From an optimization exercise on the open Yosys and OpenROAD flow, aimed at small area, a short achievable clock period and few clock cycles per item; shortcuts taken in it are not production practice.
The RTL was checked by simulation tests, not by an equivalence proof against the original design.
The series may have gaps, and a smaller design here may also do less where the tests do not look.
Power is estimated from default activity; no workload was simulated.

==> design.v <==
function [5:0] clz(input [63:0] x);
    integer i;
    reg found;
    begin
        clz = 6'd0;
        found = 1'b0;
        for (i = 63; i >= 0; i = i - 1) begin
            if (!found && x[i] == 1'b1)   begin
                clz = 6'd63 - i[5:0];
                found = 1'b1;
            end
        end
    end
endfunction
module qselect (
    input           [3:0]   b,
    input   signed  [5:0]   p,
    output          [2:0]   q
);
    wire b_1000 = (b == 4'b1000);
    wire b_1001 = (b == 4'b1001);
    wire b_1010 = (b == 4'b1010);
    wire b_1011 = (b == 4'b1011);
    wire b_1100 = (b == 4'b1100);
    wire b_1101 = (b == 4'b1101);
    wire b_1110 = (b == 4'b1110);
    wire b_1111 = (b == 4'b1111);
    wire p_ge_neg22 = p >= -22;
    wire p_ge_neg20 = p >= -20;
    wire p_ge_neg19 = p >= -19;
    wire p_ge_neg18 = p >= -18;
    wire p_ge_neg16 = p >= -16;
    wire p_ge_neg15 = p >= -15;
    wire p_ge_neg14 = p >= -14;
    wire p_ge_neg12 = p >= -12;
    wire p_ge_neg11 = p >= -11;
    wire p_ge_neg10 = p >= -10;
    wire p_ge_neg9 = p >= -9;
    wire p_ge_neg8 = p >= -8;
    wire p_ge_neg7 = p >= -7;
    wire p_ge_neg6 = p >= -6;
    wire p_ge_neg5 = p >= -5;
    wire p_ge_neg4 = p >= -4;
    wire p_ge_neg3 = p >= -3;
    wire p_ge_neg2 = p >= -2;
    wire p_ge_1 = p >= 1;
    wire p_ge_2 = p >= 2;
    wire p_ge_3 = p >= 3;
    wire p_ge_4 = p >= 4;
    wire p_ge_5 = p >= 5;
    wire p_ge_6 = p >= 6;
    wire p_ge_7 = p >= 7;
    wire p_ge_8 = p >= 8;
    wire p_ge_9 = p >= 9;
    wire p_ge_10 = p >= 10;
    wire p_ge_11 = p >= 11;
    wire p_ge_12 = p >= 12;
    wire p_ge_13 = p >= 13;
    wire p_ge_14 = p >= 14;
    wire p_ge_15 = p >= 15;
    wire p_ge_16 = p >= 16;
    wire p_ge_17 = p >= 17;
    wire p_ge_18 = p >= 18;
    wire p_ge_19 = p >= 19;
    wire p_ge_20 = p >= 20;
    wire p_ge_21 = p >= 21;
    wire p_ge_22 = p >= 22;
    wire p_1000_q_neg2 = (b_1000 & p_ge_neg12 & ~p_ge_neg6);
    wire p_1000_q_neg1 = (b_1000 & p_ge_neg6 & ~p_ge_neg2);
    wire p_1000_q_0 = (b_1000 & p_ge_neg2 & ~p_ge_2);
    wire p_1000_q_1 = (b_1000 & p_ge_2 & ~p_ge_6);
    wire p_1000_q_2 = (b_1000 & p_ge_6 & ~p_ge_12);
    wire p_1001_q_neg2 = (b_1001 & p_ge_neg14 & ~p_ge_neg7);
    wire p_1001_q_neg1 = (b_1001 & p_ge_neg7 & ~p_ge_neg2);
    wire p_1001_q_0 = (b_1001 & p_ge_neg3 & ~p_ge_3);
    wire p_1001_q_1 = (b_1001 & p_ge_2 & ~p_ge_7);
    wire p_1001_q_2 = (b_1001 & p_ge_7 & ~p_ge_14);
    wire p_1010_q_neg2 = (b_1010 & p_ge_neg15 & ~p_ge_neg8);
    wire p_1010_q_neg1 = (b_1010 & p_ge_neg8 & ~p_ge_neg2);
    wire p_1010_q_0 = (b_1010 & p_ge_neg3 & ~p_ge_3);
    wire p_1010_q_1 = (b_1010 & p_ge_2 & ~p_ge_8);
    wire p_1010_q_2 = (b_1010 & p_ge_8 & ~p_ge_15);
    wire p_1011_q_neg2 = (b_1011 & p_ge_neg16 & ~p_ge_neg8);
    wire p_1011_q_neg1 = (b_1011 & p_ge_neg9 & ~p_ge_neg2);
    wire p_1011_q_0 = (b_1011 & p_ge_neg3 & ~p_ge_3);
    wire p_1011_q_1 = (b_1011 & p_ge_2 & ~p_ge_9);
    wire p_1011_q_2 = (b_1011 & p_ge_8 & ~p_ge_16);
    wire p_1100_q_neg2 = (b_1100 & p_ge_neg18 & ~p_ge_neg9);
    wire p_1100_q_neg1 = (b_1100 & p_ge_neg10 & ~p_ge_neg3);
    wire p_1100_q_0 = (b_1100 & p_ge_neg4 & ~p_ge_4);
    wire p_1100_q_1 = (b_1100 & p_ge_3 & ~p_ge_10);
    wire p_1100_q_2 = (b_1100 & p_ge_9 & ~p_ge_18);
    wire p_1101_q_neg2 = (b_1101 & p_ge_neg19 & ~p_ge_neg10);
    wire p_1101_q_neg1 = (b_1101 & p_ge_neg10 & ~p_ge_neg3);
    wire p_1101_q_0 = (b_1101 & p_ge_neg4 & ~p_ge_4);
    wire p_1101_q_1 = (b_1101 & p_ge_3 & ~p_ge_10);
    wire p_1101_q_2 = (b_1101 & p_ge_10 & ~p_ge_19);
    wire p_1110_q_neg2 = (b_1110 & p_ge_neg20 & ~p_ge_neg10);
    wire p_1110_q_neg1 = (b_1110 & p_ge_neg11 & ~p_ge_neg3);
    wire p_1110_q_0 = (b_1110 & p_ge_neg4 & ~p_ge_4);
    wire p_1110_q_1 = (b_1110 & p_ge_3 & ~p_ge_11);
    wire p_1110_q_2 = (b_1110 & p_ge_10 & ~p_ge_20);
    wire p_1111_q_neg2 = (b_1111 & p_ge_neg22 & ~p_ge_neg11);
    wire p_1111_q_neg1 = (b_1111 & p_ge_neg12 & ~p_ge_neg3);
    wire p_1111_q_0 = (b_1111 & p_ge_neg5 & ~p_ge_5);
    wire p_1111_q_1 = (b_1111 & p_ge_3 & ~p_ge_12);
    wire p_1111_q_2 = (b_1111 & p_ge_11 & ~p_ge_22);
    wire q_neg2 = p_1000_q_neg2 | p_1001_q_neg2 | p_1010_q_neg2 | p_1011_q_neg2 | 
                p_1100_q_neg2 | p_1101_q_neg2 | p_1110_q_neg2 | p_1111_q_neg2;
    wire q_neg1 = p_1000_q_neg1 | p_1001_q_neg1 | p_1010_q_neg1 | p_1011_q_neg1 | 
                p_1100_q_neg1 | p_1101_q_neg1 | p_1110_q_neg1 | p_1111_q_neg1;
    wire q_0 = p_1000_q_0 | p_1001_q_0 | p_1010_q_0 | p_1011_q_0 | 
                p_1100_q_0 | p_1101_q_0 | p_1110_q_0 | p_1111_q_0;
    wire q_1 = p_1000_q_1 | p_1001_q_1 | p_1010_q_1 | p_1011_q_1 | 
                p_1100_q_1 | p_1101_q_1 | p_1110_q_1 | p_1111_q_1;
    wire q_2 = p_1000_q_2 | p_1001_q_2 | p_1010_q_2 | p_1011_q_2 | 
                p_1100_q_2 | p_1101_q_2 | p_1110_q_2 | p_1111_q_2;
    assign q = q_neg2? -2:
        q_neg1? -1:
        q_0? 0:
        q_1? 1:
        2;
endmodule
module SRT4_div(
    input               clock,
    input               reset,
    input               start,
    input               is_signed,
    input       [63:0]  a,
    input       [63:0]  b,
    output  reg         ready,
    output  reg         error,
    output      [63:0]  q,
    output      [63:0]  r
);
    reg [130:0] PA;
    reg [63:0] B;
    wire [63:0] abs_a = (is_signed & a[63])? ~a + 1 : a,
        abs_b = (is_signed & b[63])? ~b + 1 : b;
    reg [63:0] q_pos_acc, q_neg_acc;
    reg [5:0] cnt;   
    localparam DivFree = 2'd0, DivByZero = 2'd1, DivOn = 2'd2, DivEnd = 2'd3;
    reg [1:0] state;
    reg [1:0] next_state;
    wire signed [2:0] qi;
    qselect qsc(
        .b(B[63:60]),
        .p(PA[130:125]),
        .q(qi)
    );
    always @(*)   begin
        next_state = DivFree;
        case (state)
            DivFree:    begin
                if (start & (cnt == 32))  begin
                    next_state = (b == 0)? DivByZero : DivOn;
                end
                else    begin
                    next_state = DivFree;
                end
            end
            DivByZero:  begin
                next_state = DivFree;
            end
            DivOn:      begin
                next_state = (cnt == 0)? DivEnd: DivOn;
            end
            DivEnd:     begin
                next_state = DivFree;
            end
        endcase
    end
    always @(posedge clock) begin
        if (reset)
            state <= DivFree;
        else
            state <= next_state;
    end
    wire [130:0] B_1 = {1'b0, B, 66'b0};
    wire [130:0] B_2 = {B, 67'b0};
    wire [130:0] B_neg1 = ~B_1 + 1;
    wire [130:0] B_neg2 = B_neg1 << 1;
    always @(posedge clock) begin
        ready <= 1'b0;
        error <= 1'b0;
        case (state)
            DivFree:    begin    
                q_pos_acc <= 0;
                q_neg_acc <= 0;
                if (next_state == DivOn)    begin
                    cnt <= 32;
                    B <= (abs_b << clz(abs_b));
                    PA <= ({67'd0, abs_a}) << clz(abs_b);
                end
            end
            DivByZero:  begin
                ready <= 1'b1;
                error <= 1'b1;
            end
            DivOn:      begin
                case (qi)
                    -2: PA <= (PA << 2) - B_neg2;
                    -1: PA <= (PA << 2) - B_neg1;
                    0:  PA <= (PA << 2);
                    1:  PA <= (PA << 2) - B_1;
                    2:  PA <= (PA << 2) - B_2;
                    default:;
                endcase
                case (qi)
                    -2: q_neg_acc <= q_neg_acc + (64'd2 << ({cnt, 1'b0}));
                    -1: q_neg_acc <= q_neg_acc + (64'd1 << ({cnt, 1'b0}));
                    1:  q_pos_acc <= q_pos_acc + (64'd1 << ({cnt, 1'b0}));
                    2:  q_pos_acc <= q_pos_acc + (64'd2 << ({cnt, 1'b0}));
                    default:;
                endcase
                cnt <= cnt - 1;
            end
            DivEnd:     begin
                ready <= 1'b1;
                cnt <= 6'd32;
                if (PA[130])  begin
                    PA <= (PA + {1'b0, B, 66'b0}) >> clz(abs_b);
                    q_neg_acc <= q_neg_acc + 1;
                end
                else    begin
                    PA <= PA >> clz(abs_b);
                end
            end
        endcase
        if (reset)  begin
            ready <= 1'b0;
            error <= 1'b0;
            cnt <= 6'd32;
        end
    end
    reg [63:0] q_pos_temp, q_neg_temp, r_temp;
    always @*   begin
        q_pos_temp = q_pos_acc;
        q_neg_temp = q_neg_acc;
        r_temp = PA[129:66];
        if (ready)  begin
            if (is_signed)  begin
                case ({a[63], b[63]})
                    2'b00:;          
                    2'b01:  begin    
                        q_neg_temp = q_pos_acc;
                        q_pos_temp = q_neg_acc;
                    end
                    2'b10:  begin    
                        q_neg_temp = q_pos_acc;
                        q_pos_temp = q_neg_acc;
                        r_temp = ~r_temp + 1;
                    end
                    2'b11:  begin    
                        r_temp = ~r_temp + 1;
                    end
                endcase
            end
        end
    end
    assign q = q_pos_temp - q_neg_temp;
    assign r = r_temp;
endmodule
==> run.sh <==
#!/bin/bash
# synth_recipe.tcl (not shown) runs the flow's synth.tcl, then flattens the netlist and writes it again
# the make line also repeats each setting of config.mk as NAME=value (left out here)
make -C /OpenROAD-flow-scripts/flow DESIGN_CONFIG=/design/flow/config.mk WORK_HOME=/design/flow/orfs CLKGATE_MAP_FILE= SYNTH_SCRIPT=/design/flow/synth_recipe.tcl finish
==> config.mk <==
export PLATFORM = sky130hd
export DESIGN_NAME = SRT4_div
export DESIGN_NICKNAME = SRT4_div
export VERILOG_FILES = /design/flow/design.v
export SDC_FILE = /design/flow/constraint.sdc
export NUM_CORES = 4
export LEC_CHECK = 0
export CAP_MARGIN = 20
export CORE_MARGIN = 2
export CORE_UTILIZATION = 40
export PLACE_DENSITY = 0.6
export SLEW_MARGIN = 20
==> constraint.sdc <==
create_clock -name core_clock -period 11.0 [get_ports {clock}]
set_input_delay 2.2000 -clock core_clock [delete_from_list [all_inputs] [get_ports {clock}]]
set_output_delay 2.2000 -clock core_clock [all_outputs]
set_load 0.01 [all_outputs]
==> summary.md, run 1 <==
| Metric | Value |
|---|---|
| Busiest grt layer | `met2` |
| Initial antenna violation count | `27` |
| Vias in the first global route | `65720` |
| Mux share of post-synthesis cell area | `11.56%` |
| M1 GR Usage | `44.53%` |
| Crit path capture | `q[54]` |
| Relative slew slack | `16.20%` |
| Post-CTS Setup Repair Bufs | `11` |
| Clock latency at the later pin of the worst-skew pair | `0.69 ns` |
| PortBufs | `261` |
| Max Slew Vio Count | `0` |
| Mapped Avg Cell Area | `7.299 um^2` |
| Post-CTS resize count | `35` |
| LEAKAGE | `29.85 nW` |
| Met3 Use GR | `6.046%` |
| H-tree depth | `2` |
| Status | `timing/DRC/antenna clean` |
| Router iterations before antenna repair | `7` |
| Worst-path clk slew | `0.06 ns` |
| Crit-path leading delay family | `compound AO/OA/AOI/OAI gates` |
| Crit-path slowest cell | `clkdlybuf4s50_1` |
| Core area | `0.1604 mm^2` |
| DR WL/cell | `26.03 um` |
| Synth area leader | `edfxtp_1` |
| Placement Setup Slack | `-0.8387 ns` |
| Metal-1 WL | `123.2 mm` |
| DIE AREA | `0.1646 mm^2` |
| Synth top area cells | `edfxtp_1 15%, mux2i_1 9.5%, ha_1 8.9%` |
| First-pass GRT wire length | `426.2 mm` |
| Vias per cell | `6.332` |
| Routability cong. | `1.075` |
| Post-route setup slack | `0.2982 ns` |
| Row Count | `147` |
| Largest net degree at the start of global routing | `87` |
| Routed WL | `292.3 mm` |
| Worst endpoint data arrival time | `8.50 ns` |
| Yosys warning total | `1` |
| Share of cells above drive strength 1 | `7.791%` |
| Crit-path max FO | `6` |
| Met2 Wirelength | `128.2 mm` |
| Register area | `0.009901 mm^2` |
| Die Wd | `405.7 um` |
| TritonCTS clock tree | `built` |
| Commonest cells post-synth | `1006 x nor2_1, 980 x nand2_1, 712 x a21oi_1, 612 x mux2i_1, 572 x o21ai_0` |
| Synth Register Bits | `333` |
| Remaining Overflow, GRT | `0` |
| Max_cap viols | `0` |
| Delay of the slowest cell on the worst path | `0.59 ns` |
| Mapped Nets | `9441` |
| CP startpoint kind | `input pin` |
| Fin crit period | `10.70 ns` |
| Max rail drop VDD | `0.0002280 V` |
| Hold Crit Depth | `1` |
| Vias | `71120` |
| DP Wirelength | `233.0 mm` |
Testbench counts for the RTL of run 1, summed over its fixed seeds: cycles 432,000, divs 12,000.
## run 1: where the power goes
group          switching [mW]  leakage (nW)  internal, mW
sequential              0.983          3.46          2.23
combinational            12.3          25.7          7.73
clock                   0.701         0.744         0.922
## run 1: metrics by stage
stage | instances | setup TNS [ns] | hold WS [ns] | instance area [um^2] | power (mW)
finish | 11230 | 0 | 0.5491 | 72830 | 24.84
global route | 11220 | -0.04765 | 0.6016 | 72810 | 26.36
CTS | 11220 | -0.2590 | 0.5482 | 72610 | 24.28
global placement | 11120 | -6.788 | 0.5296 | 70850 | 22.35
floorplan | 8843 | 0 | 0.4800 | 64590 | 15.57
detailed placement | 11120 | -6.572 | 0.5363 | 70850 | 22.51
## run 1: state kept, by name, indices dropped and copies added, names as in the netlist
register and count:
PA 131, B 64, q_neg_acc 64, q_pos_acc 64, cnt 6, state 2
error 1, ready 1
## run 1: area by class of cell
cell class | count | share of cell area, %
Antenna cell | 9 | 0.03092
Multi-Input combinational cell | 7743 | 71.35
Clock buffer | 49 | 1.567
Inverter | 284 | 1.467
Tap cell | 2160 | 3.711
Timing Repair Buffer | 618 | 7.732
Clock inverter | 35 | 0.5532
Sequential cell | 333 | 13.59
==> run_1/met1.png <==
Scale: 1.5 px per um.
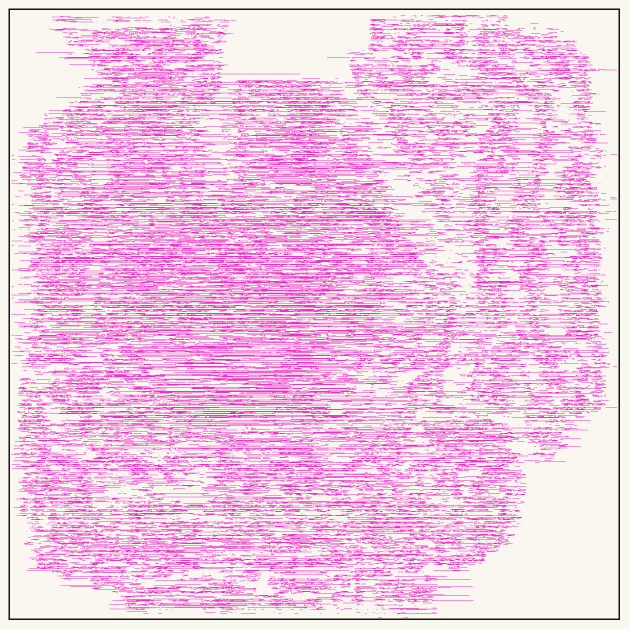
main direction: horizontal
wire length on this layer: 123 mm
nets with wire on the layer: 9171
share of all routed wire: 42%

==> run_1/port_nets.png <==
Scale: 1 px per um.
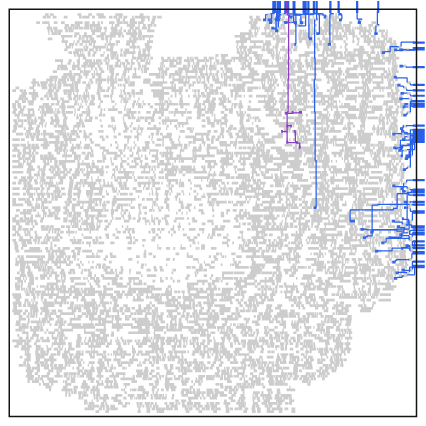
[q] blue | direction: output | end cells: 64 | buffers: 64 | wire: 1700 um
[reset] purple | direction: input | end cells: 9 | buffers: 1 | wire: 196 um

==> run_1/cts_layout.png <==
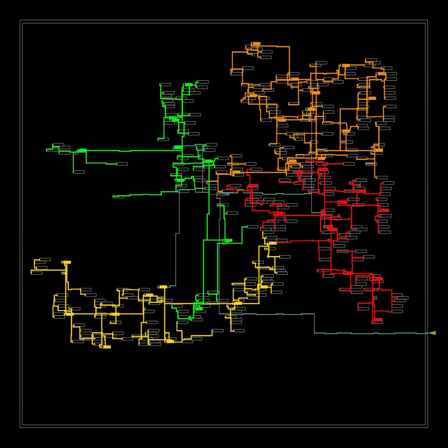
Root Buffer: clkbuf_16
total CTS buffers: 45

==> run_1/registers.png <==
Scale: 1 px per um. Other sequential cells in the stronger grey, the rest of the logic in the fainter grey.
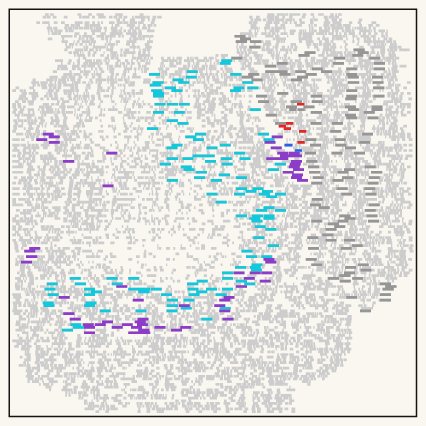
[B] purple | sequential cells: 64
[cnt] red | sequential cells: 6
[state] blue | sequential cells: 2
[PA] cyan | sequential cells: 131

## Run 2: what changed since run 1
==> design.v (replaced) <==
module lzc64 (
    input  [63:0] x,
    output [6:0]  n
);
    wire [31:0] v1;
    wire [31:0] c1;
    genvar i;
    generate
        for (i = 0; i < 32; i = i + 1) begin : l1
            assign v1[i] = x[2*i+1] | x[2*i];
            assign c1[i] = ~x[2*i+1];
        end
    endgenerate
    wire [15:0] v2;
    wire [31:0] c2;
    generate
        for (i = 0; i < 16; i = i + 1) begin : l2
            assign v2[i] = v1[2*i+1] | v1[2*i];
            assign c2[2*i+1:2*i] = v1[2*i+1] ? {1'b0, c1[2*i+1]} : {1'b1, c1[2*i]};
        end
    endgenerate
    wire [7:0] v3;
    wire [23:0] c3;
    generate
        for (i = 0; i < 8; i = i + 1) begin : l3
            assign v3[i] = v2[2*i+1] | v2[2*i];
            assign c3[3*i+2:3*i] = v2[2*i+1] ? {1'b0, c2[4*i+3:4*i+2]} : {1'b1, c2[4*i+1:4*i]};
        end
    endgenerate
    wire [3:0] v4;
    wire [15:0] c4;
    generate
        for (i = 0; i < 4; i = i + 1) begin : l4
            assign v4[i] = v3[2*i+1] | v3[2*i];
            assign c4[4*i+3:4*i] = v3[2*i+1] ? {1'b0, c3[6*i+5:6*i+3]} : {1'b1, c3[6*i+2:6*i]};
        end
    endgenerate
    wire [1:0] v5;
    wire [9:0] c5;
    generate
        for (i = 0; i < 2; i = i + 1) begin : l5
            assign v5[i] = v4[2*i+1] | v4[2*i];
            assign c5[5*i+4:5*i] = v4[2*i+1] ? {1'b0, c4[8*i+7:8*i+4]} : {1'b1, c4[8*i+3:8*i]};
        end
    endgenerate
    assign n = v5[1] ? {2'b00, c5[9:5]} :
               v5[0] ? {2'b01, c5[4:0]} : 7'd64;
endmodule
module SRT4_div(
    input               clock,
    input               reset,
    input               start,
    input               is_signed,
    input       [63:0]  a,
    input       [63:0]  b,
    output              ready,
    output              error,
    output      [63:0]  q,
    output      [63:0]  r
);
    wire sa_in = is_signed & a[63];
    wire sb_in = is_signed & b[63];
    wire [6:0] ca_in, cb_in;
    lzc64 lza (.x(a ^ {64{sa_in}}), .n(ca_in));
    lzc64 lzb (.x(b ^ {64{sb_in}}), .n(cb_in));
    reg        st_norm, st_iter, st_done;
    wire       st_idle = ~(st_norm | st_iter | st_done);
    reg [6:0]  CA, CB;
    reg        SA, SB;
    reg        err;
    reg [5:0]  cnt;
    reg [64:0] R;      
    reg [64:0] D;      
    reg [63:0] Q;      
    wire [7:0] k = {1'b0, CB} - {1'b0, CA} + {7'd0, SA & ~SB};
    wire kneg = k[7];
    wire bz = CB[6] & ~SB;   
    wire last = (cnt == 6'd0);
    wire        sub = (SA == SB);
    wire [64:0] Y = sub ? ~D : D;
    wire [64:0] T = R + Y + {64'd0, sub};
    wire [64:0] P = R ^ Y;
    wire [64:0] K = {R[63:0] | Y[63:0], sub};
    wire        tz = &(P ~^ K);
    wire        acc = SA ? (T[64] | tz) : ~T[64];
    wire [62:0] nq = ~Q[62:0] + 63'd1;
    always @(posedge clock) begin
        CA <= ca_in;
        CB <= cb_in;
        SA <= sa_in;
        SB <= sb_in;
        if (reset) begin
            st_norm <= 1'b0;
            st_iter <= 1'b0;
            st_done <= 1'b0;
        end else begin
            st_norm <= st_idle & start;
            st_iter <= (st_norm & ~kneg & ~bz) | (st_iter & ~last);
            st_done <= (st_norm & (kneg | bz)) | (st_iter & last);
        end
        if (st_norm) begin
            err <= bz;
            cnt <= k[5:0];
            D <= {SB, b} << k[5:0];
        end else begin
            cnt <= cnt - 6'd1;
            D <= {D[64], D[64:1]};
        end
        if (st_idle)
            R <= {sa_in, a};
        else if (st_iter & acc)
            R <= T;
        if (st_idle)
            Q <= 64'd0;
        else if (st_iter) begin
            if (last & (SA ^ SB))
                Q <= acc ? {~Q[62:0], 1'b1} : {nq, 1'b0};
            else
                Q <= {Q[62:0], acc};
        end
    end
    assign ready = st_done;
    assign error = err;
    assign q = Q;
    assign r = R[63:0];
endmodule
==> run_2/cts_layout.png <==
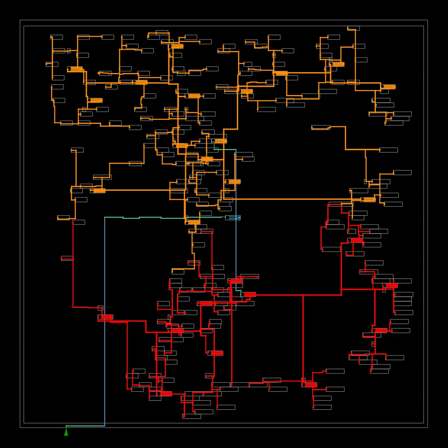
FFs & Latches: 220
H-tree depth: 1
CTS sink count: 220

==> run_2/final_routing.png <==
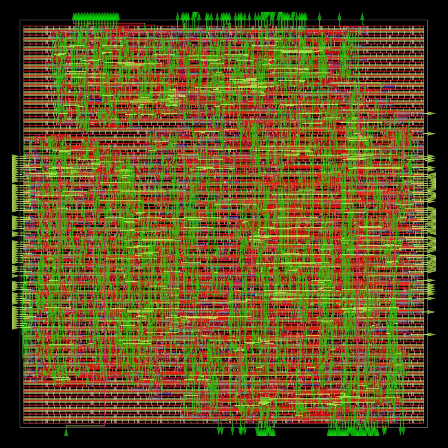
met3 wire length: 5.287 mm
Metal-1 WL: 41.01 mm
Vias: 24270

==> summary.md, run 2 <==
| Metric | Value |
|---|---|
| Clock Power | `0.937 mW` |
| Initial antenna violation count | `1` |
| Yosys warning total | `1` |
| Mux share of post-synthesis cell area | `6.356%` |
| Fin cells | `4067` |
| Comb power frac | `70.9%` |
| Status | `timing/DRC/antenna clean` |
| Mapped Avg Cell Area | `7.210 um^2` |
| Internal | `3.815 mW` |
| Crit-path max FO | `65` |
| M1 GR Usage | `40.68%` |
| PortBufs | `261` |
| Root Buffer | `clkbuf_16` |
| Routed WL | `88.35 mm` |
| Largest net degree at the start of global routing | `87` |
| LEAKAGE | `11.18 nW` |
| Biggest regs | `D x65, R x65, Q x64` |
| Remaining Overflow, GRT | `0` |
| Routability cong. | `0.9342` |
| Placement Setup Slack | `4.336 ns` |
| Crit-path slowest cell | `o41ai_1` |
| Seq. pwr | `1.46 mW` |
| DIE AREA | `0.06036 mm^2` |
| Die Wd | `245.7 um` |
| Crit-path leading delay family | `buffers and inverters` |
| Top pwr grp | `combinational cells` |
| Fin crit period | `6.798 ns` |
| TritonCTS clock tree | `built` |
| Max_cap viols | `0` |
| Synth area leader | `dfxtp_1` |
| Net Sw Power | `4.415 mW` |
| Max Slew Vio Count | `0` |
| Vias in the first global route | `22570` |
| Clock power share | `11.4%` |
| DR WL/cell | `21.72 um` |
| Synth Register Bits | `220` |
| DP Wirelength | `68.58 mm` |
| Met3 Use GR | `2.161%` |
| Vias per cell | `5.968` |
| Worst endpoint data arrival time | `6.99 ns` |
| Setup TNS | `0 ns` |
| Reg power frac | `17.7%` |
| Synth top area cells | `dfxtp_1 13%, edfxtp_1 8.6%, ha_1 7.7%` |
| Share of cells above drive strength 1 | `5.150%` |
| Commonest cells post-synth | `378 x nand2_1, 250 x nor2_1, 241 x a21oi_1, 233 x inv_1, 215 x o21ai_0` |
Testbench counts for the RTL of run 2, summed over its fixed seeds: cycles 176,512, divs 12,000.
==> run 2: changes by cell type in the layout (fill, tap and decap cells not counted), moves of 329 or more <==
cell	previous run	this run
mux2i_1	611	85
o21ai_0	570	214
a21oi_1	707	241
xnor2_1	405	76
nor2_1	996	248
nand2_1	977	377
==> run 2: tightest hold or removal path, cell delays in order (launching register included) <==
cell and delay (ns):
dfxtp_1 0.32, inv_1 0.05, o21ai_0 0.07
==> run 2: area by class of cell <==
type	instances	area, um^2
timing repair buffer	296	2875
antenna	1	2.502
multi-input combinational	2499	16240
clock buffer	38	788.3
fill	5855	30740
inverter	234	878.3
tap	765	957.2
sequential	220	5080
clock inverter	14	127.6
==> run 2: path summary, 6_finish.rpt <==
| check | endpoint | slack [ns] | cells past startpoint |
|---|---|---|---|
| worst max-delay path | R[13] | 4.20 | 16 |
| worst max register to register | R[13] | 4.20 | 16 |
| worst min register to register | D[57] | 0.49 | 2 |
| worst min-delay path | D[57] | 0.49 | 2 |
==> run 2: layer usage <==
| metal | vias up | routed length (um) |
|---|---|---|
| li1 | 11580 | - |
| met1 | 11690 | 41010 |
| met2 | 906 | 39970 |
| met3 | 105 | 5287 |
| met4 | 0 | 2074 |
| met5 | - | 0 |
## Run 3: what changed since run 2
--- a/design.v
+++ b/design.v
@@ -78,5 +78,5 @@
     wire last = (cnt == 6'd0);
     wire        sub = (SA == SB);
-    wire [64:0] Y = sub ? ~D : D;
+    wire [64:0] Y = D;
     wire [64:0] T = R + Y + {64'd0, sub};
     wire [64:0] P = R ^ Y;
@@ -102,5 +102,5 @@
             err <= bz;
             cnt <= k[5:0];
-            D <= {SB, b} << k[5:0];
+            D <= ({SB, b} << k[5:0]) ^ {65{sub}};
         end else begin
             cnt <= cnt - 6'd1;
--- a/config.mk
+++ b/config.mk
@@ -10,3 +10,4 @@
 export CORE_UTILIZATION = 40
 export PLACE_DENSITY = 0.6
+export SETUP_SLACK_MARGIN = 5
 export SLEW_MARGIN = 20
==> run_3/met1.png <==
Scale: 2 px per um.
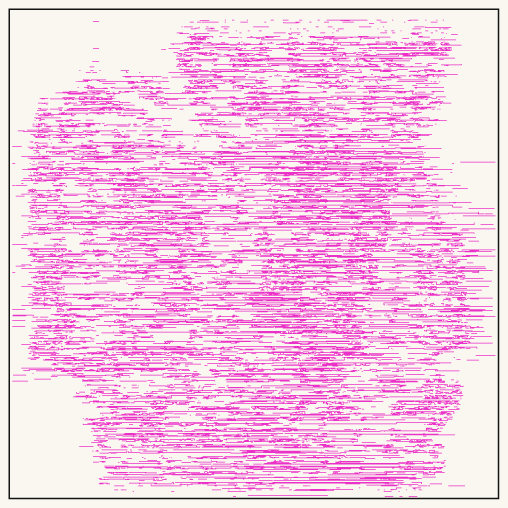
M1 GR Usage: 37.85%
Vias: 23100
Routed WL: 84.92 mm

==> run_3/cts_layout.png <==
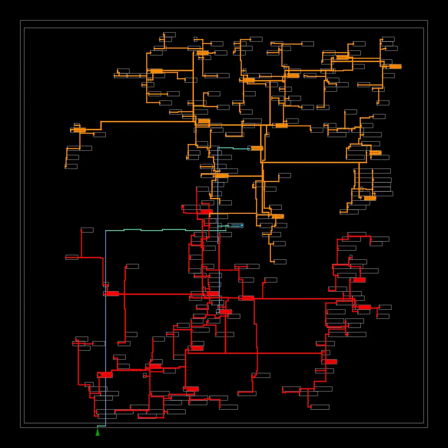
total CTS buffers: 27

==> summary.md, run 3 <==
| Metric | Value |
|---|---|
| Net Sw Power | `4.189 mW` |
| Multi-In Gates | `2411` |
| Clock power share | `11.5%` |
| Post-route design area | `0.02646 mm^2` |
| Post-CTS resize count | `0` |
| Seq. pwr | `1.48 mW` |
| Tap cell count | `756` |
| Setup TNS | `0 ns` |
| Status | `timing/DRC/antenna clean` |
| Placed instance count | `3870` |
| Die Wd | `243.9 um` |
| Max rail drop VDD | `0.0002078 V` |
| Routability cong. | `0.9579` |
| Router iterations before antenna repair | `5` |
| Fin cells | `3922` |
| Row Count | `87` |
| Core area | `0.05660 mm^2` |
| FFs & Latches | `220` |
| Relative slew slack | `29.44%` |
| Synth area leader | `dfxtp_1` |
| Net Sw Frac | `52.46%` |
| CP startpoint kind | `input pin` |
| Critical R2R Capture | `R[27]` |
| Yosys warning total | `1` |
| Biggest regs | `D x65, R x65, Q x64` |
| Crit path capture | `CA[0]` |
| Met3 Use GR | `4.274%` |
| Vias in the first global route | `21530` |
| Delay of the slowest cell on the worst path | `0.89 ns` |
| Synth Register Bits | `220` |
| Placed Instance Area | `0.02557 mm^2` |
| Total Power | `7.985 mW` |
| Max_cap viols | `0` |
| Post-CTS Setup Repair Bufs | `0` |
| LEAKAGE | `10.48 nW` |
| Post-route setup slack | `5.322 ns` |
| Register area | `0.005079 mm^2` |
| Metal-1 WL | `38.05 mm` |
| Sequential fraction of total cell area | `19.19%` |
| Max Slew Vio Count | `0` |
| Area taken by multi-input logic gates | `0.01596 mm^2` |
| Worst hold slack | `0.4693 ns` |
| First-pass GRT wire length | `128.6 mm` |
| Non-clk bufs | `288` |
| Vias per cell | `5.890` |
| Met3 wire length | `6.350 mm` |
Testbench counts for the RTL of run 3, summed over its fixed seeds: cycles 176,512, divs 12,000.
## run 3: changes by cell type after synthesis, moves of 25 or more
cell and change:
nand3_1 -44, or4_1 -39, clkbuf_1 -49, nand2_1 -26, xnor2_1 +107, inv_1 -42
xor2_1 -91, nor2_1 +28, mux2i_1 +25
## run 3: logic make-up (layout without fill, tap and decap cells)
kind of cell,after synthesis,after routing,share of synthesized area (%)
flip-flops,220,220,22.05
AND/OR/NAND/NOR,1046,1046,21.25
XOR/XNOR,227,227,8.638
AO/OA/AOI/OAI,838,838,22.38
buffers and inverters,472,533,9.192
adder cells (fa/ha/maj),147,147,8.089
multiplexers,153,153,8.404
other,0,2,0
## run 3: worst min-delay path by stage
stage / from / endpoint / slack (ns) / cells past startpoint
floorplan: cnt[0] / cnt[0] / 0.43 / 1
global placement: cnt[0] / cnt[0] / 0.45 / 1
detailed placement: cnt[0] / cnt[0] / 0.46 / 1
CTS: cnt[0] / cnt[0] / 0.47 / 1
global route: cnt[0] / cnt[0] / 0.50 / 1
finish: cnt[0] / cnt[0] / 0.47 / 1
## run 3: worst max-delay path: cells and delay by family
kind	cells	cell delay (ns)
compound gates	7	1.68
simple gates	3	0.57
buf+inv	3	1.62
## Run 4: what changed since run 3
--- a/design.v
+++ b/design.v
@@ -64,10 +64,12 @@
     lzc64 lza (.x(a ^ {64{sa_in}}), .n(ca_in));
     lzc64 lzb (.x(b ^ {64{sb_in}}), .n(cb_in));
-    reg        st_norm, st_iter, st_done;
-    wire       st_idle = ~(st_norm | st_iter | st_done);
+    reg        st_norm, st_iter, st_corr, st_done;
+    wire       st_idle = ~(st_norm | st_iter | st_corr | st_done);
     reg [6:0]  CA, CB;
     reg        SA, SB;
     reg        err;
     reg [5:0]  cnt;
+    reg        first;
+    reg        OPS;    
     reg [64:0] R;      
     reg [64:0] D;      
@@ -77,12 +79,12 @@
     wire bz = CB[6] & ~SB;   
     wire last = (cnt == 6'd0);
-    wire        sub = (SA == SB);
-    wire [64:0] Y = D;
-    wire [64:0] T = R + Y + {64'd0, sub};
+    wire ops0 = (SA == SB);
+    wire [64:0] Y = D ^ {65{OPS}};
+    wire [64:0] T = R + Y + {64'd0, OPS};
     wire [64:0] P = R ^ Y;
-    wire [64:0] K = {R[63:0] | Y[63:0], sub};
+    wire [64:0] K = {R[63:0] | Y[63:0], OPS};
     wire        tz = &(P ~^ K);
-    wire        acc = SA ? (T[64] | tz) : ~T[64];
-    wire [62:0] nq = ~Q[62:0] + 63'd1;
+    wire        sT = tz ? SA : T[64];
+    wire        need = (sT != SA);
     always @(posedge clock) begin
         CA <= ca_in;
@@ -90,33 +92,33 @@
         SA <= sa_in;
         SB <= sb_in;
+        err <= bz;
         if (reset) begin
             st_norm <= 1'b0;
             st_iter <= 1'b0;
+            st_corr <= 1'b0;
             st_done <= 1'b0;
         end else begin
             st_norm <= st_idle & start;
             st_iter <= (st_norm & ~kneg & ~bz) | (st_iter & ~last);
-            st_done <= (st_norm & (kneg | bz)) | (st_iter & last);
+            st_corr <= st_iter & last & need;
+            st_done <= (st_norm & (kneg | bz)) | (st_iter & last & ~need) | st_corr;
         end
-        if (st_norm) begin
-            err <= bz;
-            cnt <= k[5:0];
-            D <= ({SB, b} << k[5:0]) ^ {65{sub}};
-        end else begin
-            cnt <= cnt - 6'd1;
+        first <= st_norm;
+        cnt <= st_norm ? k[5:0] : cnt - 6'd1;
+        OPS <= st_norm ? ops0 : (sT == SB);
+        if (st_iter | st_corr)
+            R <= T;
+        else
+            R <= {sa_in, a};
+        if (st_norm)
+            D <= {SB, b} << k[5:0];
+        else if (st_iter & ~last)
             D <= {D[64], D[64:1]};
-        end
-        if (st_idle)
-            R <= {sa_in, a};
-        else if (st_iter & acc)
-            R <= T;
-        if (st_idle)
-            Q <= 64'd0;
-        else if (st_iter) begin
-            if (last & (SA ^ SB))
-                Q <= acc ? {~Q[62:0], 1'b1} : {nq, 1'b0};
-            else
-                Q <= {Q[62:0], acc};
-        end
+        if (st_iter)
+            Q <= {Q[62:1], first ? ~OPS : OPS, 1'b1};
+        else if (st_corr)
+            Q <= OPS ? {Q[63:1] + 63'd1, 1'b0} : {Q[63:1], 1'b0};
+        else
+            Q <= kneg ? 64'd0 : {{63{~ops0}}, 1'b1};
     end
     assign ready = st_done;
==> flow/run.sh (new file) <==
#!/bin/bash
# Standard layout, with repair_timing aiming 7 ns below the 11 ns clock so the
# resizer sizes up the divider's critical paths. Make's output goes to flow.log.
set -euo pipefail
bash standard.sh SETUP_SLACK_MARGIN=7 finish > flow.log 2>&1
==> standard.sh (new file) <==
#!/bin/bash
# synth_recipe.tcl (not shown) runs the flow's synth.tcl, then flattens the netlist and writes it again
# the make line also repeats each setting of config.mk as NAME=value (left out here)
make -C /OpenROAD-flow-scripts/flow DESIGN_CONFIG=/design/flow/config.mk WORK_HOME=/design/flow/orfs CLKGATE_MAP_FILE= SYNTH_SCRIPT=/design/flow/synth_recipe.tcl "${@:-finish}"
--- a/config.mk
+++ b/config.mk
@@ -10,4 +10,3 @@
 export CORE_UTILIZATION = 40
 export PLACE_DENSITY = 0.6
-export SETUP_SLACK_MARGIN = 5
 export SLEW_MARGIN = 20
removed: run.sh
==> run_4/registers.png <==
Scale: 1.5 px per um. Other sequential cells in the stronger grey, the rest of the logic in the fainter grey.
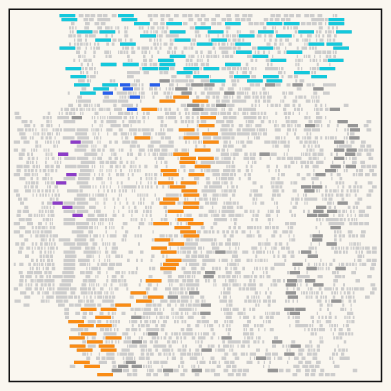
[Q] cyan | sequential cells: 64 | where: a horizontal strip, top
[D] orange | sequential cells: 65
[CB] purple | sequential cells: 7 | where: left middle
[cnt] blue | sequential cells: 6
not coloured: 81

==> run_4/metal_stack.png <==
Scale: 2 px per um.
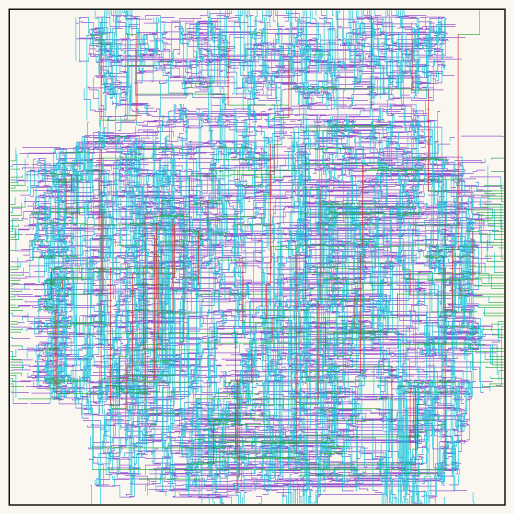
[met2] cyan | wire length: 39.8 mm
[met3] green | wire length: 5540 um
[met4] red | wire length: 2590 um
[met1] purple | wire length: 39.7 mm

==> summary.md, run 4 <==
| Metric | Value |
|---|---|
| Critical R2R Capture | `R[46]` |
| Routed WL | `87.62 mm` |
| M1 GR Usage | `38.82%` |
| Simple-Gate Fraction of Synth Area | `20.03%` |
| Setup TNS | `0 ns` |
| PortBufs | `261` |
| Metal-1 WL | `39.69 mm` |
| Router iterations before antenna repair | `6` |
| H-tree depth | `1` |
| Busiest grt layer | `met2` |
| Post-CTS resize count | `130` |
| Worst-path clk slew | `0.07 ns` |
| Met2 Wirelength | `39.80 mm` |
| Top Layer Used | `met4` |
| Total CTS buffers | `28` |
| Biggest regs | `D x65, R x65, Q x64` |
| Placement Setup Slack | `4.723 ns` |
| Routability cong. | `0.9855` |
| Clock latency at the later pin of the worst-skew pair | `0.59 ns` |
| R2r worst-path depth | `13` |
| Status | `timing/DRC/antenna clean` |
| R2r setup slk | `7.10 ns` |
| TritonCTS clock tree | `built` |
| LEAKAGE | `11.85 nW` |
| Crit path capture | `CB[0]` |
| Yosys warning total | `1` |
| DR WL/cell | `22.20 um` |
| Commonest cells post-synth | `343 x nand2_1, 264 x a21oi_1, 238 x inv_1, 228 x nor2_1` |
| CTS sink count | `223` |
| Post-route design area | `0.02862 mm^2` |
| Post-Synth Adder-Cell Area | `7.842%` |
| Max_cap viols | `0` |
| Relative slew slack | `40.17%` |
| Mux share of post-synthesis cell area | `8.424%` |
| Met3 wire length | `5.544 mm` |
| DP Wirelength | `67.40 mm` |
| Met3 Use GR | `3.256%` |
| DIE AREA | `0.06107 mm^2` |
| Post-route setup slack | `7.011 ns` |
| Vias | `23180` |
| Delay of the slowest cell on the worst path | `0.56 ns` |
| Fin crit period | `3.989 ns` |
| Root Buffer | `clkbuf_16` |
Testbench counts for the RTL of run 4, summed over its fixed seeds: cycles 179,909, divs 12,000.
[run 4: cell count changes in the layout (fill, tap and decap cells not counted), moves of 35 or more]
cell,delta
clkdlybuf4s50_1,-78
mux2i_1,-66
o21ai_1,+114
nor2_1,-57
edfxtp_1,+61
xnor2_1,-118
xor2_1,+110
dlymetal6s2s_1,+38
dlygate4sd2_1,+35
inv_1,+46
dfxtp_1,-62
o21ai_0,-139
ha_1,-35
[run 4: cell type report]
type,instances,area [um^2],share of cell area [%]
tap,773,967.2,3.379
multi-input combinational,2338,16730,58.45
clock inverter,12,131.4,0.4590
timing repair buffer,318,3263,11.40
clock buffer,40,840.8,2.938
sequential,223,5759,20.12
inverter,242,932.1,3.257
[run 4: power breakdown]
part / internal (mW) / total, mW / switching [mW] / leakage [nW]
Combinational: 1.99 / 5.17 / 3.17 / 9.22
Sequential: 1.06 / 1.27 / 0.209 / 2.16
Clock: 0.580 / 0.994 / 0.414 / 0.474
Total: 3.64 / 7.43 / 3.80 / 11.9
[run 4: critical path, delay by kind of cell]
kind                   cells  cell delay, ns
buffers and inverters      2            0.42
AOI/OAI and AO/OA          5            1.04
and+or+nand+nor            2            0.65
muxes                      1            0.19
## Run 5: what changed since run 4
--- a/design.v
+++ b/design.v
@@ -68,7 +68,7 @@
     reg [6:0]  CA, CB;
     reg        SA, SB;
-    reg        err;
     reg [5:0]  cnt;
     reg        first;
+    reg        Z;      
     reg        OPS;    
     reg [64:0] R;      
@@ -80,11 +80,7 @@
     wire last = (cnt == 6'd0);
     wire ops0 = (SA == SB);
-    wire [64:0] Y = D ^ {65{OPS}};
-    wire [64:0] T = R + Y + {64'd0, OPS};
-    wire [64:0] P = R ^ Y;
-    wire [64:0] K = {R[63:0] | Y[63:0], OPS};
-    wire        tz = &(P ~^ K);
-    wire        sT = tz ? SA : T[64];
-    wire        need = (sT != SA);
+    wire rz = ~|R;
+    wire [64:0] T = R + (D ^ {65{OPS}}) + {64'd0, OPS};
+    wire need = SA ? (~T[64] | Z | rz) : T[64];
     always @(posedge clock) begin
         CA <= ca_in;
@@ -92,5 +88,4 @@
         SA <= sa_in;
         SB <= sb_in;
-        err <= bz;
         if (reset) begin
             st_norm <= 1'b0;
@@ -105,23 +100,29 @@
         end
         first <= st_norm;
+        Z <= st_iter & (Z | rz);
         cnt <= st_norm ? k[5:0] : cnt - 6'd1;
-        OPS <= st_norm ? ops0 : (sT == SB);
-        if (st_iter | st_corr)
+        OPS <= st_norm ? ops0 : (T[64] == SB);
+        if (st_iter | (st_corr & ~rz))
             R <= T;
+        else if (st_corr)
+            R <= 65'd0;
         else
             R <= {sa_in, a};
         if (st_norm)
-            D <= {SB, b} << k[5:0];
-        else if (st_iter & ~last)
-            D <= {D[64], D[64:1]};
+            D <= D << k[5:0];
+        else if (st_iter) begin
+            if (~last)
+                D <= {D[64], D[64:1]};
+        end else if (~st_corr)
+            D <= {sb_in, b};
         if (st_iter)
             Q <= {Q[62:1], first ? ~OPS : OPS, 1'b1};
         else if (st_corr)
-            Q <= OPS ? {Q[63:1] + 63'd1, 1'b0} : {Q[63:1], 1'b0};
+            Q <= {(OPS & ~rz) ? Q[63:1] + 63'd1 : Q[63:1], rz};
         else
             Q <= kneg ? 64'd0 : {{63{~ops0}}, 1'b1};
     end
     assign ready = st_done;
-    assign error = err;
+    assign error = bz;
     assign q = Q;
     assign r = R[63:0];
==> run_5/final_routing.png <==
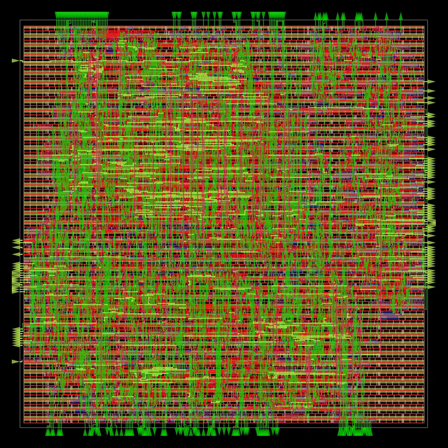
DR WL/cell: 22.64 um
Top Layer Used: met4
Routed WL: 82.51 mm
Vias: 22180

==> run_5/cts_layout.png <==
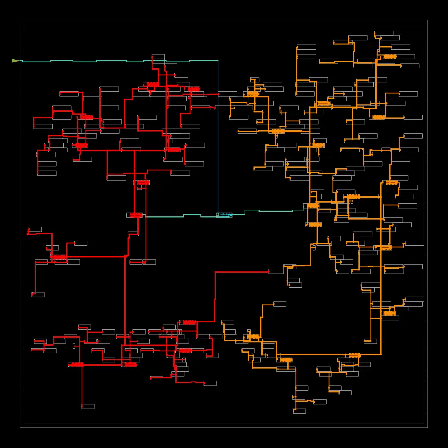
total CTS buffers: 28
CTS sink count: 223

==> summary.md, run 5 <==
| Metric | Value |
|---|---|
| Post-Synth Adder-Cell Area | `4.771%` |
| Synth top area cells | `edfxtp_1 18%, dfxtp_1 8.7%, nand2_1 6.6%` |
| Hold Startpoint | `st_done` |
| Logic inverters | `96` |
| Comb pwr | `4.56 mW` |
| Largest cell class by area | `multi-input combinational cells` |
| Post-CTS Setup Repair Bufs | `18` |
| Area taken by multi-input logic gates | `0.01527 mm^2` |
| Mapped Avg Cell Area | `7.796 um^2` |
| Placed instance count | `3542` |
| Crit-path slowest cell | `clkdlybuf4s50_1` |
| Clock Power | `0.955 mW` |
| Simple-Gate Fraction of Synth Area | `21.04%` |
| CP startpoint kind | `input pin` |
| Post-CTS resize count | `84` |
| Routability cong. | `0.9530` |
| Worst-path clk slew | `0.06 ns` |
| Post-route setup slack | `7.058 ns` |
| Status | `timing/DRC/antenna clean` |
| Post-Synth XOR/XNOR Area | `7.466%` |
| Mux share of post-synthesis cell area | `10.17%` |
| DP Wirelength | `61.30 mm` |
| Clock latency at the later pin of the worst-skew pair | `0.57 ns` |
| Placement Setup Slack | `5.410 ns` |
| Register area | `0.005763 mm^2` |
| Total Power | `6.875 mW` |
| Seq. pwr | `1.36 mW` |
| R2r worst-path depth | `16` |
| Met3 wire length | `4.997 mm` |
| Share of cells above drive strength 1 | `10.79%` |
| Row Count | `85` |
| Hold Crit Depth | `1` |
| Max Slew Vio Count | `0` |
| LEAKAGE | `10.21 nW` |
| Synth area leader | `edfxtp_1` |
| Largest net degree at the start of global routing | `103` |
| Post-synthesis compound-gate area fraction | `23.38%` |
| Multi-In Gates | `2247` |
| Worst endpoint data arrival time | `4.42 ns` |
| TritonCTS clock tree | `built` |
| Fin cells | `3644` |
| Non-clk bufs | `330` |
| Placed Instance Area | `0.02450 mm^2` |
| Remaining Overflow, GRT | `0` |
| Reg power frac | `19.8%` |
| Max rail drop VDD | `0.0001401 V` |
| Met2 Wirelength | `40.23 mm` |
| CLK BUF | `41` |
| Mapped Nets | `3013` |
Testbench counts for the RTL of run 5, summed over its fixed seeds: cycles 179,963, divs 12,000.
-- run 5: cell types whose count changed in the layout (fill, tap and decap cells not counted), sizes merged, moves of 20 or more --
cell,change
a21oi,-62
clkdlybuf4s50,+52
dlygate4sd2,-31
dlymetal6s2s,-20
ha,-65
inv,-150
mux2i,+53
nand2,+42
nor2,-56
o211ai,+23
o21ai,+67
xor2,-67
-- run 5: logic make-up after synthesis --
group	Yosys count
DFF	223
buffers and inverters	330
and+or+nand+nor	978
xor gates and xnor gates	186
AOI/OAI and AO/OA	831
muxes	169
adders and majority gates	82
-- run 5: path summary, 6_finish.rpt --
kind / endpoint / slack [ns]
setup / recovery: CA[1] / 7.06
hold / removal: st_norm / 0.41
setup reg to reg: D[51] / 7.06
hold reg to reg: st_norm / 0.41
-- run 5: layer usage --
| layer | vias to the layer above | GRT usage (%) |
|---|---|---|
| met5 | - | 0 |
| met4 | 0 | 8.634 |
| met3 | 152 | 3.310 |
| met2 | 880 | 48.64 |
| met1 | 10630 | 35.90 |
| li1 | 10520 | - |
-- run 5: worst max-delay path, delay by kind of cell --
kind / cells / cell delay (ns)
AND/OR/NAND/NOR: 3 / 0.92
AO/OA/AOI/OAI: 4 / 0.68
buffers and inverters: 1 / 0.62
## Run 6: what changed since run 5
--- a/design.v
+++ b/design.v
@@ -69,4 +69,5 @@
     reg        SA, SB;
     reg [5:0]  cnt;
+    reg        err;
     reg        first;
     reg        Z;      
@@ -88,4 +89,5 @@
         SA <= sa_in;
         SB <= sb_in;
+        err <= bz;
         if (reset) begin
             st_norm <= 1'b0;
@@ -124,5 +126,5 @@
     end
     assign ready = st_done;
-    assign error = bz;
+    assign error = err;
     assign q = Q;
     assign r = R[63:0];
==> flow/run.sh (replaced) <==
#!/bin/bash
# Standard layout, with repair_timing aiming 7 ns below the 11 ns clock so the
# resizer sizes up the divider's critical paths, and the ports buffered with
# the smallest buffer (the resizer still sizes them up where timing needs it).
# Make's output goes to flow.log; ORFS keeps each step's log under orfs/logs.
set -euo pipefail
bash standard.sh SETUP_SLACK_MARGIN=7 "BUFFER_PORTS_ARGS=-buffer_cell sky130_fd_sc_hd__buf_1" finish > flow.log 2>&1
==> run_6/registers.png <==
Scale: 1.5 px per um. Other sequential cells in the stronger grey, the rest of the logic in the fainter grey.
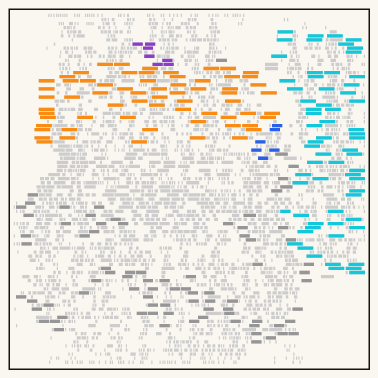
[Q] cyan | sequential cells: 64
[cnt] blue | sequential cells: 6
[CB] purple | sequential cells: 7 | where: top middle
[D] orange | sequential cells: 65

==> run_6/port_nets.png <==
Scale: 2 px per um.
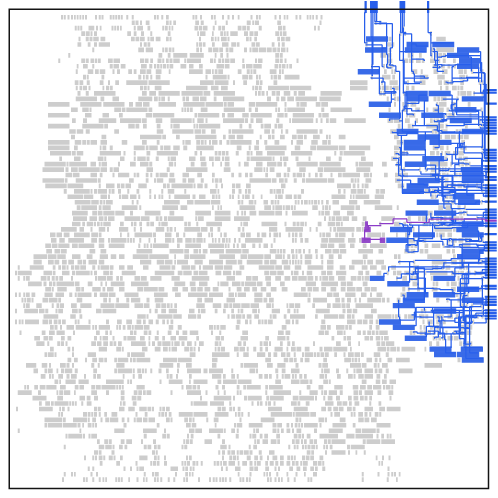
[reset] purple | direction: input | end cells: 4 | buffers: 1 | wire: 86.5 um
[q] blue | direction: output | end cells: 64 | buffers: 64 | wire: 3380 um

==> summary.md, run 6 <==
| Metric | Value |
|---|---|
| Status | `timing/DRC/antenna clean` |
| Total Power | `6.799 mW` |
| Hold Startpoint | `st_done` |
| Largest cell class by area | `multi-input combinational cells` |
| Sequential fraction of total cell area | `23.23%` |
| Post-CTS resize count | `69` |
| Remaining Overflow, GRT | `0` |
| Tap cell count | `704` |
| Multi-input combinational area share | `61.61%` |
| Worst-path clk slew | `0.06 ns` |
| Buf+Inv Stages, Crit Path | `2` |
| Post-CTS Setup Repair Bufs | `9` |
| Busiest grt layer | `met2` |
| Vias | `22140` |
| Largest net degree at the start of global routing | `82` |
| DIE AREA | `0.05708 mm^2` |
| M1 GR Usage | `35.41%` |
| Share of cells above drive strength 1 | `10.28%` |
| DR WL/cell | `22.60 um` |
| Fillers | `5539` |
| Fin crit period | `3.942 ns` |
| H-tree depth | `1` |
| PortBufs | `261` |
| Logic inverters | `88` |
| Max rail drop VDD | `0.0001384 V` |
| Multi-In Gates | `2235` |
| Proportion of final cell area spent on non-clock buffers | `6.527%` |
| Placed instance count | `3533` |
| Yosys warning total | `1` |
| Vias in the first global route | `20500` |
| Met2 Wirelength | `39.42 mm` |
| Crit-path slowest cell | `or3_4` |
| Area taken by multi-input logic gates | `0.01533 mm^2` |
| Mapped Nets | `3002` |
| Mapped Avg Cell Area | `7.918 um^2` |
| Core area | `0.05488 mm^2` |
| Biggest regs | `D x65, R x65, Q x64` |
| Crit path capture | `CB[0]` |
| R2r setup slk | `7.08 ns` |
| Top Layer Used | `met5` |
| Fin cells | `3631` |
| Commonest cells post-synth | `345 x nand2_1, 249 x o21ai_0, 229 x a21oi_1, 185 x nor2_1, 138 x clkbuf_1` |
| Critical R2R Capture | `D[49]` |
| CTS sink count | `224` |
| Met3 wire length | `4.835 mm` |
| First-pass GRT wire length | `123.1 mm` |
| Synth area leader | `edfxtp_1` |
| LEAKAGE | `9.366 nW` |
| Total CTS buffers | `28` |
| Hold Crit Depth | `1` |
| Worst hold slack | `0.4213 ns` |
| Max Slew Vio Count | `0` |
| Router iterations before antenna repair | `6` |
| Met3 Use GR | `3.476%` |
| Crit-path leading delay family | `simple AND/OR/NAND/NOR gates` |
| TritonCTS clock tree | `built` |
| Crit-path max FO | `7` |
| Non-clk bufs | `328` |
| Synth top area cells | `edfxtp_1 17%, dfxtp_1 8.7%, nand2_1 5.9%` |
Testbench counts for the RTL of run 6, summed over its fixed seeds: cycles 179,963, divs 12,000.
run 6: cell count changes after synthesis, moves of 8 or more:
cell / previous run / this run
nand2_1: 384 / 345
nor2_1: 172 / 185
a211oi_1: 41 / 60
mux2i_1: 120 / 129
a21oi_1: 203 / 229
nor3_1: 69 / 59
buf_2: 11 / 26
nand3_1: 103 / 86
o21ai_1: 11 / 3
nand4_1: 40 / 51
buf_1: 22 / 12
o211ai_1: 55 / 19
o21ai_0: 272 / 249
run 6: through the flow:
step           worst slack [ns]  instance area [um^2]
4_1_cts                   6.979                 24320
2_1_floorplan             6.860                 22110
3_5_place_dp              5.152                 23070
3_3_place_gp              5.283                 23070
5_1_grt                   6.965                 24880
6_report                  7.058                 24880
run 6: kinds of logic after synthesis:
group                      count (synthesis)  share of synthesized area (%)
muxes                                    177                          10.46
DFF                                      224                          26.12
adders and majority gates                 82                          4.716
xor gates and xnor gates                 186                          7.380
buffers and inverters                    331                          6.915
AOI/OAI and AO/OA                        841                          23.74
and+or+nand+nor                          947                          20.68
run 6: report_power, final:
part	internal [mW]	switching, mW
sequential	1.09	0.287
combinational	1.75	2.76
clock	0.528	0.387
total	3.37	3.43
## Run 7: what changed since run 6
--- a/design.v
+++ b/design.v
@@ -113,8 +113,7 @@
         if (st_norm)
             D <= D << k[5:0];
-        else if (st_iter) begin
-            if (~last)
-                D <= {D[64], D[64:1]};
-        end else if (~st_corr)
+        else if (st_iter & ~last)
+            D <= {D[64], D[64:1]};
+        else
             D <= {sb_in, b};
         if (st_iter)
==> run_7/port_nets.png <==
Scale: 2 px per um.
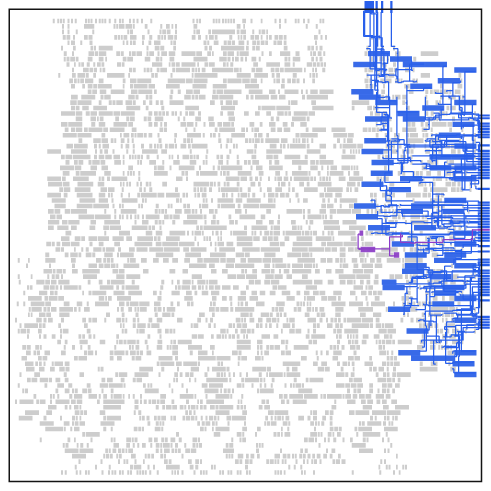
[q] blue | direction: output | end cells: 64 | buffers: 64 | wire: 3590 um
[reset] purple | direction: input | end cells: 4 | buffers: 1 | wire: 96.9 um

==> run_7/metal_stack.png <==
Scale: 2 px per um.
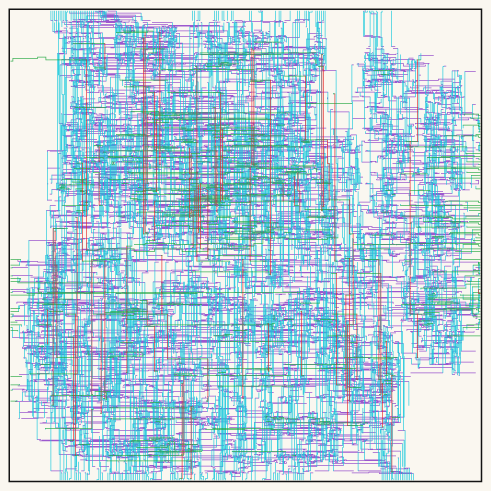
[met3] green | wire length: 5530 um
[met1] purple | wire length: 33.9 mm
[met4] red | wire length: 3280 um
[met2] cyan | wire length: 39.6 mm

==> summary.md, run 7 <==
| Metric | Value |
|---|---|
| Multi-input combinational area share | `62.91%` |
| Largest family of logic cells by synthesized area | `compound AO/OA/AOI/OAI gates` |
| R2r setup slk | `7.11 ns` |
| Comb power frac | `65.0%` |
| Status | `timing/DRC/antenna clean` |
| Biggest regs | `D x65, R x65, Q x64` |
| Mapped Nets | `2992` |
| Post-Synth Adder-Cell Area | `4.921%` |
| Total Power | `6.495 mW` |
| Routability cong. | `0.9505` |
| LEAKAGE | `9.506 nW` |
| Max Slew Vio Count | `0` |
| Post-synthesis compound-gate area fraction | `23.97%` |
| Met2 Wirelength | `39.62 mm` |
| Worst-path clk slew | `0.06 ns` |
| Antenna diode count | `2` |
| Post-route design area | `0.02417 mm^2` |
| Proportion of final cell area spent on non-clock buffers | `6.767%` |
| Largest cell class by area | `multi-input combinational cells` |
| Post-Synth XOR/XNOR Area | `7.721%` |
| Share of cells above drive strength 1 | `9.869%` |
| Placed Instance Area | `0.02238 mm^2` |
| Fin cells | `3598` |
| Routed WL | `82.34 mm` |
| H-tree depth | `1` |
| Post-CTS resize count | `54` |
| Clock buf/inv share | `4.054%` |
| R2r worst-path depth | `17` |
| Area taken by multi-input logic gates | `0.01520 mm^2` |
| Root Buffer | `clkbuf_16` |
| Critical R2R Capture | `D[61]` |
| Internal | `3.242 mW` |
| Synth top area cells | `dfxtp_1 15%, edfxtp_1 9.1%, o21ai_0 7.0%` |
| Crit path capture | `CB[0]` |
| Clock power share | `15.2%` |
| Fin crit period | `4.019 ns` |
| Tap cell count | `688` |
| Largest net degree at the start of global routing | `108` |
| DR WL/cell | `22.88 um` |
| Max_cap viols | `0` |
| Row Count | `84` |
| Crit-path max FO | `7` |
| Max rail drop VDD | `0.0001504 V` |
| Hold Startpoint | `st_done` |
| Placed instance count | `3515` |
| Vias in the first global route | `20680` |
| Met2 Usage GRT | `48.08%` |
| Initial antenna violation count | `2` |
| Register area | `0.005149 mm^2` |
| Seq. pwr | `1.28 mW` |
| Met3 wire length | `5.525 mm` |
Testbench counts for the RTL of run 7, summed over its fixed seeds: cycles 179,963, divs 12,000.
## run 7: worst min-delay path by stage
stage | end | cells past startpoint
after detailed placement | st_norm | 1
after global routing | st_norm | 1
after floorplan | first | 0
after global placement | st_norm | 1
final | st_norm | 1
after CTS | st_norm | 1
## run 7: cell families (layout without fill, tap and decap cells)
group | after synthesis | after routing
and+or+nand+nor | 978 | 978
AOI/OAI and AO/OA | 830 | 830
buffers and inverters | 317 | 448
DFF | 224 | 224
xor gates and xnor gates | 187 | 187
muxes | 158 | 158
adders and majority gates | 83 | 83
other | 0 | 2
## run 7: worst max-delay path: stages
cell and delay (ns):
buf_6 0.15, nand2_4 0.09, buf_12 0.11, clkinvlp_4 0.16, buf_6 0.18, or3_4 0.33
o22ai_2 0.11, o311ai_1 0.13, a22oi_1 0.24, o21ai_0 0.11, nand3_1 0.11, o21ai_1 0.11
a221oi_2 0.36, nor2b_1 0.08
## run 7: per-stage QoR
step                      utilization [%]  hold WS, ns  setup WS (ns)
after floorplan                         -       0.3937          7.036
after global placement              42.41       0.3986          5.233
after detailed placement            42.41       0.4029          5.101
after CTS                           45.11       0.4093          7.003
after global routing                45.80       0.4171          6.880
final                               45.80       0.4063          6.981
## Run 8: what changed since run 7
==> flow/run.sh (replaced) <==
#!/bin/bash
# Standard layout, with repair_timing aiming 7.25 ns below the 11 ns clock so
# the resizer sizes up the divider's critical paths, the ports buffered with the
# smallest buffer (the resizer still sizes them up where timing needs it), and a
# clock tree of clkbuf_8 with clusters of up to 20 sinks.
# Make's output goes to flow.log; ORFS keeps each step's log under orfs/logs.
set -euo pipefail
bash standard.sh SETUP_SLACK_MARGIN=7.25 \
  "BUFFER_PORTS_ARGS=-buffer_cell sky130_fd_sc_hd__buf_1" \
  CTS_BUF_LIST=sky130_fd_sc_hd__clkbuf_8 CTS_CLUSTER_SIZE=20 \
  finish > flow.log 2>&1
==> run_8/final_routing.png <==
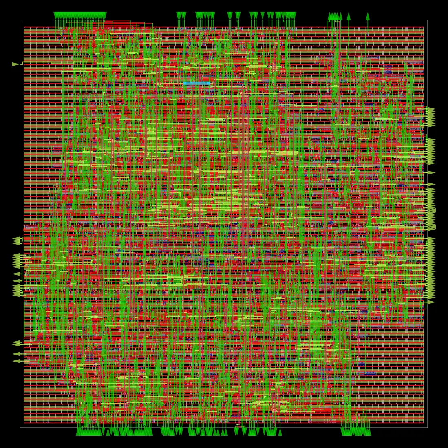
Met2 Wirelength: 39.40 mm
DR WL/cell: 22.63 um

==> run_8/metal_stack.png <==
Scale: 2 px per um.
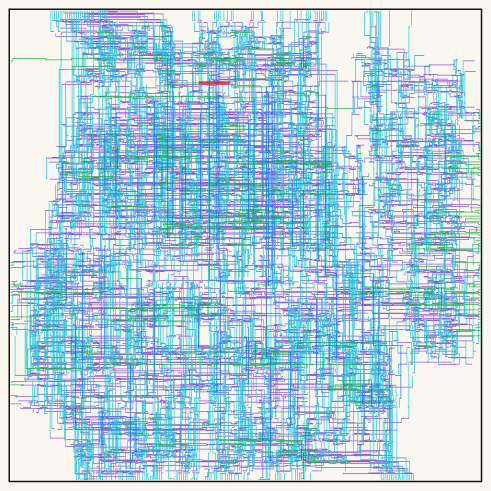
[met1] purple | wire length: 33.9 mm
[met5] red | wire length: 13.8 um
[met2] cyan | wire length: 39.4 mm
[met3] green | wire length: 5360 um
[met4] blue | wire length: 3690 um

==> summary.md, run 8 <==
| Metric | Value |
|---|---|
| Synth top area cells | `dfxtp_1 15%, edfxtp_1 9.1%, o21ai_0 7.0%` |
| Mux share of post-synthesis cell area | `10.78%` |
| Vias in the first global route | `20870` |
| Worst hold slack | `0.4361 ns` |
| DIE AREA | `0.05538 mm^2` |
| CP startpoint kind | `input pin` |
| Yosys warning total | `1` |
| Initial antenna violation count | `2` |
| Mapped Nets | `2992` |
| Root Buffer | `clkbuf_8` |
| Buf+Inv Stages, Crit Path | `2` |
| CTS sink count | `224` |
| Simple-Gate Fraction of Synth Area | `21.67%` |
| R2r worst-path depth | `16` |
| Remaining Overflow, GRT | `0` |
| Max rail drop VDD | `0.0001613 V` |
| Reg power frac | `19.1%` |
| Clock power share | `14.6%` |
| CP Depth | `12` |
| Largest net degree at the start of global routing | `104` |
| Post-route setup slack | `7.230 ns` |
| Largest family of logic cells by synthesized area | `compound AO/OA/AOI/OAI gates` |
| Status | `timing/DRC/antenna clean` |
| Clock Power | `0.974 mW` |
| Synth area leader | `dfxtp_1` |
| Final core utilization | `46.81%` |
| Routability cong. | `0.9487` |
| Total Power | `6.666 mW` |
| Worst-path clk slew | `0.07 ns` |
| Most used cell along the critical path | `o21ai_0` |
| LEAKAGE | `9.727 nW` |
| R2r setup slk | `7.29 ns` |
| Max_cap viols | `0` |
| Post-route design area | `0.02470 mm^2` |
| Fillers | `5336` |
| Clock latency at the later pin of the worst-skew pair | `0.64 ns` |
| Top pwr grp | `combinational cells` |
| Synth Register Bits | `224` |
| Crit-path slowest cell | `a222oi_1` |
| PortBufs | `261` |
| Hold Path Sink | `st_norm` |
| Hold Crit Depth | `1` |
| Worst endpoint data arrival time | `4.32 ns` |
[run 8: cell counts after synthesis]
No cell type changed its count.
[run 8: per-layer routing]
metal | part of all wire [%] | global-route usage (%) | wire length, um | vias up
met3 | 6.5 | 4.386 | 5359 | 196
li1 | - | - | - | 10450
met4 | 4.5 | 12.70 | 3685 | 2
met5 | 0.016 | 0 | 13 | -
met1 | 41 | 35.03 | 33950 | 10560
met2 | 48 | 48.07 | 39400 | 950
[run 8: final cells by class]
cell class / instances / area, um^2 / share of cell area (%)
tap: 688 / 860.8 / 3.485
clock inverter: 16 / 140.1 / 0.5674
sequential: 224 / 5154 / 20.87
timing repair buffer: 329 / 1774 / 7.184
multi-input combinational: 2237 / 15520 / 62.82
clock buffer: 64 / 880.8 / 3.567
inverter: 82 / 360.3 / 1.459
timing repair inverter: 1 / 11.26 / 0.04560
[run 8: what timing repair did]
| action | 4_1_cts | 5_1_grt |
|---|---|---|
| pin swaps | 5 | 25 |
| gates cloned | 3 | 5 |
| setup buffers | 12 | 27 |
| setup endpoints to repair | 195 | 151 |
| resized for setup | 71 | 132 |
## Run 9: what changed since run 8
--- a/design.v
+++ b/design.v
@@ -47,4 +47,25 @@
                v5[0] ? {2'b01, c5[4:0]} : 7'd64;
 endmodule
+module inc63 (
+    input  [62:0] x,
+    output [62:0] s
+);
+    wire [63:0] c;           
+    wire [8:0]  bc;          
+    assign bc[0] = 1'b1;
+    genvar i;
+    generate
+        for (i = 0; i < 8; i = i + 1) begin : blk
+            assign bc[i+1] = bc[i] & (&x[(i*8+7 < 62 ? i*8+7 : 62):i*8]);
+        end
+        for (i = 0; i < 63; i = i + 1) begin : bit_
+            if (i % 8 == 0)
+                assign c[i] = bc[i/8];
+            else
+                assign c[i] = c[i-1] & x[i-1];
+        end
+    endgenerate
+    assign s = x ^ c[62:0];
+endmodule
 module SRT4_div(
     input               clock,
@@ -82,4 +103,6 @@
     wire ops0 = (SA == SB);
     wire rz = ~|R;
+    wire [62:0] qinc;
+    inc63 qi (.x(Q[63:1]), .s(qinc));
     wire [64:0] T = R + (D ^ {65{OPS}}) + {64'd0, OPS};
     wire need = SA ? (~T[64] | Z | rz) : T[64];
@@ -120,5 +143,5 @@
             Q <= {Q[62:1], first ? ~OPS : OPS, 1'b1};
         else if (st_corr)
-            Q <= {(OPS & ~rz) ? Q[63:1] + 63'd1 : Q[63:1], rz};
+            Q <= {(OPS & ~rz) ? qinc : Q[63:1], rz};
         else
             Q <= kneg ? 64'd0 : {{63{~ops0}}, 1'b1};
==> run_9/cts_layout.png <==
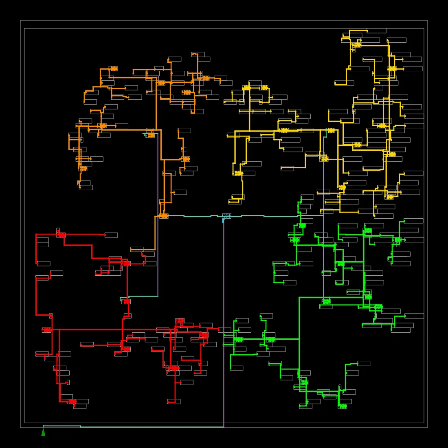
H-tree depth: 2
FFs & Latches: 224
total CTS buffers: 44

==> run_9/met1.png <==
Scale: 2 px per um.
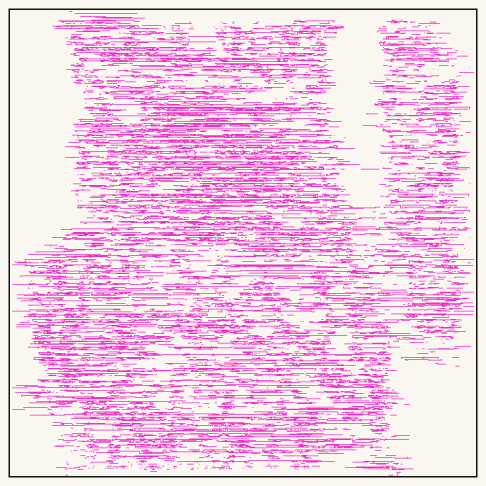
nets with wire on the layer: 2976
wire length on this layer: 32.6 mm
main direction: horizontal
share of all routed wire: 41%
longest straight run: 56.1 um

==> summary.md, run 9 <==
| Metric | Value |
|---|---|
| Post-Synth Adder-Cell Area | `8.182%` |
| Worst hold slack | `0.4551 ns` |
| Initial antenna violation count | `1` |
| Seq. pwr | `1.26 mW` |
| Busiest grt layer | `met2` |
| Met2 Wirelength | `37.85 mm` |
| Register area | `0.005155 mm^2` |
| Met2 Usage GRT | `47.05%` |
| Tap cell count | `680` |
| Share of cells above drive strength 1 | `13.41%` |
| Hold Crit Depth | `1` |
| Metal-1 WL | `32.57 mm` |
| Multi-input combinational area share | `62.58%` |
| Largest net degree at the start of global routing | `129` |
| Met3 wire length | `4.960 mm` |
| Clock latency at the later pin of the worst-skew pair | `0.64 ns` |
| M1 GR Usage | `34.68%` |
| PortBufs | `261` |
| Simple-Gate Fraction of Synth Area | `19.90%` |
| Relative slew slack | `27.61%` |
| Non-clk bufs | `352` |
| Reg power frac | `19.5%` |
| CP cell instances | `buf_1 -> buf_6 -> nand2_8 -> inv_16 -> or3_1 -> or3_4 -> o21ai_4 -> nand2_2 -> nor3_4 -> nand2_2 -> nor3_2 -> a211oi_2 -> nor3_1` |
| LEAKAGE | `9.960 nW` |
| Setup TNS | `0 ns` |
| Core area | `0.05161 mm^2` |
| Critical R2R Capture | `D[53]` |
| Area taken by multi-input logic gates | `0.01557 mm^2` |
| Post-synthesis compound-gate area fraction | `25.42%` |
| Max Slew Vio Count | `0` |
| Total Power | `6.474 mW` |
| CP startpoint kind | `input pin` |
| Post-Synth XOR/XNOR Area | `5.970%` |
| Top pwr grp | `combinational cells` |
| Post-CTS Setup Repair Bufs | `23` |
| Crit-path leading delay family | `simple AND/OR/NAND/NOR gates` |
| Status | `timing/DRC/antenna clean` |
| R2r setup slk | `7.30 ns` |
| Commonest cells post-synth | `396 x nand2_1, 327 x o21ai_0, 249 x a21oi_1, 159 x dfxtp_1, 142 x nor2_1` |
| Clock buf/inv share | `3.958%` |
| Crit-path max FO | `29` |
| Synth Register Bits | `224` |
| Top Layer Used | `met4` |
| Routability cong. | `0.9615` |
| Net Sw Power | `3.253 mW` |
| Yosys warning total | `1` |
| Vias in the first global route | `20120` |
| Mapped Nets | `3041` |
| Internal | `3.221 mW` |
| CTS sink count | `224` |
| Fillers | `5089` |
| Clock power share | `14.6%` |
| Max rail drop VDD | `0.0001231 V` |
| Net Sw Frac | `50.24%` |
| First-pass GRT wire length | `117.8 mm` |
| Hold Startpoint | `st_done` |
| Met3 Use GR | `3.542%` |
| Multi-In Gates | `2238` |
| Most used cell along the critical path | `nand2_2` |
| Remaining Overflow, GRT | `0` |
Testbench counts for the RTL of run 9, summed over its fixed seeds: cycles 179,963, divs 12,000.
## run 9: cell types whose count changed in the layout (fill, tap and decap cells not counted), sizes merged, moves of 17 or more
cell and change:
a21oi +66, a31oi -21, buf +20, ha +53, mux2i +27, mux4 -32
nand3 -29, nor2 -51, o211ai +26, o21ai +21, or3 +17, xnor2 -42
## run 9: per-stage QoR
step                      utilization, %  setup slack [ns]  cell area (um^2)  std cells
after detailed placement           42.67             5.911             22020       3488
final                              48.20             7.277             24880       3642
after CTS                          45.96             7.239             23720       3598
after global routing               48.20             7.130             24880       3642
after floorplan                        -             7.035             21120       2773
after global placement             42.67             5.930             22020       3488
## run 9: how the worst max path moves through the flow
stage               from  endpoint  slack (ns)  cells after the start
2_1_floorplan      b[63]     CB[0]        7.04                     10
3_3_place_gp   is_signed     CA[2]        5.93                     13
3_5_place_dp   is_signed     CA[2]        5.91                     13
4_1_cts               SB     D[53]        7.24                     16
5_1_grt             Q[2]     Q[56]        7.13                     17
6_report       is_signed     CB[1]        7.28                     13
## Run 10: what changed since run 9
--- a/design.v
+++ b/design.v
@@ -95,5 +95,5 @@
     reg        OPS;    
     reg [64:0] R;      
-    reg [64:0] D;      
+    reg [63:0] D;      
     reg [63:0] Q;      
     wire [7:0] k = {1'b0, CB} - {1'b0, CA} + {7'd0, SA & ~SB};
@@ -105,5 +105,5 @@
     wire [62:0] qinc;
     inc63 qi (.x(Q[63:1]), .s(qinc));
-    wire [64:0] T = R + (D ^ {65{OPS}}) + {64'd0, OPS};
+    wire [64:0] T = R + ({SB, D} ^ {65{OPS}}) + {64'd0, OPS};
     wire need = SA ? (~T[64] | Z | rz) : T[64];
     always @(posedge clock) begin
@@ -137,7 +137,7 @@
             D <= D << k[5:0];
         else if (st_iter & ~last)
-            D <= {D[64], D[64:1]};
+            D <= {SB, D[63:1]};
         else
-            D <= {sb_in, b};
+            D <= b;
         if (st_iter)
             Q <= {Q[62:1], first ? ~OPS : OPS, 1'b1};
==> run_10/final_routing.png <==
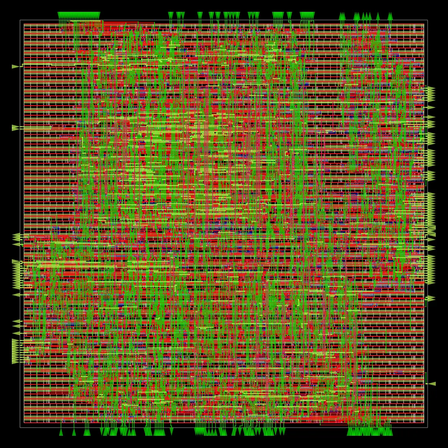
Met2 Wirelength: 37.23 mm
Total GRT Usage: 27.70%
Metal-1 WL: 32.18 mm
Routed WL: 77.52 mm

==> run_10/metal_stack.png <==
Scale: 2 px per um.
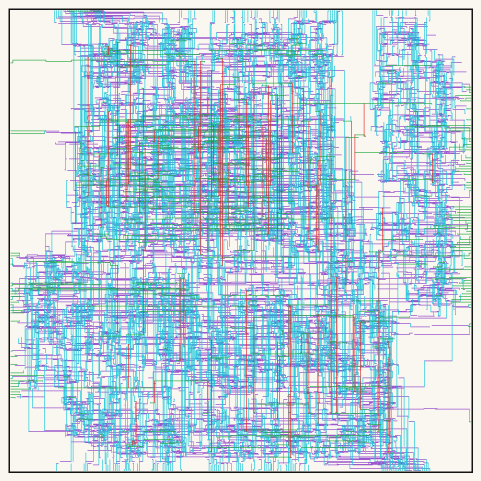
[met3] green | wire length: 4660 um
[met1] purple | wire length: 32.2 mm
[met4] red | wire length: 3450 um
[met2] cyan | wire length: 37.2 mm

==> summary.md, run 10 <==
| Metric | Value |
|---|---|
| Synth top area cells | `dfxtp_1 15%, edfxtp_1 9.5%, ha_1 8.2%` |
| Routability cong. | `0.9618` |
| CP Depth | `14` |
| Synth area leader | `dfxtp_1` |
| Vias | `20960` |
| Fin crit period | `3.875 ns` |
| Die Wd | `230.7 um` |
| Router iterations before antenna repair | `6` |
| H-tree depth | `2` |
| Vias in the first global route | `19940` |
| R2r setup slk | `7.30 ns` |
| Status | `timing/DRC/antenna clean` |
| Biggest register | `R` |
| Placement Setup Slack | `5.347 ns` |
| Max rail drop VDD | `0.0001654 V` |
| First-pass GRT wire length | `115.9 mm` |
| Setup TNS | `0 ns` |
| R2r worst-path depth | `16` |
| Yosys warning total | `1` |
| TritonCTS clock tree | `built` |
| Hold Crit Depth | `1` |
| Mapped Nets | `2881` |
| PortBufs | `261` |
| Simple-Gate Fraction of Synth Area | `19.26%` |
| Start point of the critical path | `is_signed` |
| Largest family of logic cells by synthesized area | `compound AO/OA/AOI/OAI gates` |
| Clock latency at the later pin of the worst-skew pair | `0.64 ns` |
| LEAKAGE | `10.02 nW` |
| Crit-path slowest cell | `a2111oi_4` |
| CTS sink count | `223` |
| Hold Startpoint | `st_done` |
Testbench counts for the RTL of run 10, summed over its fixed seeds: cycles 179,963, divs 12,000.
run 10: cell type report:
type	instances	area [um^2]
clock buffer	52	715.7
sequential	223	5126
fill	5138	26940
antenna	1	2.502
inverter	62	287.8
timing repair inverter	2	27.53
timing repair buffer	338	1913
multi-input combinational	2107	15050
clock inverter	23	178.9
tap	680	850.8
run 10: stage by stage:
step	hold WS, ns	utilization (%)	instance area (um^2)	std cells
after floorplan	0.3714	-	20640	2613
after global placement	0.4167	42.33	21630	3354
after detailed placement	0.4291	42.33	21630	3354
after CTS	0.4353	45.56	23280	3459
after global routing	0.4378	47.27	24150	3487
final	0.4307	47.27	24150	3488
run 10: what timing repair did:
action,CTS,global route
endpoints found under the hold margin,0,0
cloned,6,3
gates resized for setup,85,159
pin swaps,13,46
endpoints found under the setup margin,170,124
buffers inserted,24,25
run 10: power breakdown:
group	switching [mW]	internal [mW]
logic	2.64	1.63
registers	0.239	1.01
clock network	0.397	0.478
run 10: routing by layer:
metal,wire length [um],vias to the layer above,GRT usage [%]
met2,37230,772,47.43
met1,32180,10010,34.50
li1,-,10000,-
met5,0,-,0
met3,4659,180,3.817
met4,3452,0,12.56
## Run 11: what changed since run 10
--- a/config.mk
+++ b/config.mk
@@ -6,4 +6,5 @@
 export NUM_CORES = 4
 export LEC_CHECK = 0
+export ABC_AREA = 1
 export CAP_MARGIN = 20
 export CORE_MARGIN = 2
==> run_11/met1.png <==
Scale: 2 px per um.
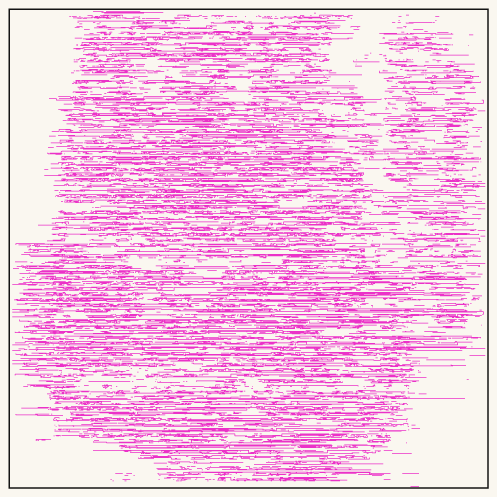
main direction: horizontal
longest straight run: 72.5 um
wire length on this layer: 40.3 mm

==> run_11/metal_stack.png <==
Scale: 2 px per um.
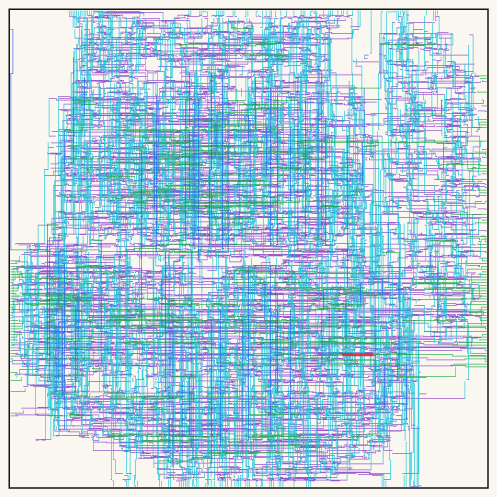
[met4] blue | wire length: 4010 um
[met2] cyan | wire length: 40.4 mm
[met3] green | wire length: 6850 um
[met5] red | wire length: 13.8 um
[met1] purple | wire length: 40.3 mm

==> summary.md, run 11 <==
| Metric | Value |
|---|---|
| Status | `timing/DRC/antenna clean` |
| Core area | `0.05477 mm^2` |
| Clock latency at the later pin of the worst-skew pair | `0.65 ns` |
| Max_cap viols | `0` |
| Post-synthesis compound-gate area fraction | `19.78%` |
| Logic inverters | `371` |
| Antenna diode count | `2` |
| Delay of the slowest cell on the worst path | `0.34 ns` |
| Die Wd | `238.7 um` |
| Post-CTS Setup Repair Bufs | `7` |
| Biggest register | `R` |
| Max Slew Vio Count | `0` |
| Post-Synth Adder-Cell Area | `7.794%` |
| Simple-Gate Fraction of Synth Area | `31.60%` |
| Top Layer Used | `met5` |
| Fillers | `6006` |
| TritonCTS clock tree | `built` |
| Clock buf/inv share | `3.619%` |
| PortBufs | `261` |
| Net Sw Power | `3.953 mW` |
| FFs & Latches | `223` |
| Yosys warning total | `1` |
| Largest register FFs | `65` |
| Largest cell class by area | `multi-input combinational cells` |
| Internal | `3.005 mW` |
| Share of cells above drive strength 1 | `5.594%` |
| Commonest cells post-synth | `998 x nand2_1, 383 x o21ai_0, 354 x inv_1, 312 x nor2_1, 207 x nand3_1` |
| Router iterations before antenna repair | `7` |
| Proportion of final cell area spent on non-clock buffers | `6.304%` |
| Row Count | `86` |
| Metal-1 WL | `40.33 mm` |
| Met2 Wirelength | `40.43 mm` |
| Max rail drop VDD | `0.0001324 V` |
| Worst endpoint data arrival time | `4.23 ns` |
| Worst-path clk slew | `0.06 ns` |
| Total CTS buffers | `43` |
| Net Sw Frac | `56.81%` |
| Met3 wire length | `6.854 mm` |
| Fin crit period | `3.702 ns` |
| Area taken by multi-input logic gates | `0.01455 mm^2` |
| Total GRT Usage | `30.87%` |
| Biggest regs | `R x65, D x64, Q x64` |
| Synth Register Bits | `223` |
| Reg power frac | `18.0%` |
| Mux share of post-synthesis cell area | `0.8180%` |
| DIE AREA | `0.05696 mm^2` |
| Vias | `24270` |
| Register area | `0.005120 mm^2` |
| Crit-path leading delay family | `simple AND/OR/NAND/NOR gates` |
| Clock power share | `12.9%` |
| Post-CTS resize count | `44` |
| LEAKAGE | `11.23 nW` |
| Multi-In Gates | `2743` |
==> run 11: cell count changes after synthesis, sizes merged, moves of 43 or more <==
cell / change
a221o: -58
nand2: +668
nand3: +119
inv: +305
nor2b: -43
nor2: +172
o21ai: +159
mux2i: -110
==> run 11: per-stage QoR <==
step	setup slack, ns	cells	utilization, %	power (mW)	instance area [um^2]
floorplan	7.424	3542	-	4.350	22020
global placement	6.096	4319	41.87	5.731	22930
detailed placement	6.048	4319	41.87	5.708	22930
CTS	7.234	4404	44.00	6.718	24100
global route	7.186	4424	44.57	7.470	24410
finish	7.298	4424	44.57	6.958	24410
==> run 11: power by group through the flow <==
stage | clock (mW) | sequential, mW | combinational, mW
floorplan | 0 | 1.18 | 3.17
global placement | 0 | 1.28 | 4.45
detailed placement | 0 | 1.28 | 4.43
CTS | 0.905 | 1.26 | 4.55
global route | 0.934 | 1.27 | 5.27
finish | 0.899 | 1.25 | 4.81
==> run 11: path summary, 6_finish.rpt <==
check / to / slack [ns] / start / cells past startpoint
worst max register to register: D[33] / 7.33 / SA / 14
worst max-delay path: CA[1] / 7.30 / is_signed / 14
worst min register to register: st_norm / 0.43 / st_done / 1
worst min-delay path: st_norm / 0.43 / st_done / 1
## Run 12: what changed since run 11
==> flow/run.sh (replaced) <==
#!/bin/bash
# Standard layout, with repair_timing aiming 7.4 ns below the 11 ns clock so
# the resizer sizes up the divider's critical paths, the ports buffered with the
# smallest buffer (the resizer still sizes them up where timing needs it), and a
# clock tree of clkbuf_8 with clusters of up to 20 sinks.
# Make's output goes to flow.log; ORFS keeps each step's log under orfs/logs.
set -euo pipefail
bash standard.sh SETUP_SLACK_MARGIN=7.4 \
  "BUFFER_PORTS_ARGS=-buffer_cell sky130_fd_sc_hd__buf_1" \
  CTS_BUF_LIST=sky130_fd_sc_hd__clkbuf_8 CTS_CLUSTER_SIZE=20 \
  finish > flow.log 2>&1
==> run_12/registers.png <==
Scale: 1.5 px per um. Other sequential cells in the stronger grey, the rest of the logic in the fainter grey.
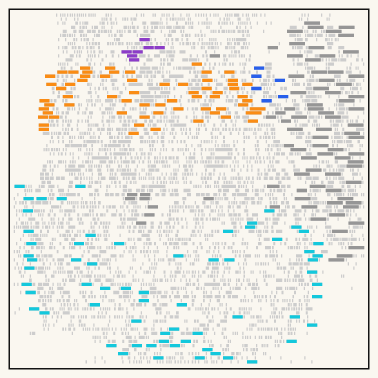
[R] cyan | sequential cells: 65
[D] orange | sequential cells: 64
[CB] purple | sequential cells: 7
[cnt] blue | sequential cells: 6

==> run_12/met1.png <==
Scale: 2 px per um.
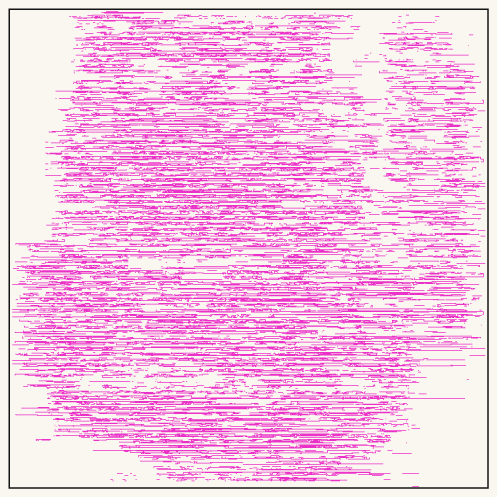
nets with wire on the layer: 3742
longest straight run: 64.9 um
share of all routed wire: 43%

==> summary.md, run 12 <==
| Metric | Value |
|---|---|
| Largest net degree at the start of global routing | `87` |
| Share of cells above drive strength 1 | `6.942%` |
| Final core utilization | `45.30%` |
| Commonest cells post-synth | `998 x nand2_1, 383 x o21ai_0, 354 x inv_1, 312 x nor2_1, 207 x nand3_1` |
| Post-synthesis compound-gate area fraction | `19.78%` |
| Most used cell along the critical path | `o21ai_0` |
| Mux share of post-synthesis cell area | `0.8180%` |
| Busiest grt layer | `met2` |
| DIE AREA | `0.05696 mm^2` |
| Vias per cell | `5.545` |
| Total Power | `7.135 mW` |
| Post-route setup slack | `7.446 ns` |
| Placed instance count | `4319` |
| Total GRT Usage | `31.31%` |
| Root Buffer | `clkbuf_8` |
| Status | `timing/DRC/antenna clean` |
| Mapped Nets | `3810` |
| Delay of the slowest cell on the worst path | `0.63 ns` |
| Hold Startpoint | `st_done` |
| Post-route design area | `0.02481 mm^2` |
| Fillers | `5979` |
| Router iterations before antenna repair | `7` |
| Die Wd | `238.7 um` |
| Reg2Reg Launch Point | `SA` |
| Row Count | `86` |
| M1 GR Usage | `42.78%` |
| Simple-Gate Fraction of Synth Area | `31.60%` |
| Worst-path clk slew | `0.07 ns` |
| Met3 Use GR | `3.291%` |
run 12: cell type report:
type | count | share of cell area [%]
Antenna cell | 4 | 0.04034
Clock buffer | 50 | 2.773
Clock inverter | 26 | 0.7866
Inverter | 370 | 5.809
Multi-Input combinational cell | 2744 | 59.37
Sequential cell | 223 | 20.63
Tap cell | 704 | 3.550
Timing Repair Buffer | 315 | 6.924
Timing Repair inverter | 3 | 0.1109
run 12: worst paths after layout:
kind,end,slack [ns],depth (start not counted)
setup reg to reg,D[42],7.45,14
setup / recovery,D[42],7.45,14
hold / removal,st_norm,0.43,1
hold reg to reg,st_norm,0.43,1
run 12: repair_timing:
| item | 4_1_cts | 5_1_grt |
|---|---|---|
| buffers inserted | 12 | 12 |
| setup endpoints to repair | 129 | 87 |
| pin swaps | 4 | 10 |
| gates resized for setup | 59 | 110 |
| gates cloned | 7 | 9 |
run 12: where the power goes:
| part | total (mW) | internal, mW | leakage (nW) | switching, mW |
|---|---|---|---|---|
| Sequential | 1.25 | 1.03 | 2.09 | 0.223 |
| Clock | 0.896 | 0.467 | 0.489 | 0.429 |
| Combinational | 4.99 | 1.60 | 8.80 | 3.39 |
## Run 13: what changed since run 12
--- a/design.v
+++ b/design.v
@@ -1,5 +1,6 @@
 module lzc64 (
     input  [63:0] x,
-    output [6:0]  n
+    output [6:0]  n,
+    output [7:0]  g8     
 );
     wire [31:0] v1;
@@ -28,4 +29,5 @@
         end
     endgenerate
+    assign g8 = v3;
     wire [3:0] v4;
     wire [15:0] c4;
@@ -83,7 +85,18 @@
     wire sb_in = is_signed & b[63];
     wire [6:0] ca_in, cb_in;
-    lzc64 lza (.x(a ^ {64{sa_in}}), .n(ca_in));
-    lzc64 lzb (.x(b ^ {64{sb_in}}), .n(cb_in));
+    wire [7:0] ga_in, gb_in;
+    lzc64 lza (.x(a ^ {64{sa_in}}), .n(ca_in), .g8(ga_in));
+    lzc64 lzb (.x(b ^ {64{sb_in}}), .n(cb_in), .g8(gb_in));
+    wire [7:0] ga_above;     
+    genvar gi;
+    generate
+        for (gi = 0; gi < 8; gi = gi + 1) begin : gab
+            assign ga_above[gi] = |ga_in[7:gi];
+        end
+    endgenerate
+    wire small_in = (sa_in & ~sb_in) ? |(gb_in[7:1] & ~ga_above[6:0])
+                                     : |(gb_in & ~ga_above);
     reg        st_norm, st_iter, st_corr, st_done;
+    reg        SMALL;
     wire       st_idle = ~(st_norm | st_iter | st_corr | st_done);
     reg [6:0]  CA, CB;
@@ -112,5 +125,6 @@
         SA <= sa_in;
         SB <= sb_in;
-        err <= bz;
+        err <= ~st_idle & bz;
+        SMALL <= small_in;
         if (reset) begin
             st_norm <= 1'b0;
@@ -122,5 +136,5 @@
             st_iter <= (st_norm & ~kneg & ~bz) | (st_iter & ~last);
             st_corr <= st_iter & last & need;
-            st_done <= (st_norm & (kneg | bz)) | (st_iter & last & ~need) | st_corr;
+            st_done <= (st_norm & (kneg | bz) & ~SMALL) | (st_iter & last & ~need) | st_corr;
         end
         first <= st_norm;
@@ -145,7 +159,7 @@
             Q <= {(OPS & ~rz) ? qinc : Q[63:1], rz};
         else
-            Q <= kneg ? 64'd0 : {{63{~ops0}}, 1'b1};
+            Q <= (kneg | st_idle) ? 64'd0 : {{63{~ops0}}, 1'b1};
     end
-    assign ready = st_done;
+    assign ready = st_done | (st_norm & SMALL);
     assign error = err;
     assign q = Q;
==> flow/run.sh (replaced) <==
#!/bin/bash
# Standard layout, with repair_timing aiming 7.25 ns below the 11 ns clock so
# the resizer sizes up the divider's critical paths, the ports buffered with the
# smallest buffer (the resizer still sizes them up where timing needs it), and a
# clock tree of clkbuf_8 with clusters of up to 20 sinks.
# Make's output goes to flow.log; ORFS keeps each step's log under orfs/logs.
set -euo pipefail
bash standard.sh SETUP_SLACK_MARGIN=7.25 \
  "BUFFER_PORTS_ARGS=-buffer_cell sky130_fd_sc_hd__buf_1" \
  CTS_BUF_LIST=sky130_fd_sc_hd__clkbuf_8 CTS_CLUSTER_SIZE=20 \
  finish > flow.log 2>&1
--- a/config.mk
+++ b/config.mk
@@ -6,5 +6,4 @@
 export NUM_CORES = 4
 export LEC_CHECK = 0
-export ABC_AREA = 1
 export CAP_MARGIN = 20
 export CORE_MARGIN = 2
==> run_13/cts_layout.png <==
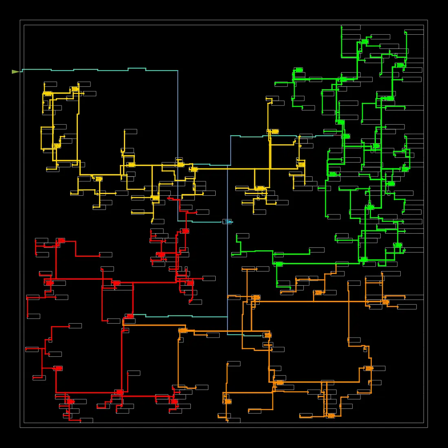
total CTS buffers: 47
CTS sink count: 224
Root Buffer: clkbuf_8

==> run_13/final_routing.png <==
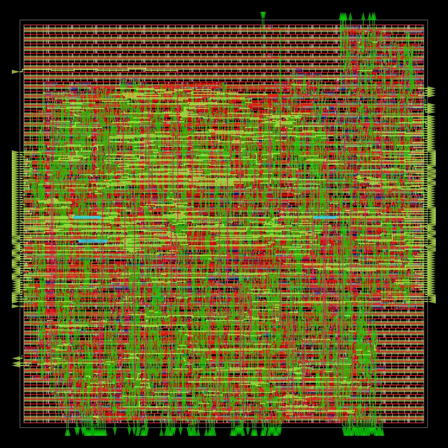
Metal-1 WL: 36.90 mm
Met2 Wirelength: 39.74 mm
Top Layer Used: met5

==> summary.md, run 13 <==
| Metric | Value |
|---|---|
| Status | `timing/DRC/antenna clean` |
| Met2 Usage GRT | `48.54%` |
| Non-clk bufs | `389` |
| Buf+Inv Stages, Crit Path | `3` |
| DP Wirelength | `63.11 mm` |
| Total GRT Usage | `30.54%` |
| Die Wd | `234.1 um` |
| Proportion of final cell area spent on non-clock buffers | `9.044%` |
| LEAKAGE | `10.60 nW` |
| Crit-path slowest cell | `or3_4` |
| Mapped Avg Cell Area | `7.694 um^2` |
| Net Sw Frac | `51.16%` |
| FFs & Latches | `224` |
| Register area | `0.005149 mm^2` |
| Post-route design area | `0.02573 mm^2` |
| Synth area leader | `dfxtp_1` |
| Clock latency at the later pin of the worst-skew pair | `0.67 ns` |
| Max rail drop VDD | `0.0001338 V` |
| Remaining Overflow, GRT | `0` |
| Synth Register Bits | `224` |
| Post-Synth XOR/XNOR Area | `5.897%` |
| Worst hold slack | `0.4599 ns` |
| Max Slew Vio Count | `0` |
| Setup TNS | `0 ns` |
| Hold Startpoint | `Z` |
| Crit-path max FO | `6` |
| Clock buf/inv share | `3.938%` |
| Crit-path leading delay family | `compound AO/OA/AOI/OAI gates` |
| Worst-path clk slew | `0.06 ns` |
| Fin cells | `3708` |
| Fin crit period | `3.894 ns` |
| DIE AREA | `0.05479 mm^2` |
| Placed Instance Area | `0.02234 mm^2` |
| Mapped Nets | `3020` |
| CLK BUF | `59` |
| Largest net degree at the start of global routing | `95` |
| Clock Power | `0.988 mW` |
| First-pass GRT wire length | `128.3 mm` |
| Comb power frac | `67.0%` |
| Area taken by multi-input logic gates | `0.01599 mm^2` |
| Relative slew slack | `32.20%` |
| Start point of the critical path | `is_signed` |
| Multi-input combinational area share | `62.13%` |
| Seq. pwr | `1.21 mW` |
| Biggest register | `R` |
| Largest cell class by area | `multi-input combinational cells` |
| TritonCTS clock tree | `built` |
| Busiest grt layer | `met2` |
| Clock power share | `14.9%` |
| Sequential fraction of total cell area | `20.01%` |
| Vias in the first global route | `20710` |
| Met3 wire length | `9.117 mm` |
| Max_cap viols | `0` |
| Most used cell along the critical path | `nand2b_4` |
| Commonest cells post-synth | `379 x nand2_1, 259 x o21ai_0, 244 x nor2_1, 159 x dfxtp_1, 153 x a21oi_1` |
| Logic inverters | `73` |
| Comb pwr | `4.46 mW` |
| Met3 Use GR | `6.943%` |
| M1 GR Usage | `41.11%` |
| Post-synthesis compound-gate area fraction | `24.17%` |
Testbench counts for the RTL of run 13, summed over its fixed seeds: cycles 175,424, divs 12,000.
## run 13: cell types whose count changed after synthesis, sizes merged, moves of 32 or more
cell and change:
nand2 -621, o21ai -174, nor2 -88, inv -299, nand3 -149, mux2 +32
clkbuf +37, mux2i +103, a31oi +59
## run 13: repair_timing
item / CTS / global route
pin swaps: 13 / 51
gates cloned: 5 / 6
buffers inserted: 38 / 62
endpoints found under the setup margin: 179 / 154
gates resized for setup: 117 / 194
## run 13: path summary, 6_finish.rpt
| kind | end | slack, ns | cells past startpoint |
|---|---|---|---|
| worst max-delay path | SMALL | 7.11 | 12 |
| worst min-delay path | Z | 0.46 | 2 |
| worst max register to register | R[57] | 7.26 | 12 |
| worst min register to register | Z | 0.46 | 2 |
## run 13: metrics by stage
stage / utilization [%] / power, mW / setup WS, ns
finish: 49.07 / 6.649 / 7.106
CTS: 46.35 / 6.273 / 7.142
floorplan: - / 3.956 / 6.878
detailed placement: 42.59 / 5.022 / 5.629
global placement: 42.59 / 4.998 / 5.786
global route: 49.02 / 7.028 / 7.072
## Run 14: what changed since run 13
--- a/design.v
+++ b/design.v
@@ -1,6 +1,5 @@
 module lzc64 (
     input  [63:0] x,
-    output [6:0]  n,
-    output [7:0]  g8     
+    output [6:0]  n
 );
     wire [31:0] v1;
@@ -29,5 +28,4 @@
         end
     endgenerate
-    assign g8 = v3;
     wire [3:0] v4;
     wire [15:0] c4;
@@ -85,11 +83,13 @@
     wire sb_in = is_signed & b[63];
     wire [6:0] ca_in, cb_in;
+    lzc64 lza (.x(a ^ {64{sa_in}}), .n(ca_in));
+    lzc64 lzb (.x(b ^ {64{sb_in}}), .n(cb_in));
     wire [7:0] ga_in, gb_in;
-    lzc64 lza (.x(a ^ {64{sa_in}}), .n(ca_in), .g8(ga_in));
-    lzc64 lzb (.x(b ^ {64{sb_in}}), .n(cb_in), .g8(gb_in));
     wire [7:0] ga_above;     
     genvar gi;
     generate
         for (gi = 0; gi < 8; gi = gi + 1) begin : gab
+            assign ga_in[gi] = sa_in ? ~&a[8*gi+7:8*gi] : |a[8*gi+7:8*gi];
+            assign gb_in[gi] = sb_in ? ~&b[8*gi+7:8*gi] : |b[8*gi+7:8*gi];
             assign ga_above[gi] = |ga_in[7:gi];
         end
==> run_14/cts_layout.png <==
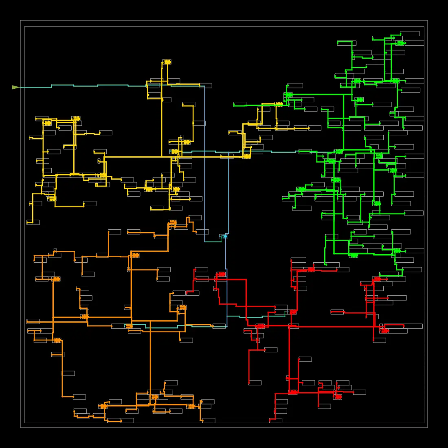
total CTS buffers: 44

==> run_14/final_routing.png <==
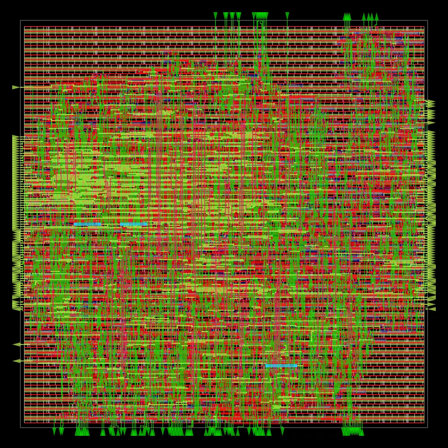
Met2 Wirelength: 38.89 mm
Metal-1 WL: 37.03 mm
Vias: 22600
Routed WL: 89.06 mm

==> summary.md, run 14 <==
| Metric | Value |
|---|---|
| Tap cell count | `688` |
| R2r worst-path depth | `17` |
| Top Layer Used | `met5` |
| Synth Register Bits | `224` |
| Root Buffer | `clkbuf_8` |
| Multi-input combinational area share | `63.02%` |
| Register area | `0.005152 mm^2` |
| TritonCTS clock tree | `built` |
| Final core utilization | `49.76%` |
| Row Count | `84` |
| Placed instance count | `3446` |
| Setup TNS | `0 ns` |
| Fin crit period | `3.757 ns` |
| DIE AREA | `0.05512 mm^2` |
| Crit-path slowest cell | `or3_4` |
| Max_cap viols | `0` |
| Largest register FFs | `65` |
| Internal | `3.472 mW` |
| Crit path capture | `Q[56]` |
| Seq. pwr | `1.23 mW` |
| Placement Setup Slack | `5.372 ns` |
| Multi-In Gates | `2198` |
| Router iterations before antenna repair | `7` |
| Reg power frac | `17.8%` |
| Clock power share | `13.3%` |
| Net Sw Frac | `49.73%` |
| Status | `timing/DRC/antenna clean` |
| Hold Path Sink | `cnt[0]` |
| Yosys warning total | `1` |
| Total GRT Usage | `30.11%` |
| Post-route design area | `0.02620 mm^2` |
| Mapped Avg Cell Area | `7.841 um^2` |
| DR WL/cell | `24.43 um` |
| Proportion of final cell area spent on non-clock buffers | `9.565%` |
| Relative slew slack | `35.82%` |
| CTS sink count | `224` |
| FFs & Latches | `224` |
| Post-CTS Setup Repair Bufs | `50` |
Testbench counts for the RTL of run 14, summed over its fixed seeds: cycles 175,424, divs 12,000.
==> run 14: cell count changes in the layout (fill, tap and decap cells not counted), moves of 24 or more <==
cell,delta
a21oi_1,+59
nand3_1,+34
nor2b_1,+51
ha_1,-34
mux2i_1,-28
nor2_1,-101
a31oi_1,-57
o21ai_0,-37
mux2_2,-24
mux4_2,+27
==> run 14: kinds of logic (layout without fill, tap and decap cells) <==
| logic type | Yosys count | after routing | synth area share (%) |
|---|---|---|---|
| AND/OR/NAND/NOR | 984 | 986 | 21.94 |
| AO/OA/AOI/OAI | 785 | 785 | 22.89 |
| buffers and inverters | 297 | 534 | 6.912 |
| flip-flops | 224 | 224 | 24.10 |
| multiplexers | 155 | 155 | 10.51 |
| adder cells (fa/ha/maj) | 136 | 136 | 8.058 |
| XOR/XNOR | 136 | 136 | 5.591 |
| other | 0 | 2 | 0 |
==> run 14: layer usage <==
| metal | global-route usage [%] | vias up |
|---|---|---|
| li1 | - | 10410 |
| met1 | 40.55 | 10770 |
| met2 | 46.09 | 1179 |
| met3 | 7.049 | 228 |
| met4 | 12.77 | 6 |
| met5 | 0 | - |
## Run 15: what changed since run 14
--- a/design.v
+++ b/design.v
@@ -68,4 +68,35 @@
     assign s = x ^ c[62:0];
 endmodule
+module hcadd #(parameter W = 65) (
+    input  [W-1:0] x,
+    input  [W-1:0] y,
+    input          ci,
+    output [W-1:0] s
+);
+    localparam N = W + 1;    
+    reg [N-1:0] G, P;
+    integer i, d;
+    always @* begin
+        G = {x & y, ci};
+        P = {x ^ y, 1'b0};
+        for (i = N - 1; i >= 0; i = i - 1)
+            if (i % 2 == 1) begin
+                G[i] = G[i] | (P[i] & G[i - 1]);
+                P[i] = P[i] & P[i - 1];
+            end
+        for (d = 2; d < N; d = d * 2)
+            for (i = N - 1; i >= 0; i = i - 1)
+                if (i % 2 == 1 && i >= d) begin
+                    G[i] = G[i] | (P[i] & G[i - d]);
+                    P[i] = P[i] & P[i - d];
+                end
+        for (i = N - 1; i >= 0; i = i - 1)
+            if (i % 2 == 0 && i >= 2) begin
+                G[i] = G[i] | (P[i] & G[i - 1]);
+                P[i] = P[i] & P[i - 1];
+            end
+    end
+    assign s = (x ^ y) ^ G[W-1:0];
+endmodule
 module SRT4_div(
     input               clock,
@@ -85,18 +116,5 @@
     lzc64 lza (.x(a ^ {64{sa_in}}), .n(ca_in));
     lzc64 lzb (.x(b ^ {64{sb_in}}), .n(cb_in));
-    wire [7:0] ga_in, gb_in;
-    wire [7:0] ga_above;     
-    genvar gi;
-    generate
-        for (gi = 0; gi < 8; gi = gi + 1) begin : gab
-            assign ga_in[gi] = sa_in ? ~&a[8*gi+7:8*gi] : |a[8*gi+7:8*gi];
-            assign gb_in[gi] = sb_in ? ~&b[8*gi+7:8*gi] : |b[8*gi+7:8*gi];
-            assign ga_above[gi] = |ga_in[7:gi];
-        end
-    endgenerate
-    wire small_in = (sa_in & ~sb_in) ? |(gb_in[7:1] & ~ga_above[6:0])
-                                     : |(gb_in & ~ga_above);
     reg        st_norm, st_iter, st_corr, st_done;
-    reg        SMALL;
     wire       st_idle = ~(st_norm | st_iter | st_corr | st_done);
     reg [6:0]  CA, CB;
@@ -118,5 +136,6 @@
     wire [62:0] qinc;
     inc63 qi (.x(Q[63:1]), .s(qinc));
-    wire [64:0] T = R + ({SB, D} ^ {65{OPS}}) + {64'd0, OPS};
+    wire [64:0] T;
+    hcadd #(.W(65)) add (.x(R), .y({SB, D} ^ {65{OPS}}), .ci(OPS), .s(T));
     wire need = SA ? (~T[64] | Z | rz) : T[64];
     always @(posedge clock) begin
@@ -125,6 +144,5 @@
         SA <= sa_in;
         SB <= sb_in;
-        err <= ~st_idle & bz;
-        SMALL <= small_in;
+        err <= bz;
         if (reset) begin
             st_norm <= 1'b0;
@@ -136,5 +154,5 @@
             st_iter <= (st_norm & ~kneg & ~bz) | (st_iter & ~last);
             st_corr <= st_iter & last & need;
-            st_done <= (st_norm & (kneg | bz) & ~SMALL) | (st_iter & last & ~need) | st_corr;
+            st_done <= (st_norm & (kneg | bz)) | (st_iter & last & ~need) | st_corr;
         end
         first <= st_norm;
@@ -159,7 +177,7 @@
             Q <= {(OPS & ~rz) ? qinc : Q[63:1], rz};
         else
-            Q <= (kneg | st_idle) ? 64'd0 : {{63{~ops0}}, 1'b1};
+            Q <= kneg ? 64'd0 : {{63{~ops0}}, 1'b1};
     end
-    assign ready = st_done | (st_norm & SMALL);
+    assign ready = st_done;
     assign error = err;
     assign q = Q;
--- a/config.mk
+++ b/config.mk
@@ -6,4 +6,5 @@
 export NUM_CORES = 4
 export LEC_CHECK = 0
+export ABC_AREA = 1
 export CAP_MARGIN = 20
 export CORE_MARGIN = 2
==> run_15/metal_stack.png <==
Scale: 2 px per um.
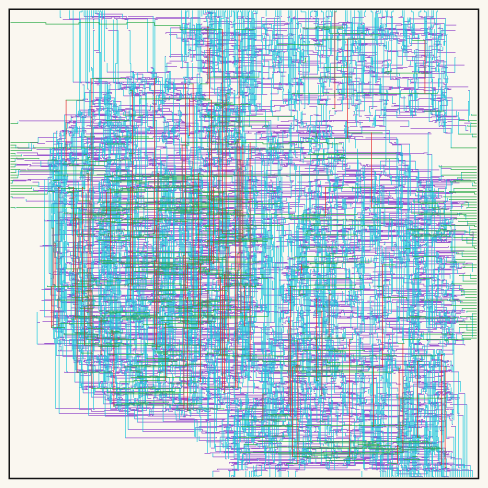
[met3] green | wire length: 7260 um
[met1] purple | wire length: 36.3 mm
[met4] red | wire length: 3920 um
[met2] cyan | wire length: 37.4 mm

==> run_15/cts_layout.png <==
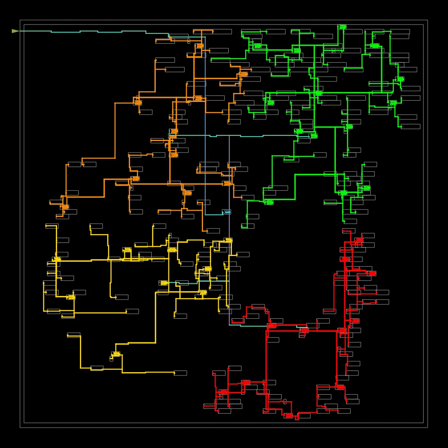
total CTS buffers: 45
FFs & Latches: 223
CTS sink count: 223

==> summary.md, run 15 <==
| Metric | Value |
|---|---|
| Status | `timing/DRC/antenna clean` |
| Top pwr grp | `combinational cells` |
| Total GRT Usage | `29.35%` |
| Net Sw Frac | `53.37%` |
| Reg2Reg Launch Point | `OPS` |
| Synth Register Bits | `223` |
| Max rail drop VDD | `0.0001047 V` |
| Router iterations before antenna repair | `7` |
| Critical R2R Capture | `st_done` |
| Mapped Nets | `3611` |
| Largest net degree at the start of global routing | `98` |
| Vias per cell | `5.498` |
| Max_cap viols | `0` |
| Vias | `22980` |
| Synth top area cells | `nand2_1 18%, dfxtp_1 15%, edfxtp_1 9.2%` |
| DP Wirelength | `63.52 mm` |
| Metal-1 WL | `36.32 mm` |
| Fillers | `5610` |
| Row Count | `84` |
| Crit-path slowest cell | `buf_4` |
| R2r worst-path depth | `21` |
| H-tree depth | `2` |
| Worst hold slack | `0.4183 ns` |
| Routed WL | `84.94 mm` |
| Hold Path Sink | `st_norm` |
| Post-route design area | `0.02388 mm^2` |
| Seq. pwr | `1.31 mW` |
| PortBufs | `261` |
| Synth area leader | `nand2_1` |
| Reg power frac | `20.2%` |
| Busiest grt layer | `met2` |
| Core area | `0.05234 mm^2` |
| Worst-path clk slew | `0.06 ns` |
| Root Buffer | `clkbuf_8` |
| Hold Crit Depth | `1` |
| Clock latency at the later pin of the worst-skew pair | `0.66 ns` |
| Met3 wire length | `7.261 mm` |
| Fin crit period | `3.613 ns` |
| Total Power | `6.490 mW` |
| Routability cong. | `0.9890` |
| Crit-path leading delay family | `simple AND/OR/NAND/NOR gates` |
| Initial antenna violation count | `0` |
| Internal | `3.026 mW` |
| Comb pwr | `4.31 mW` |
| Buf+Inv Stages, Crit Path | `4` |
Testbench counts for the RTL of run 15, summed over its fixed seeds: cycles 179,963, divs 12,000.
-- run 15: timing repair --
action,4_1_cts,5_1_grt
pin swaps,1,14
buffers inserted,2,17
endpoints found under the hold margin,0,0
hold buffers,0,0
resized for setup,36,91
setup endpoints to repair,100,92
gates cloned,2,11
-- run 15: worst max path at each step --
stage	from	to	slack, ns	depth (start not counted)
6_report	is_signed	CA[2]	7.39	14
5_1_grt	OPS	st_done	7.09	24
4_1_cts	SB	D[35]	7.25	18
3_5_place_dp	is_signed	CA[2]	5.95	14
3_3_place_gp	is_signed	CA[2]	5.95	14
2_1_floorplan	OPS	st_done	7.34	24
-- run 15: final cells by class --
cell class                      instances  area [um^2]  area share [%]
Timing Repair inverter                  1        5.005         0.02096
Clock inverter                         28        171.4          0.7178
Multi-Input combinational cell       2556        14190           59.40
Timing Repair Buffer                  312         1605           6.722
Sequential cell                       223         5120           21.44
Inverter                              321         1245           5.213
Clock buffer                           50        688.2           2.882
Tap cell                              688        860.8           3.605
-- run 15: kinds of logic after synthesis --
group	synth area share [%]
AO/OA/AOI/OAI	14.94
XOR/XNOR	4.933
adder cells (fa/ha/maj)	11.00
buffers and inverters	11.29
flip-flops	24.21
AND/OR/NAND/NOR	33.62
## Run 16: what changed since run 15
--- a/design.v
+++ b/design.v
@@ -68,5 +68,5 @@
     assign s = x ^ c[62:0];
 endmodule
-module hcadd #(parameter W = 65) (
+module bkadd #(parameter W = 65) (
     input  [W-1:0] x,
     input  [W-1:0] y,
@@ -76,24 +76,25 @@
     localparam N = W + 1;    
     reg [N-1:0] G, P;
-    integer i, d;
+    integer l, i, d;
     always @* begin
         G = {x & y, ci};
         P = {x ^ y, 1'b0};
-        for (i = N - 1; i >= 0; i = i - 1)
-            if (i % 2 == 1) begin
-                G[i] = G[i] | (P[i] & G[i - 1]);
-                P[i] = P[i] & P[i - 1];
-            end
-        for (d = 2; d < N; d = d * 2)
-            for (i = N - 1; i >= 0; i = i - 1)
-                if (i % 2 == 1 && i >= d) begin
+        for (l = 0; (1 << (l + 1)) <= N; l = l + 1) begin
+            d = 1 << l;
+            for (i = 0; i < N; i = i + 1)
+                if (((i + 1) % (2 * d)) == 0) begin
                     G[i] = G[i] | (P[i] & G[i - d]);
                     P[i] = P[i] & P[i - d];
                 end
-        for (i = N - 1; i >= 0; i = i - 1)
-            if (i % 2 == 0 && i >= 2) begin
-                G[i] = G[i] | (P[i] & G[i - 1]);
-                P[i] = P[i] & P[i - 1];
-            end
+        end
+        for (l = 6; l >= 0; l = l - 1) begin
+            d = 1 << l;
+            if (2 * d < N)
+                for (i = 0; i < N; i = i + 1)
+                    if (((i + 1) % (2 * d)) == d && i >= 2 * d) begin
+                        G[i] = G[i] | (P[i] & G[i - d]);
+                        P[i] = P[i] & P[i - d];
+                    end
+        end
     end
     assign s = (x ^ y) ^ G[W-1:0];
@@ -137,5 +138,5 @@
     inc63 qi (.x(Q[63:1]), .s(qinc));
     wire [64:0] T;
-    hcadd #(.W(65)) add (.x(R), .y({SB, D} ^ {65{OPS}}), .ci(OPS), .s(T));
+    bkadd #(.W(65)) add (.x(R), .y({SB, D} ^ {65{OPS}}), .ci(OPS), .s(T));
     wire need = SA ? (~T[64] | Z | rz) : T[64];
     always @(posedge clock) begin
==> flow/run.sh (replaced) <==
#!/bin/bash
# Standard layout, with repair_timing aiming 7.4 ns below the 11 ns clock so
# the resizer sizes up the divider's critical paths, the ports buffered with the
# smallest buffer (the resizer still sizes them up where timing needs it), and a
# clock tree of clkbuf_8 with clusters of up to 20 sinks.
# Make's output goes to flow.log; ORFS keeps each step's log under orfs/logs.
set -euo pipefail
bash standard.sh SETUP_SLACK_MARGIN=7.4 \
  "BUFFER_PORTS_ARGS=-buffer_cell sky130_fd_sc_hd__buf_1" \
  CTS_BUF_LIST=sky130_fd_sc_hd__clkbuf_8 CTS_CLUSTER_SIZE=20 \
  finish > flow.log 2>&1
==> run_16/final_routing.png <==
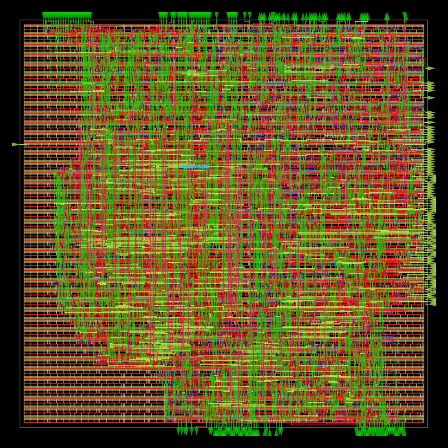
Vias: 20830
Metal-1 WL: 33.54 mm
DR WL/cell: 21.62 um
Met2 Wirelength: 36.77 mm
Routed WL: 80.92 mm

==> run_16/met1.png <==
Scale: 2 px per um.
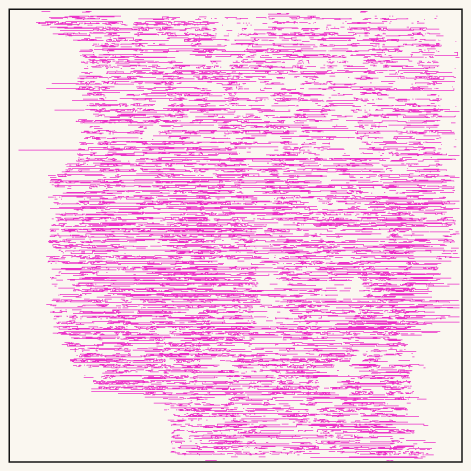
main direction: horizontal
longest straight run: 85.6 um
wire length on this layer: 33.5 mm
nets with wire on the layer: 3139

==> summary.md, run 16 <==
| Metric | Value |
|---|---|
| Crit-path slowest cell | `dfxtp_4` |
| Comb power frac | `63.6%` |
| Delay of the slowest cell on the worst path | `0.39 ns` |
| Top Layer Used | `met5` |
| Fin crit period | `3.754 ns` |
| PortBufs | `261` |
| Logic inverters | `273` |
| Top pwr grp | `combinational cells` |
| Row Count | `81` |
| Worst endpoint data arrival time | `4.28 ns` |
| Internal | `3.161 mW` |
| Worst-path clk slew | `0.07 ns` |
| Max rail drop VDD | `0.0001165 V` |
| TritonCTS clock tree | `built` |
| Most used cell along the critical path | `nand2_2` |
| Commonest cells post-synth | `740 x nand2_1, 341 x o21ai_0, 245 x inv_1, 182 x nor2_1, 158 x dfxtp_1` |
| Synth area leader | `dfxtp_1` |
| Placement Setup Slack | `6.033 ns` |
| Non-clk bufs | `346` |
| Register area | `0.005125 mm^2` |
| Vias in the first global route | `19290` |
| Sequential fraction of total cell area | `22.02%` |
| Vias per cell | `5.565` |
| Synth top area cells | `dfxtp_1 16%, nand2_1 14%, edfxtp_1 9.9%` |
| Clock buf/inv share | `4.151%` |
| Crit-path max FO | `5` |
| Net Sw Power | `3.142 mW` |
| Placed instance count | `3598` |
| Clock power share | `15.1%` |
| Setup TNS | `0 ns` |
| Status | `timing/DRC/antenna clean` |
| Routability cong. | `0.9556` |
Testbench counts for the RTL of run 16, summed over its fixed seeds: cycles 179,963, divs 12,000.
run 16: what timing repair did:
action / in CTS / in global routing
buffers inserted: 24 / 26
gates resized for setup: 87 / 122
cloned: 8 / 7
hold buffers: 0 / 0
pin swaps: 25 / 46
setup endpoints to repair: 117 / 74
run 16: critical path: cells and delay by family (launching register included):
family                     cells  cell delay [ns]
AOI/OAI and AO/OA              4             0.74
and+or+nand+nor               14             1.01
xor gates and xnor gates       3             0.57
adders and majority gates      2             0.59
buffers and inverters          3             0.33
DFF                            1             0.39
run 16: logic make-up (layout without fill, tap and decap cells):
family                     after synthesis  in the layout  share of synthesized area, %
adders and majority gates              166            166                         11.83
AOI/OAI and AO/OA                      667            667                         19.05
xor gates and xnor gates               134            134                         6.049
DFF                                    223            223                         26.03
muxes                                   25             25                         1.274
buffers and inverters                  481            699                         11.01
and+or+nand+nor                       1162           1165                         24.76
run 16: path summary, 6_finish.rpt:
check / from / to / cells past startpoint
hold / removal: cnt[0] / cnt[0] / 1
setup / recovery: OPS / st_done / 26
hold reg to reg: cnt[0] / cnt[0] / 1
setup reg to reg: OPS / st_done / 26

==> notes/layouts.md <==
Pictures saved along the way, in no particular order.

Wires after detailed routing.
panel A
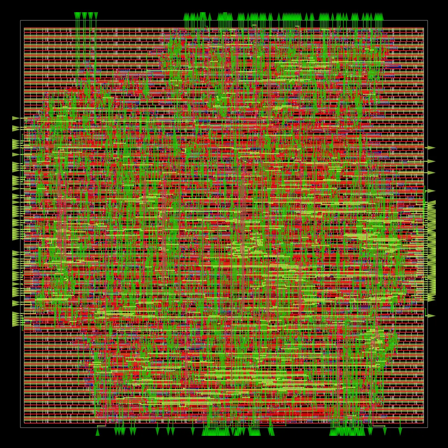
panel B
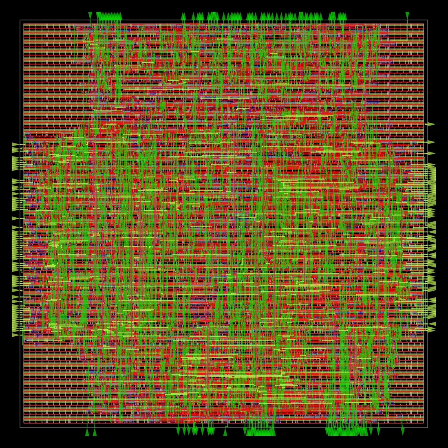
panel C
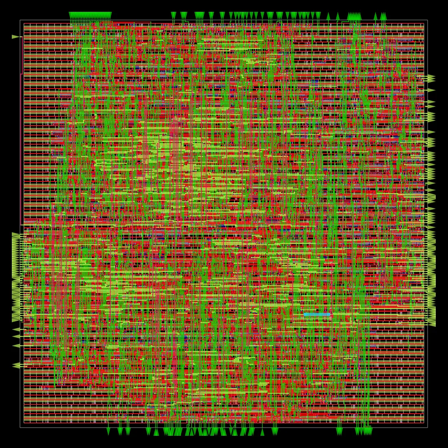
panel D
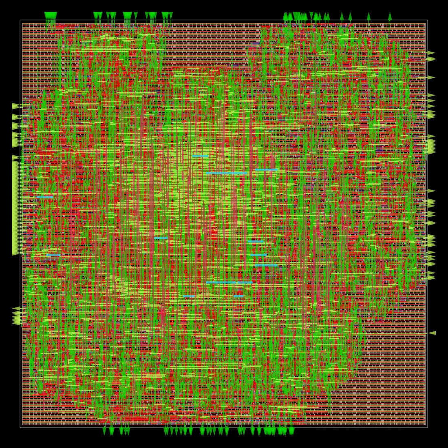
panel E
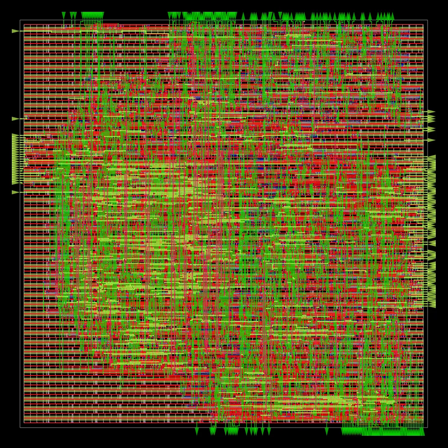
panel F
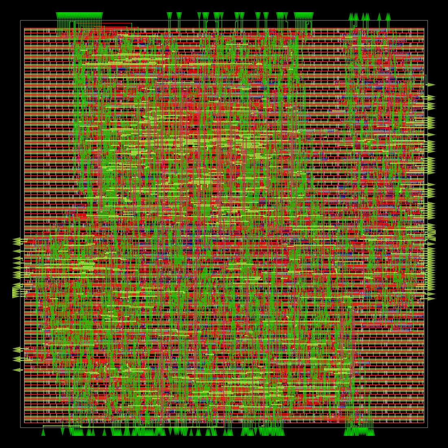
Of these, most wire per cell: panel D
panel D -> run 1
panel C -> run 12
panel A -> run 3
panel B -> run 4
panel F -> run 9
panel E -> run 15


## Gallery

The clock tree on the layout.
image #1
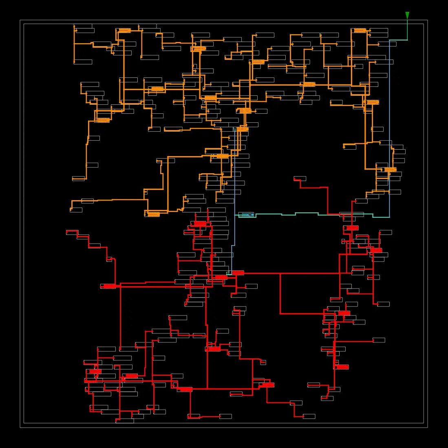
image #2
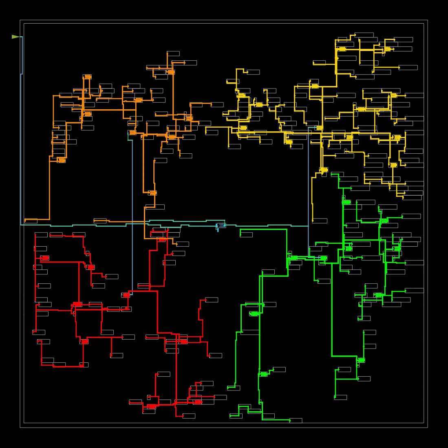
image #3
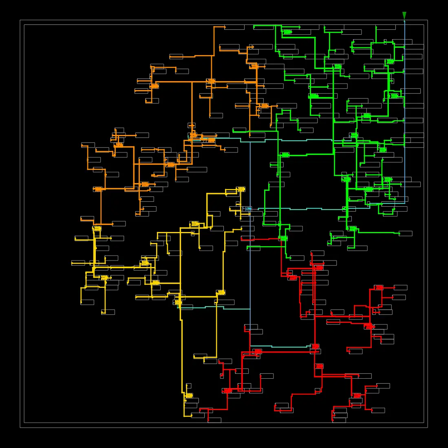
image #4
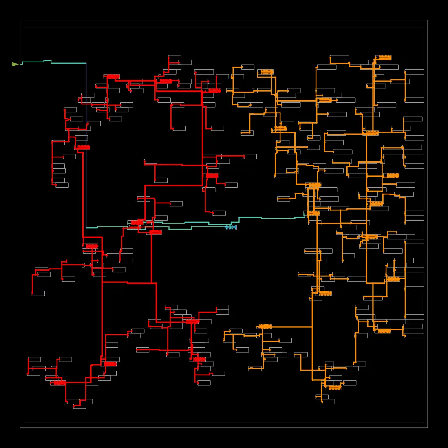
image #5
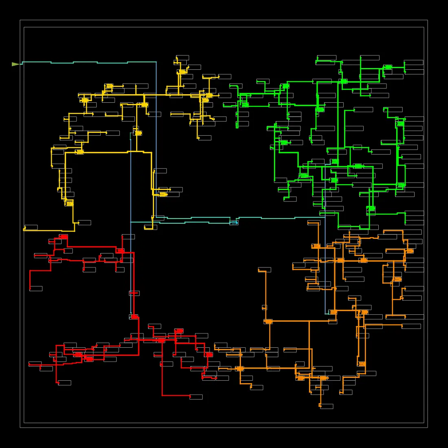
run 8: image #5
run 16: image #3
run 4: image #1
run 7: image #4
run 11: image #2

==> re-timing with driven ports <==
The flow's constraints put no driver on any port. The routed layouts listed below were extracted and timed again, unchanged, in two steps.
Step 1: set_driving_cell puts a clkbuf_16 on clock and a buf_2 on each other input, an assumption about the parent block.
Step 2 also shifts input and output timing later by t, the mid clock arrival at the registers, as if the neighbouring blocks saw the same clock.
Slacks: ideal / step 1 / step 2; pairs: ideal / step 1.
| run | t (ns) | setup slack, ns | worst setup path after step 2 | pins driven straight from the clock port |
|---|---|---|---|---|
| run 1 | 0.748 | 0.298 / 0.275 / 0.275 | input to output | 1 |
| run 2 | 0.645 | 4.202 / 4.202 / 4.154 | input to register | 1 |
| run 3 | 0.631 | 5.322 / 5.355 / 4.724 | input to register | 1 |
| run 4 | 0.637 | 7.011 / 7.030 / 6.404 | input to register | 1 |
| run 5 | 0.625 | 7.058 / 7.003 / 6.466 | input to register | 1 |
| run 6 | 0.634 | 7.058 / 7.079 / 6.457 | input to register | 1 |
| run 7 | 0.640 | 6.981 / 7.011 / 6.371 | input to register | 1 |
| run 8 | 0.676 | 7.230 / 7.256 / 6.580 | input to register | 1 |
| run 9 | 0.679 | 7.277 / 7.297 / 6.621 | input to register | 1 |
| run 10 | 0.674 | 7.125 / 7.135 / 6.460 | input to register | 1 |
| run 11 | 0.686 | 7.298 / 7.316 / 6.630 | input to register | 1 |
| run 12 | 0.683 | 7.446 / 7.393 / 6.797 | input to register | 1 |
| run 13 | 0.700 | 7.106 / 7.136 / 6.436 | input to register | 1 |
| run 14 | 0.707 | 7.243 / 7.223 / 6.516 | input to register | 1 |
| run 15 | 0.691 | 7.387 / 7.384 / 6.718 | input to register | 1 |
| run 16 | 0.691 | 7.246 / 7.246 / 6.837 | input to register | 1 |
After both steps every run listed still meets setup and hold. For run 14, which loses most, drivers alone change the setup slack by -0.020 ns; drivers and shift together by -0.727 ns.
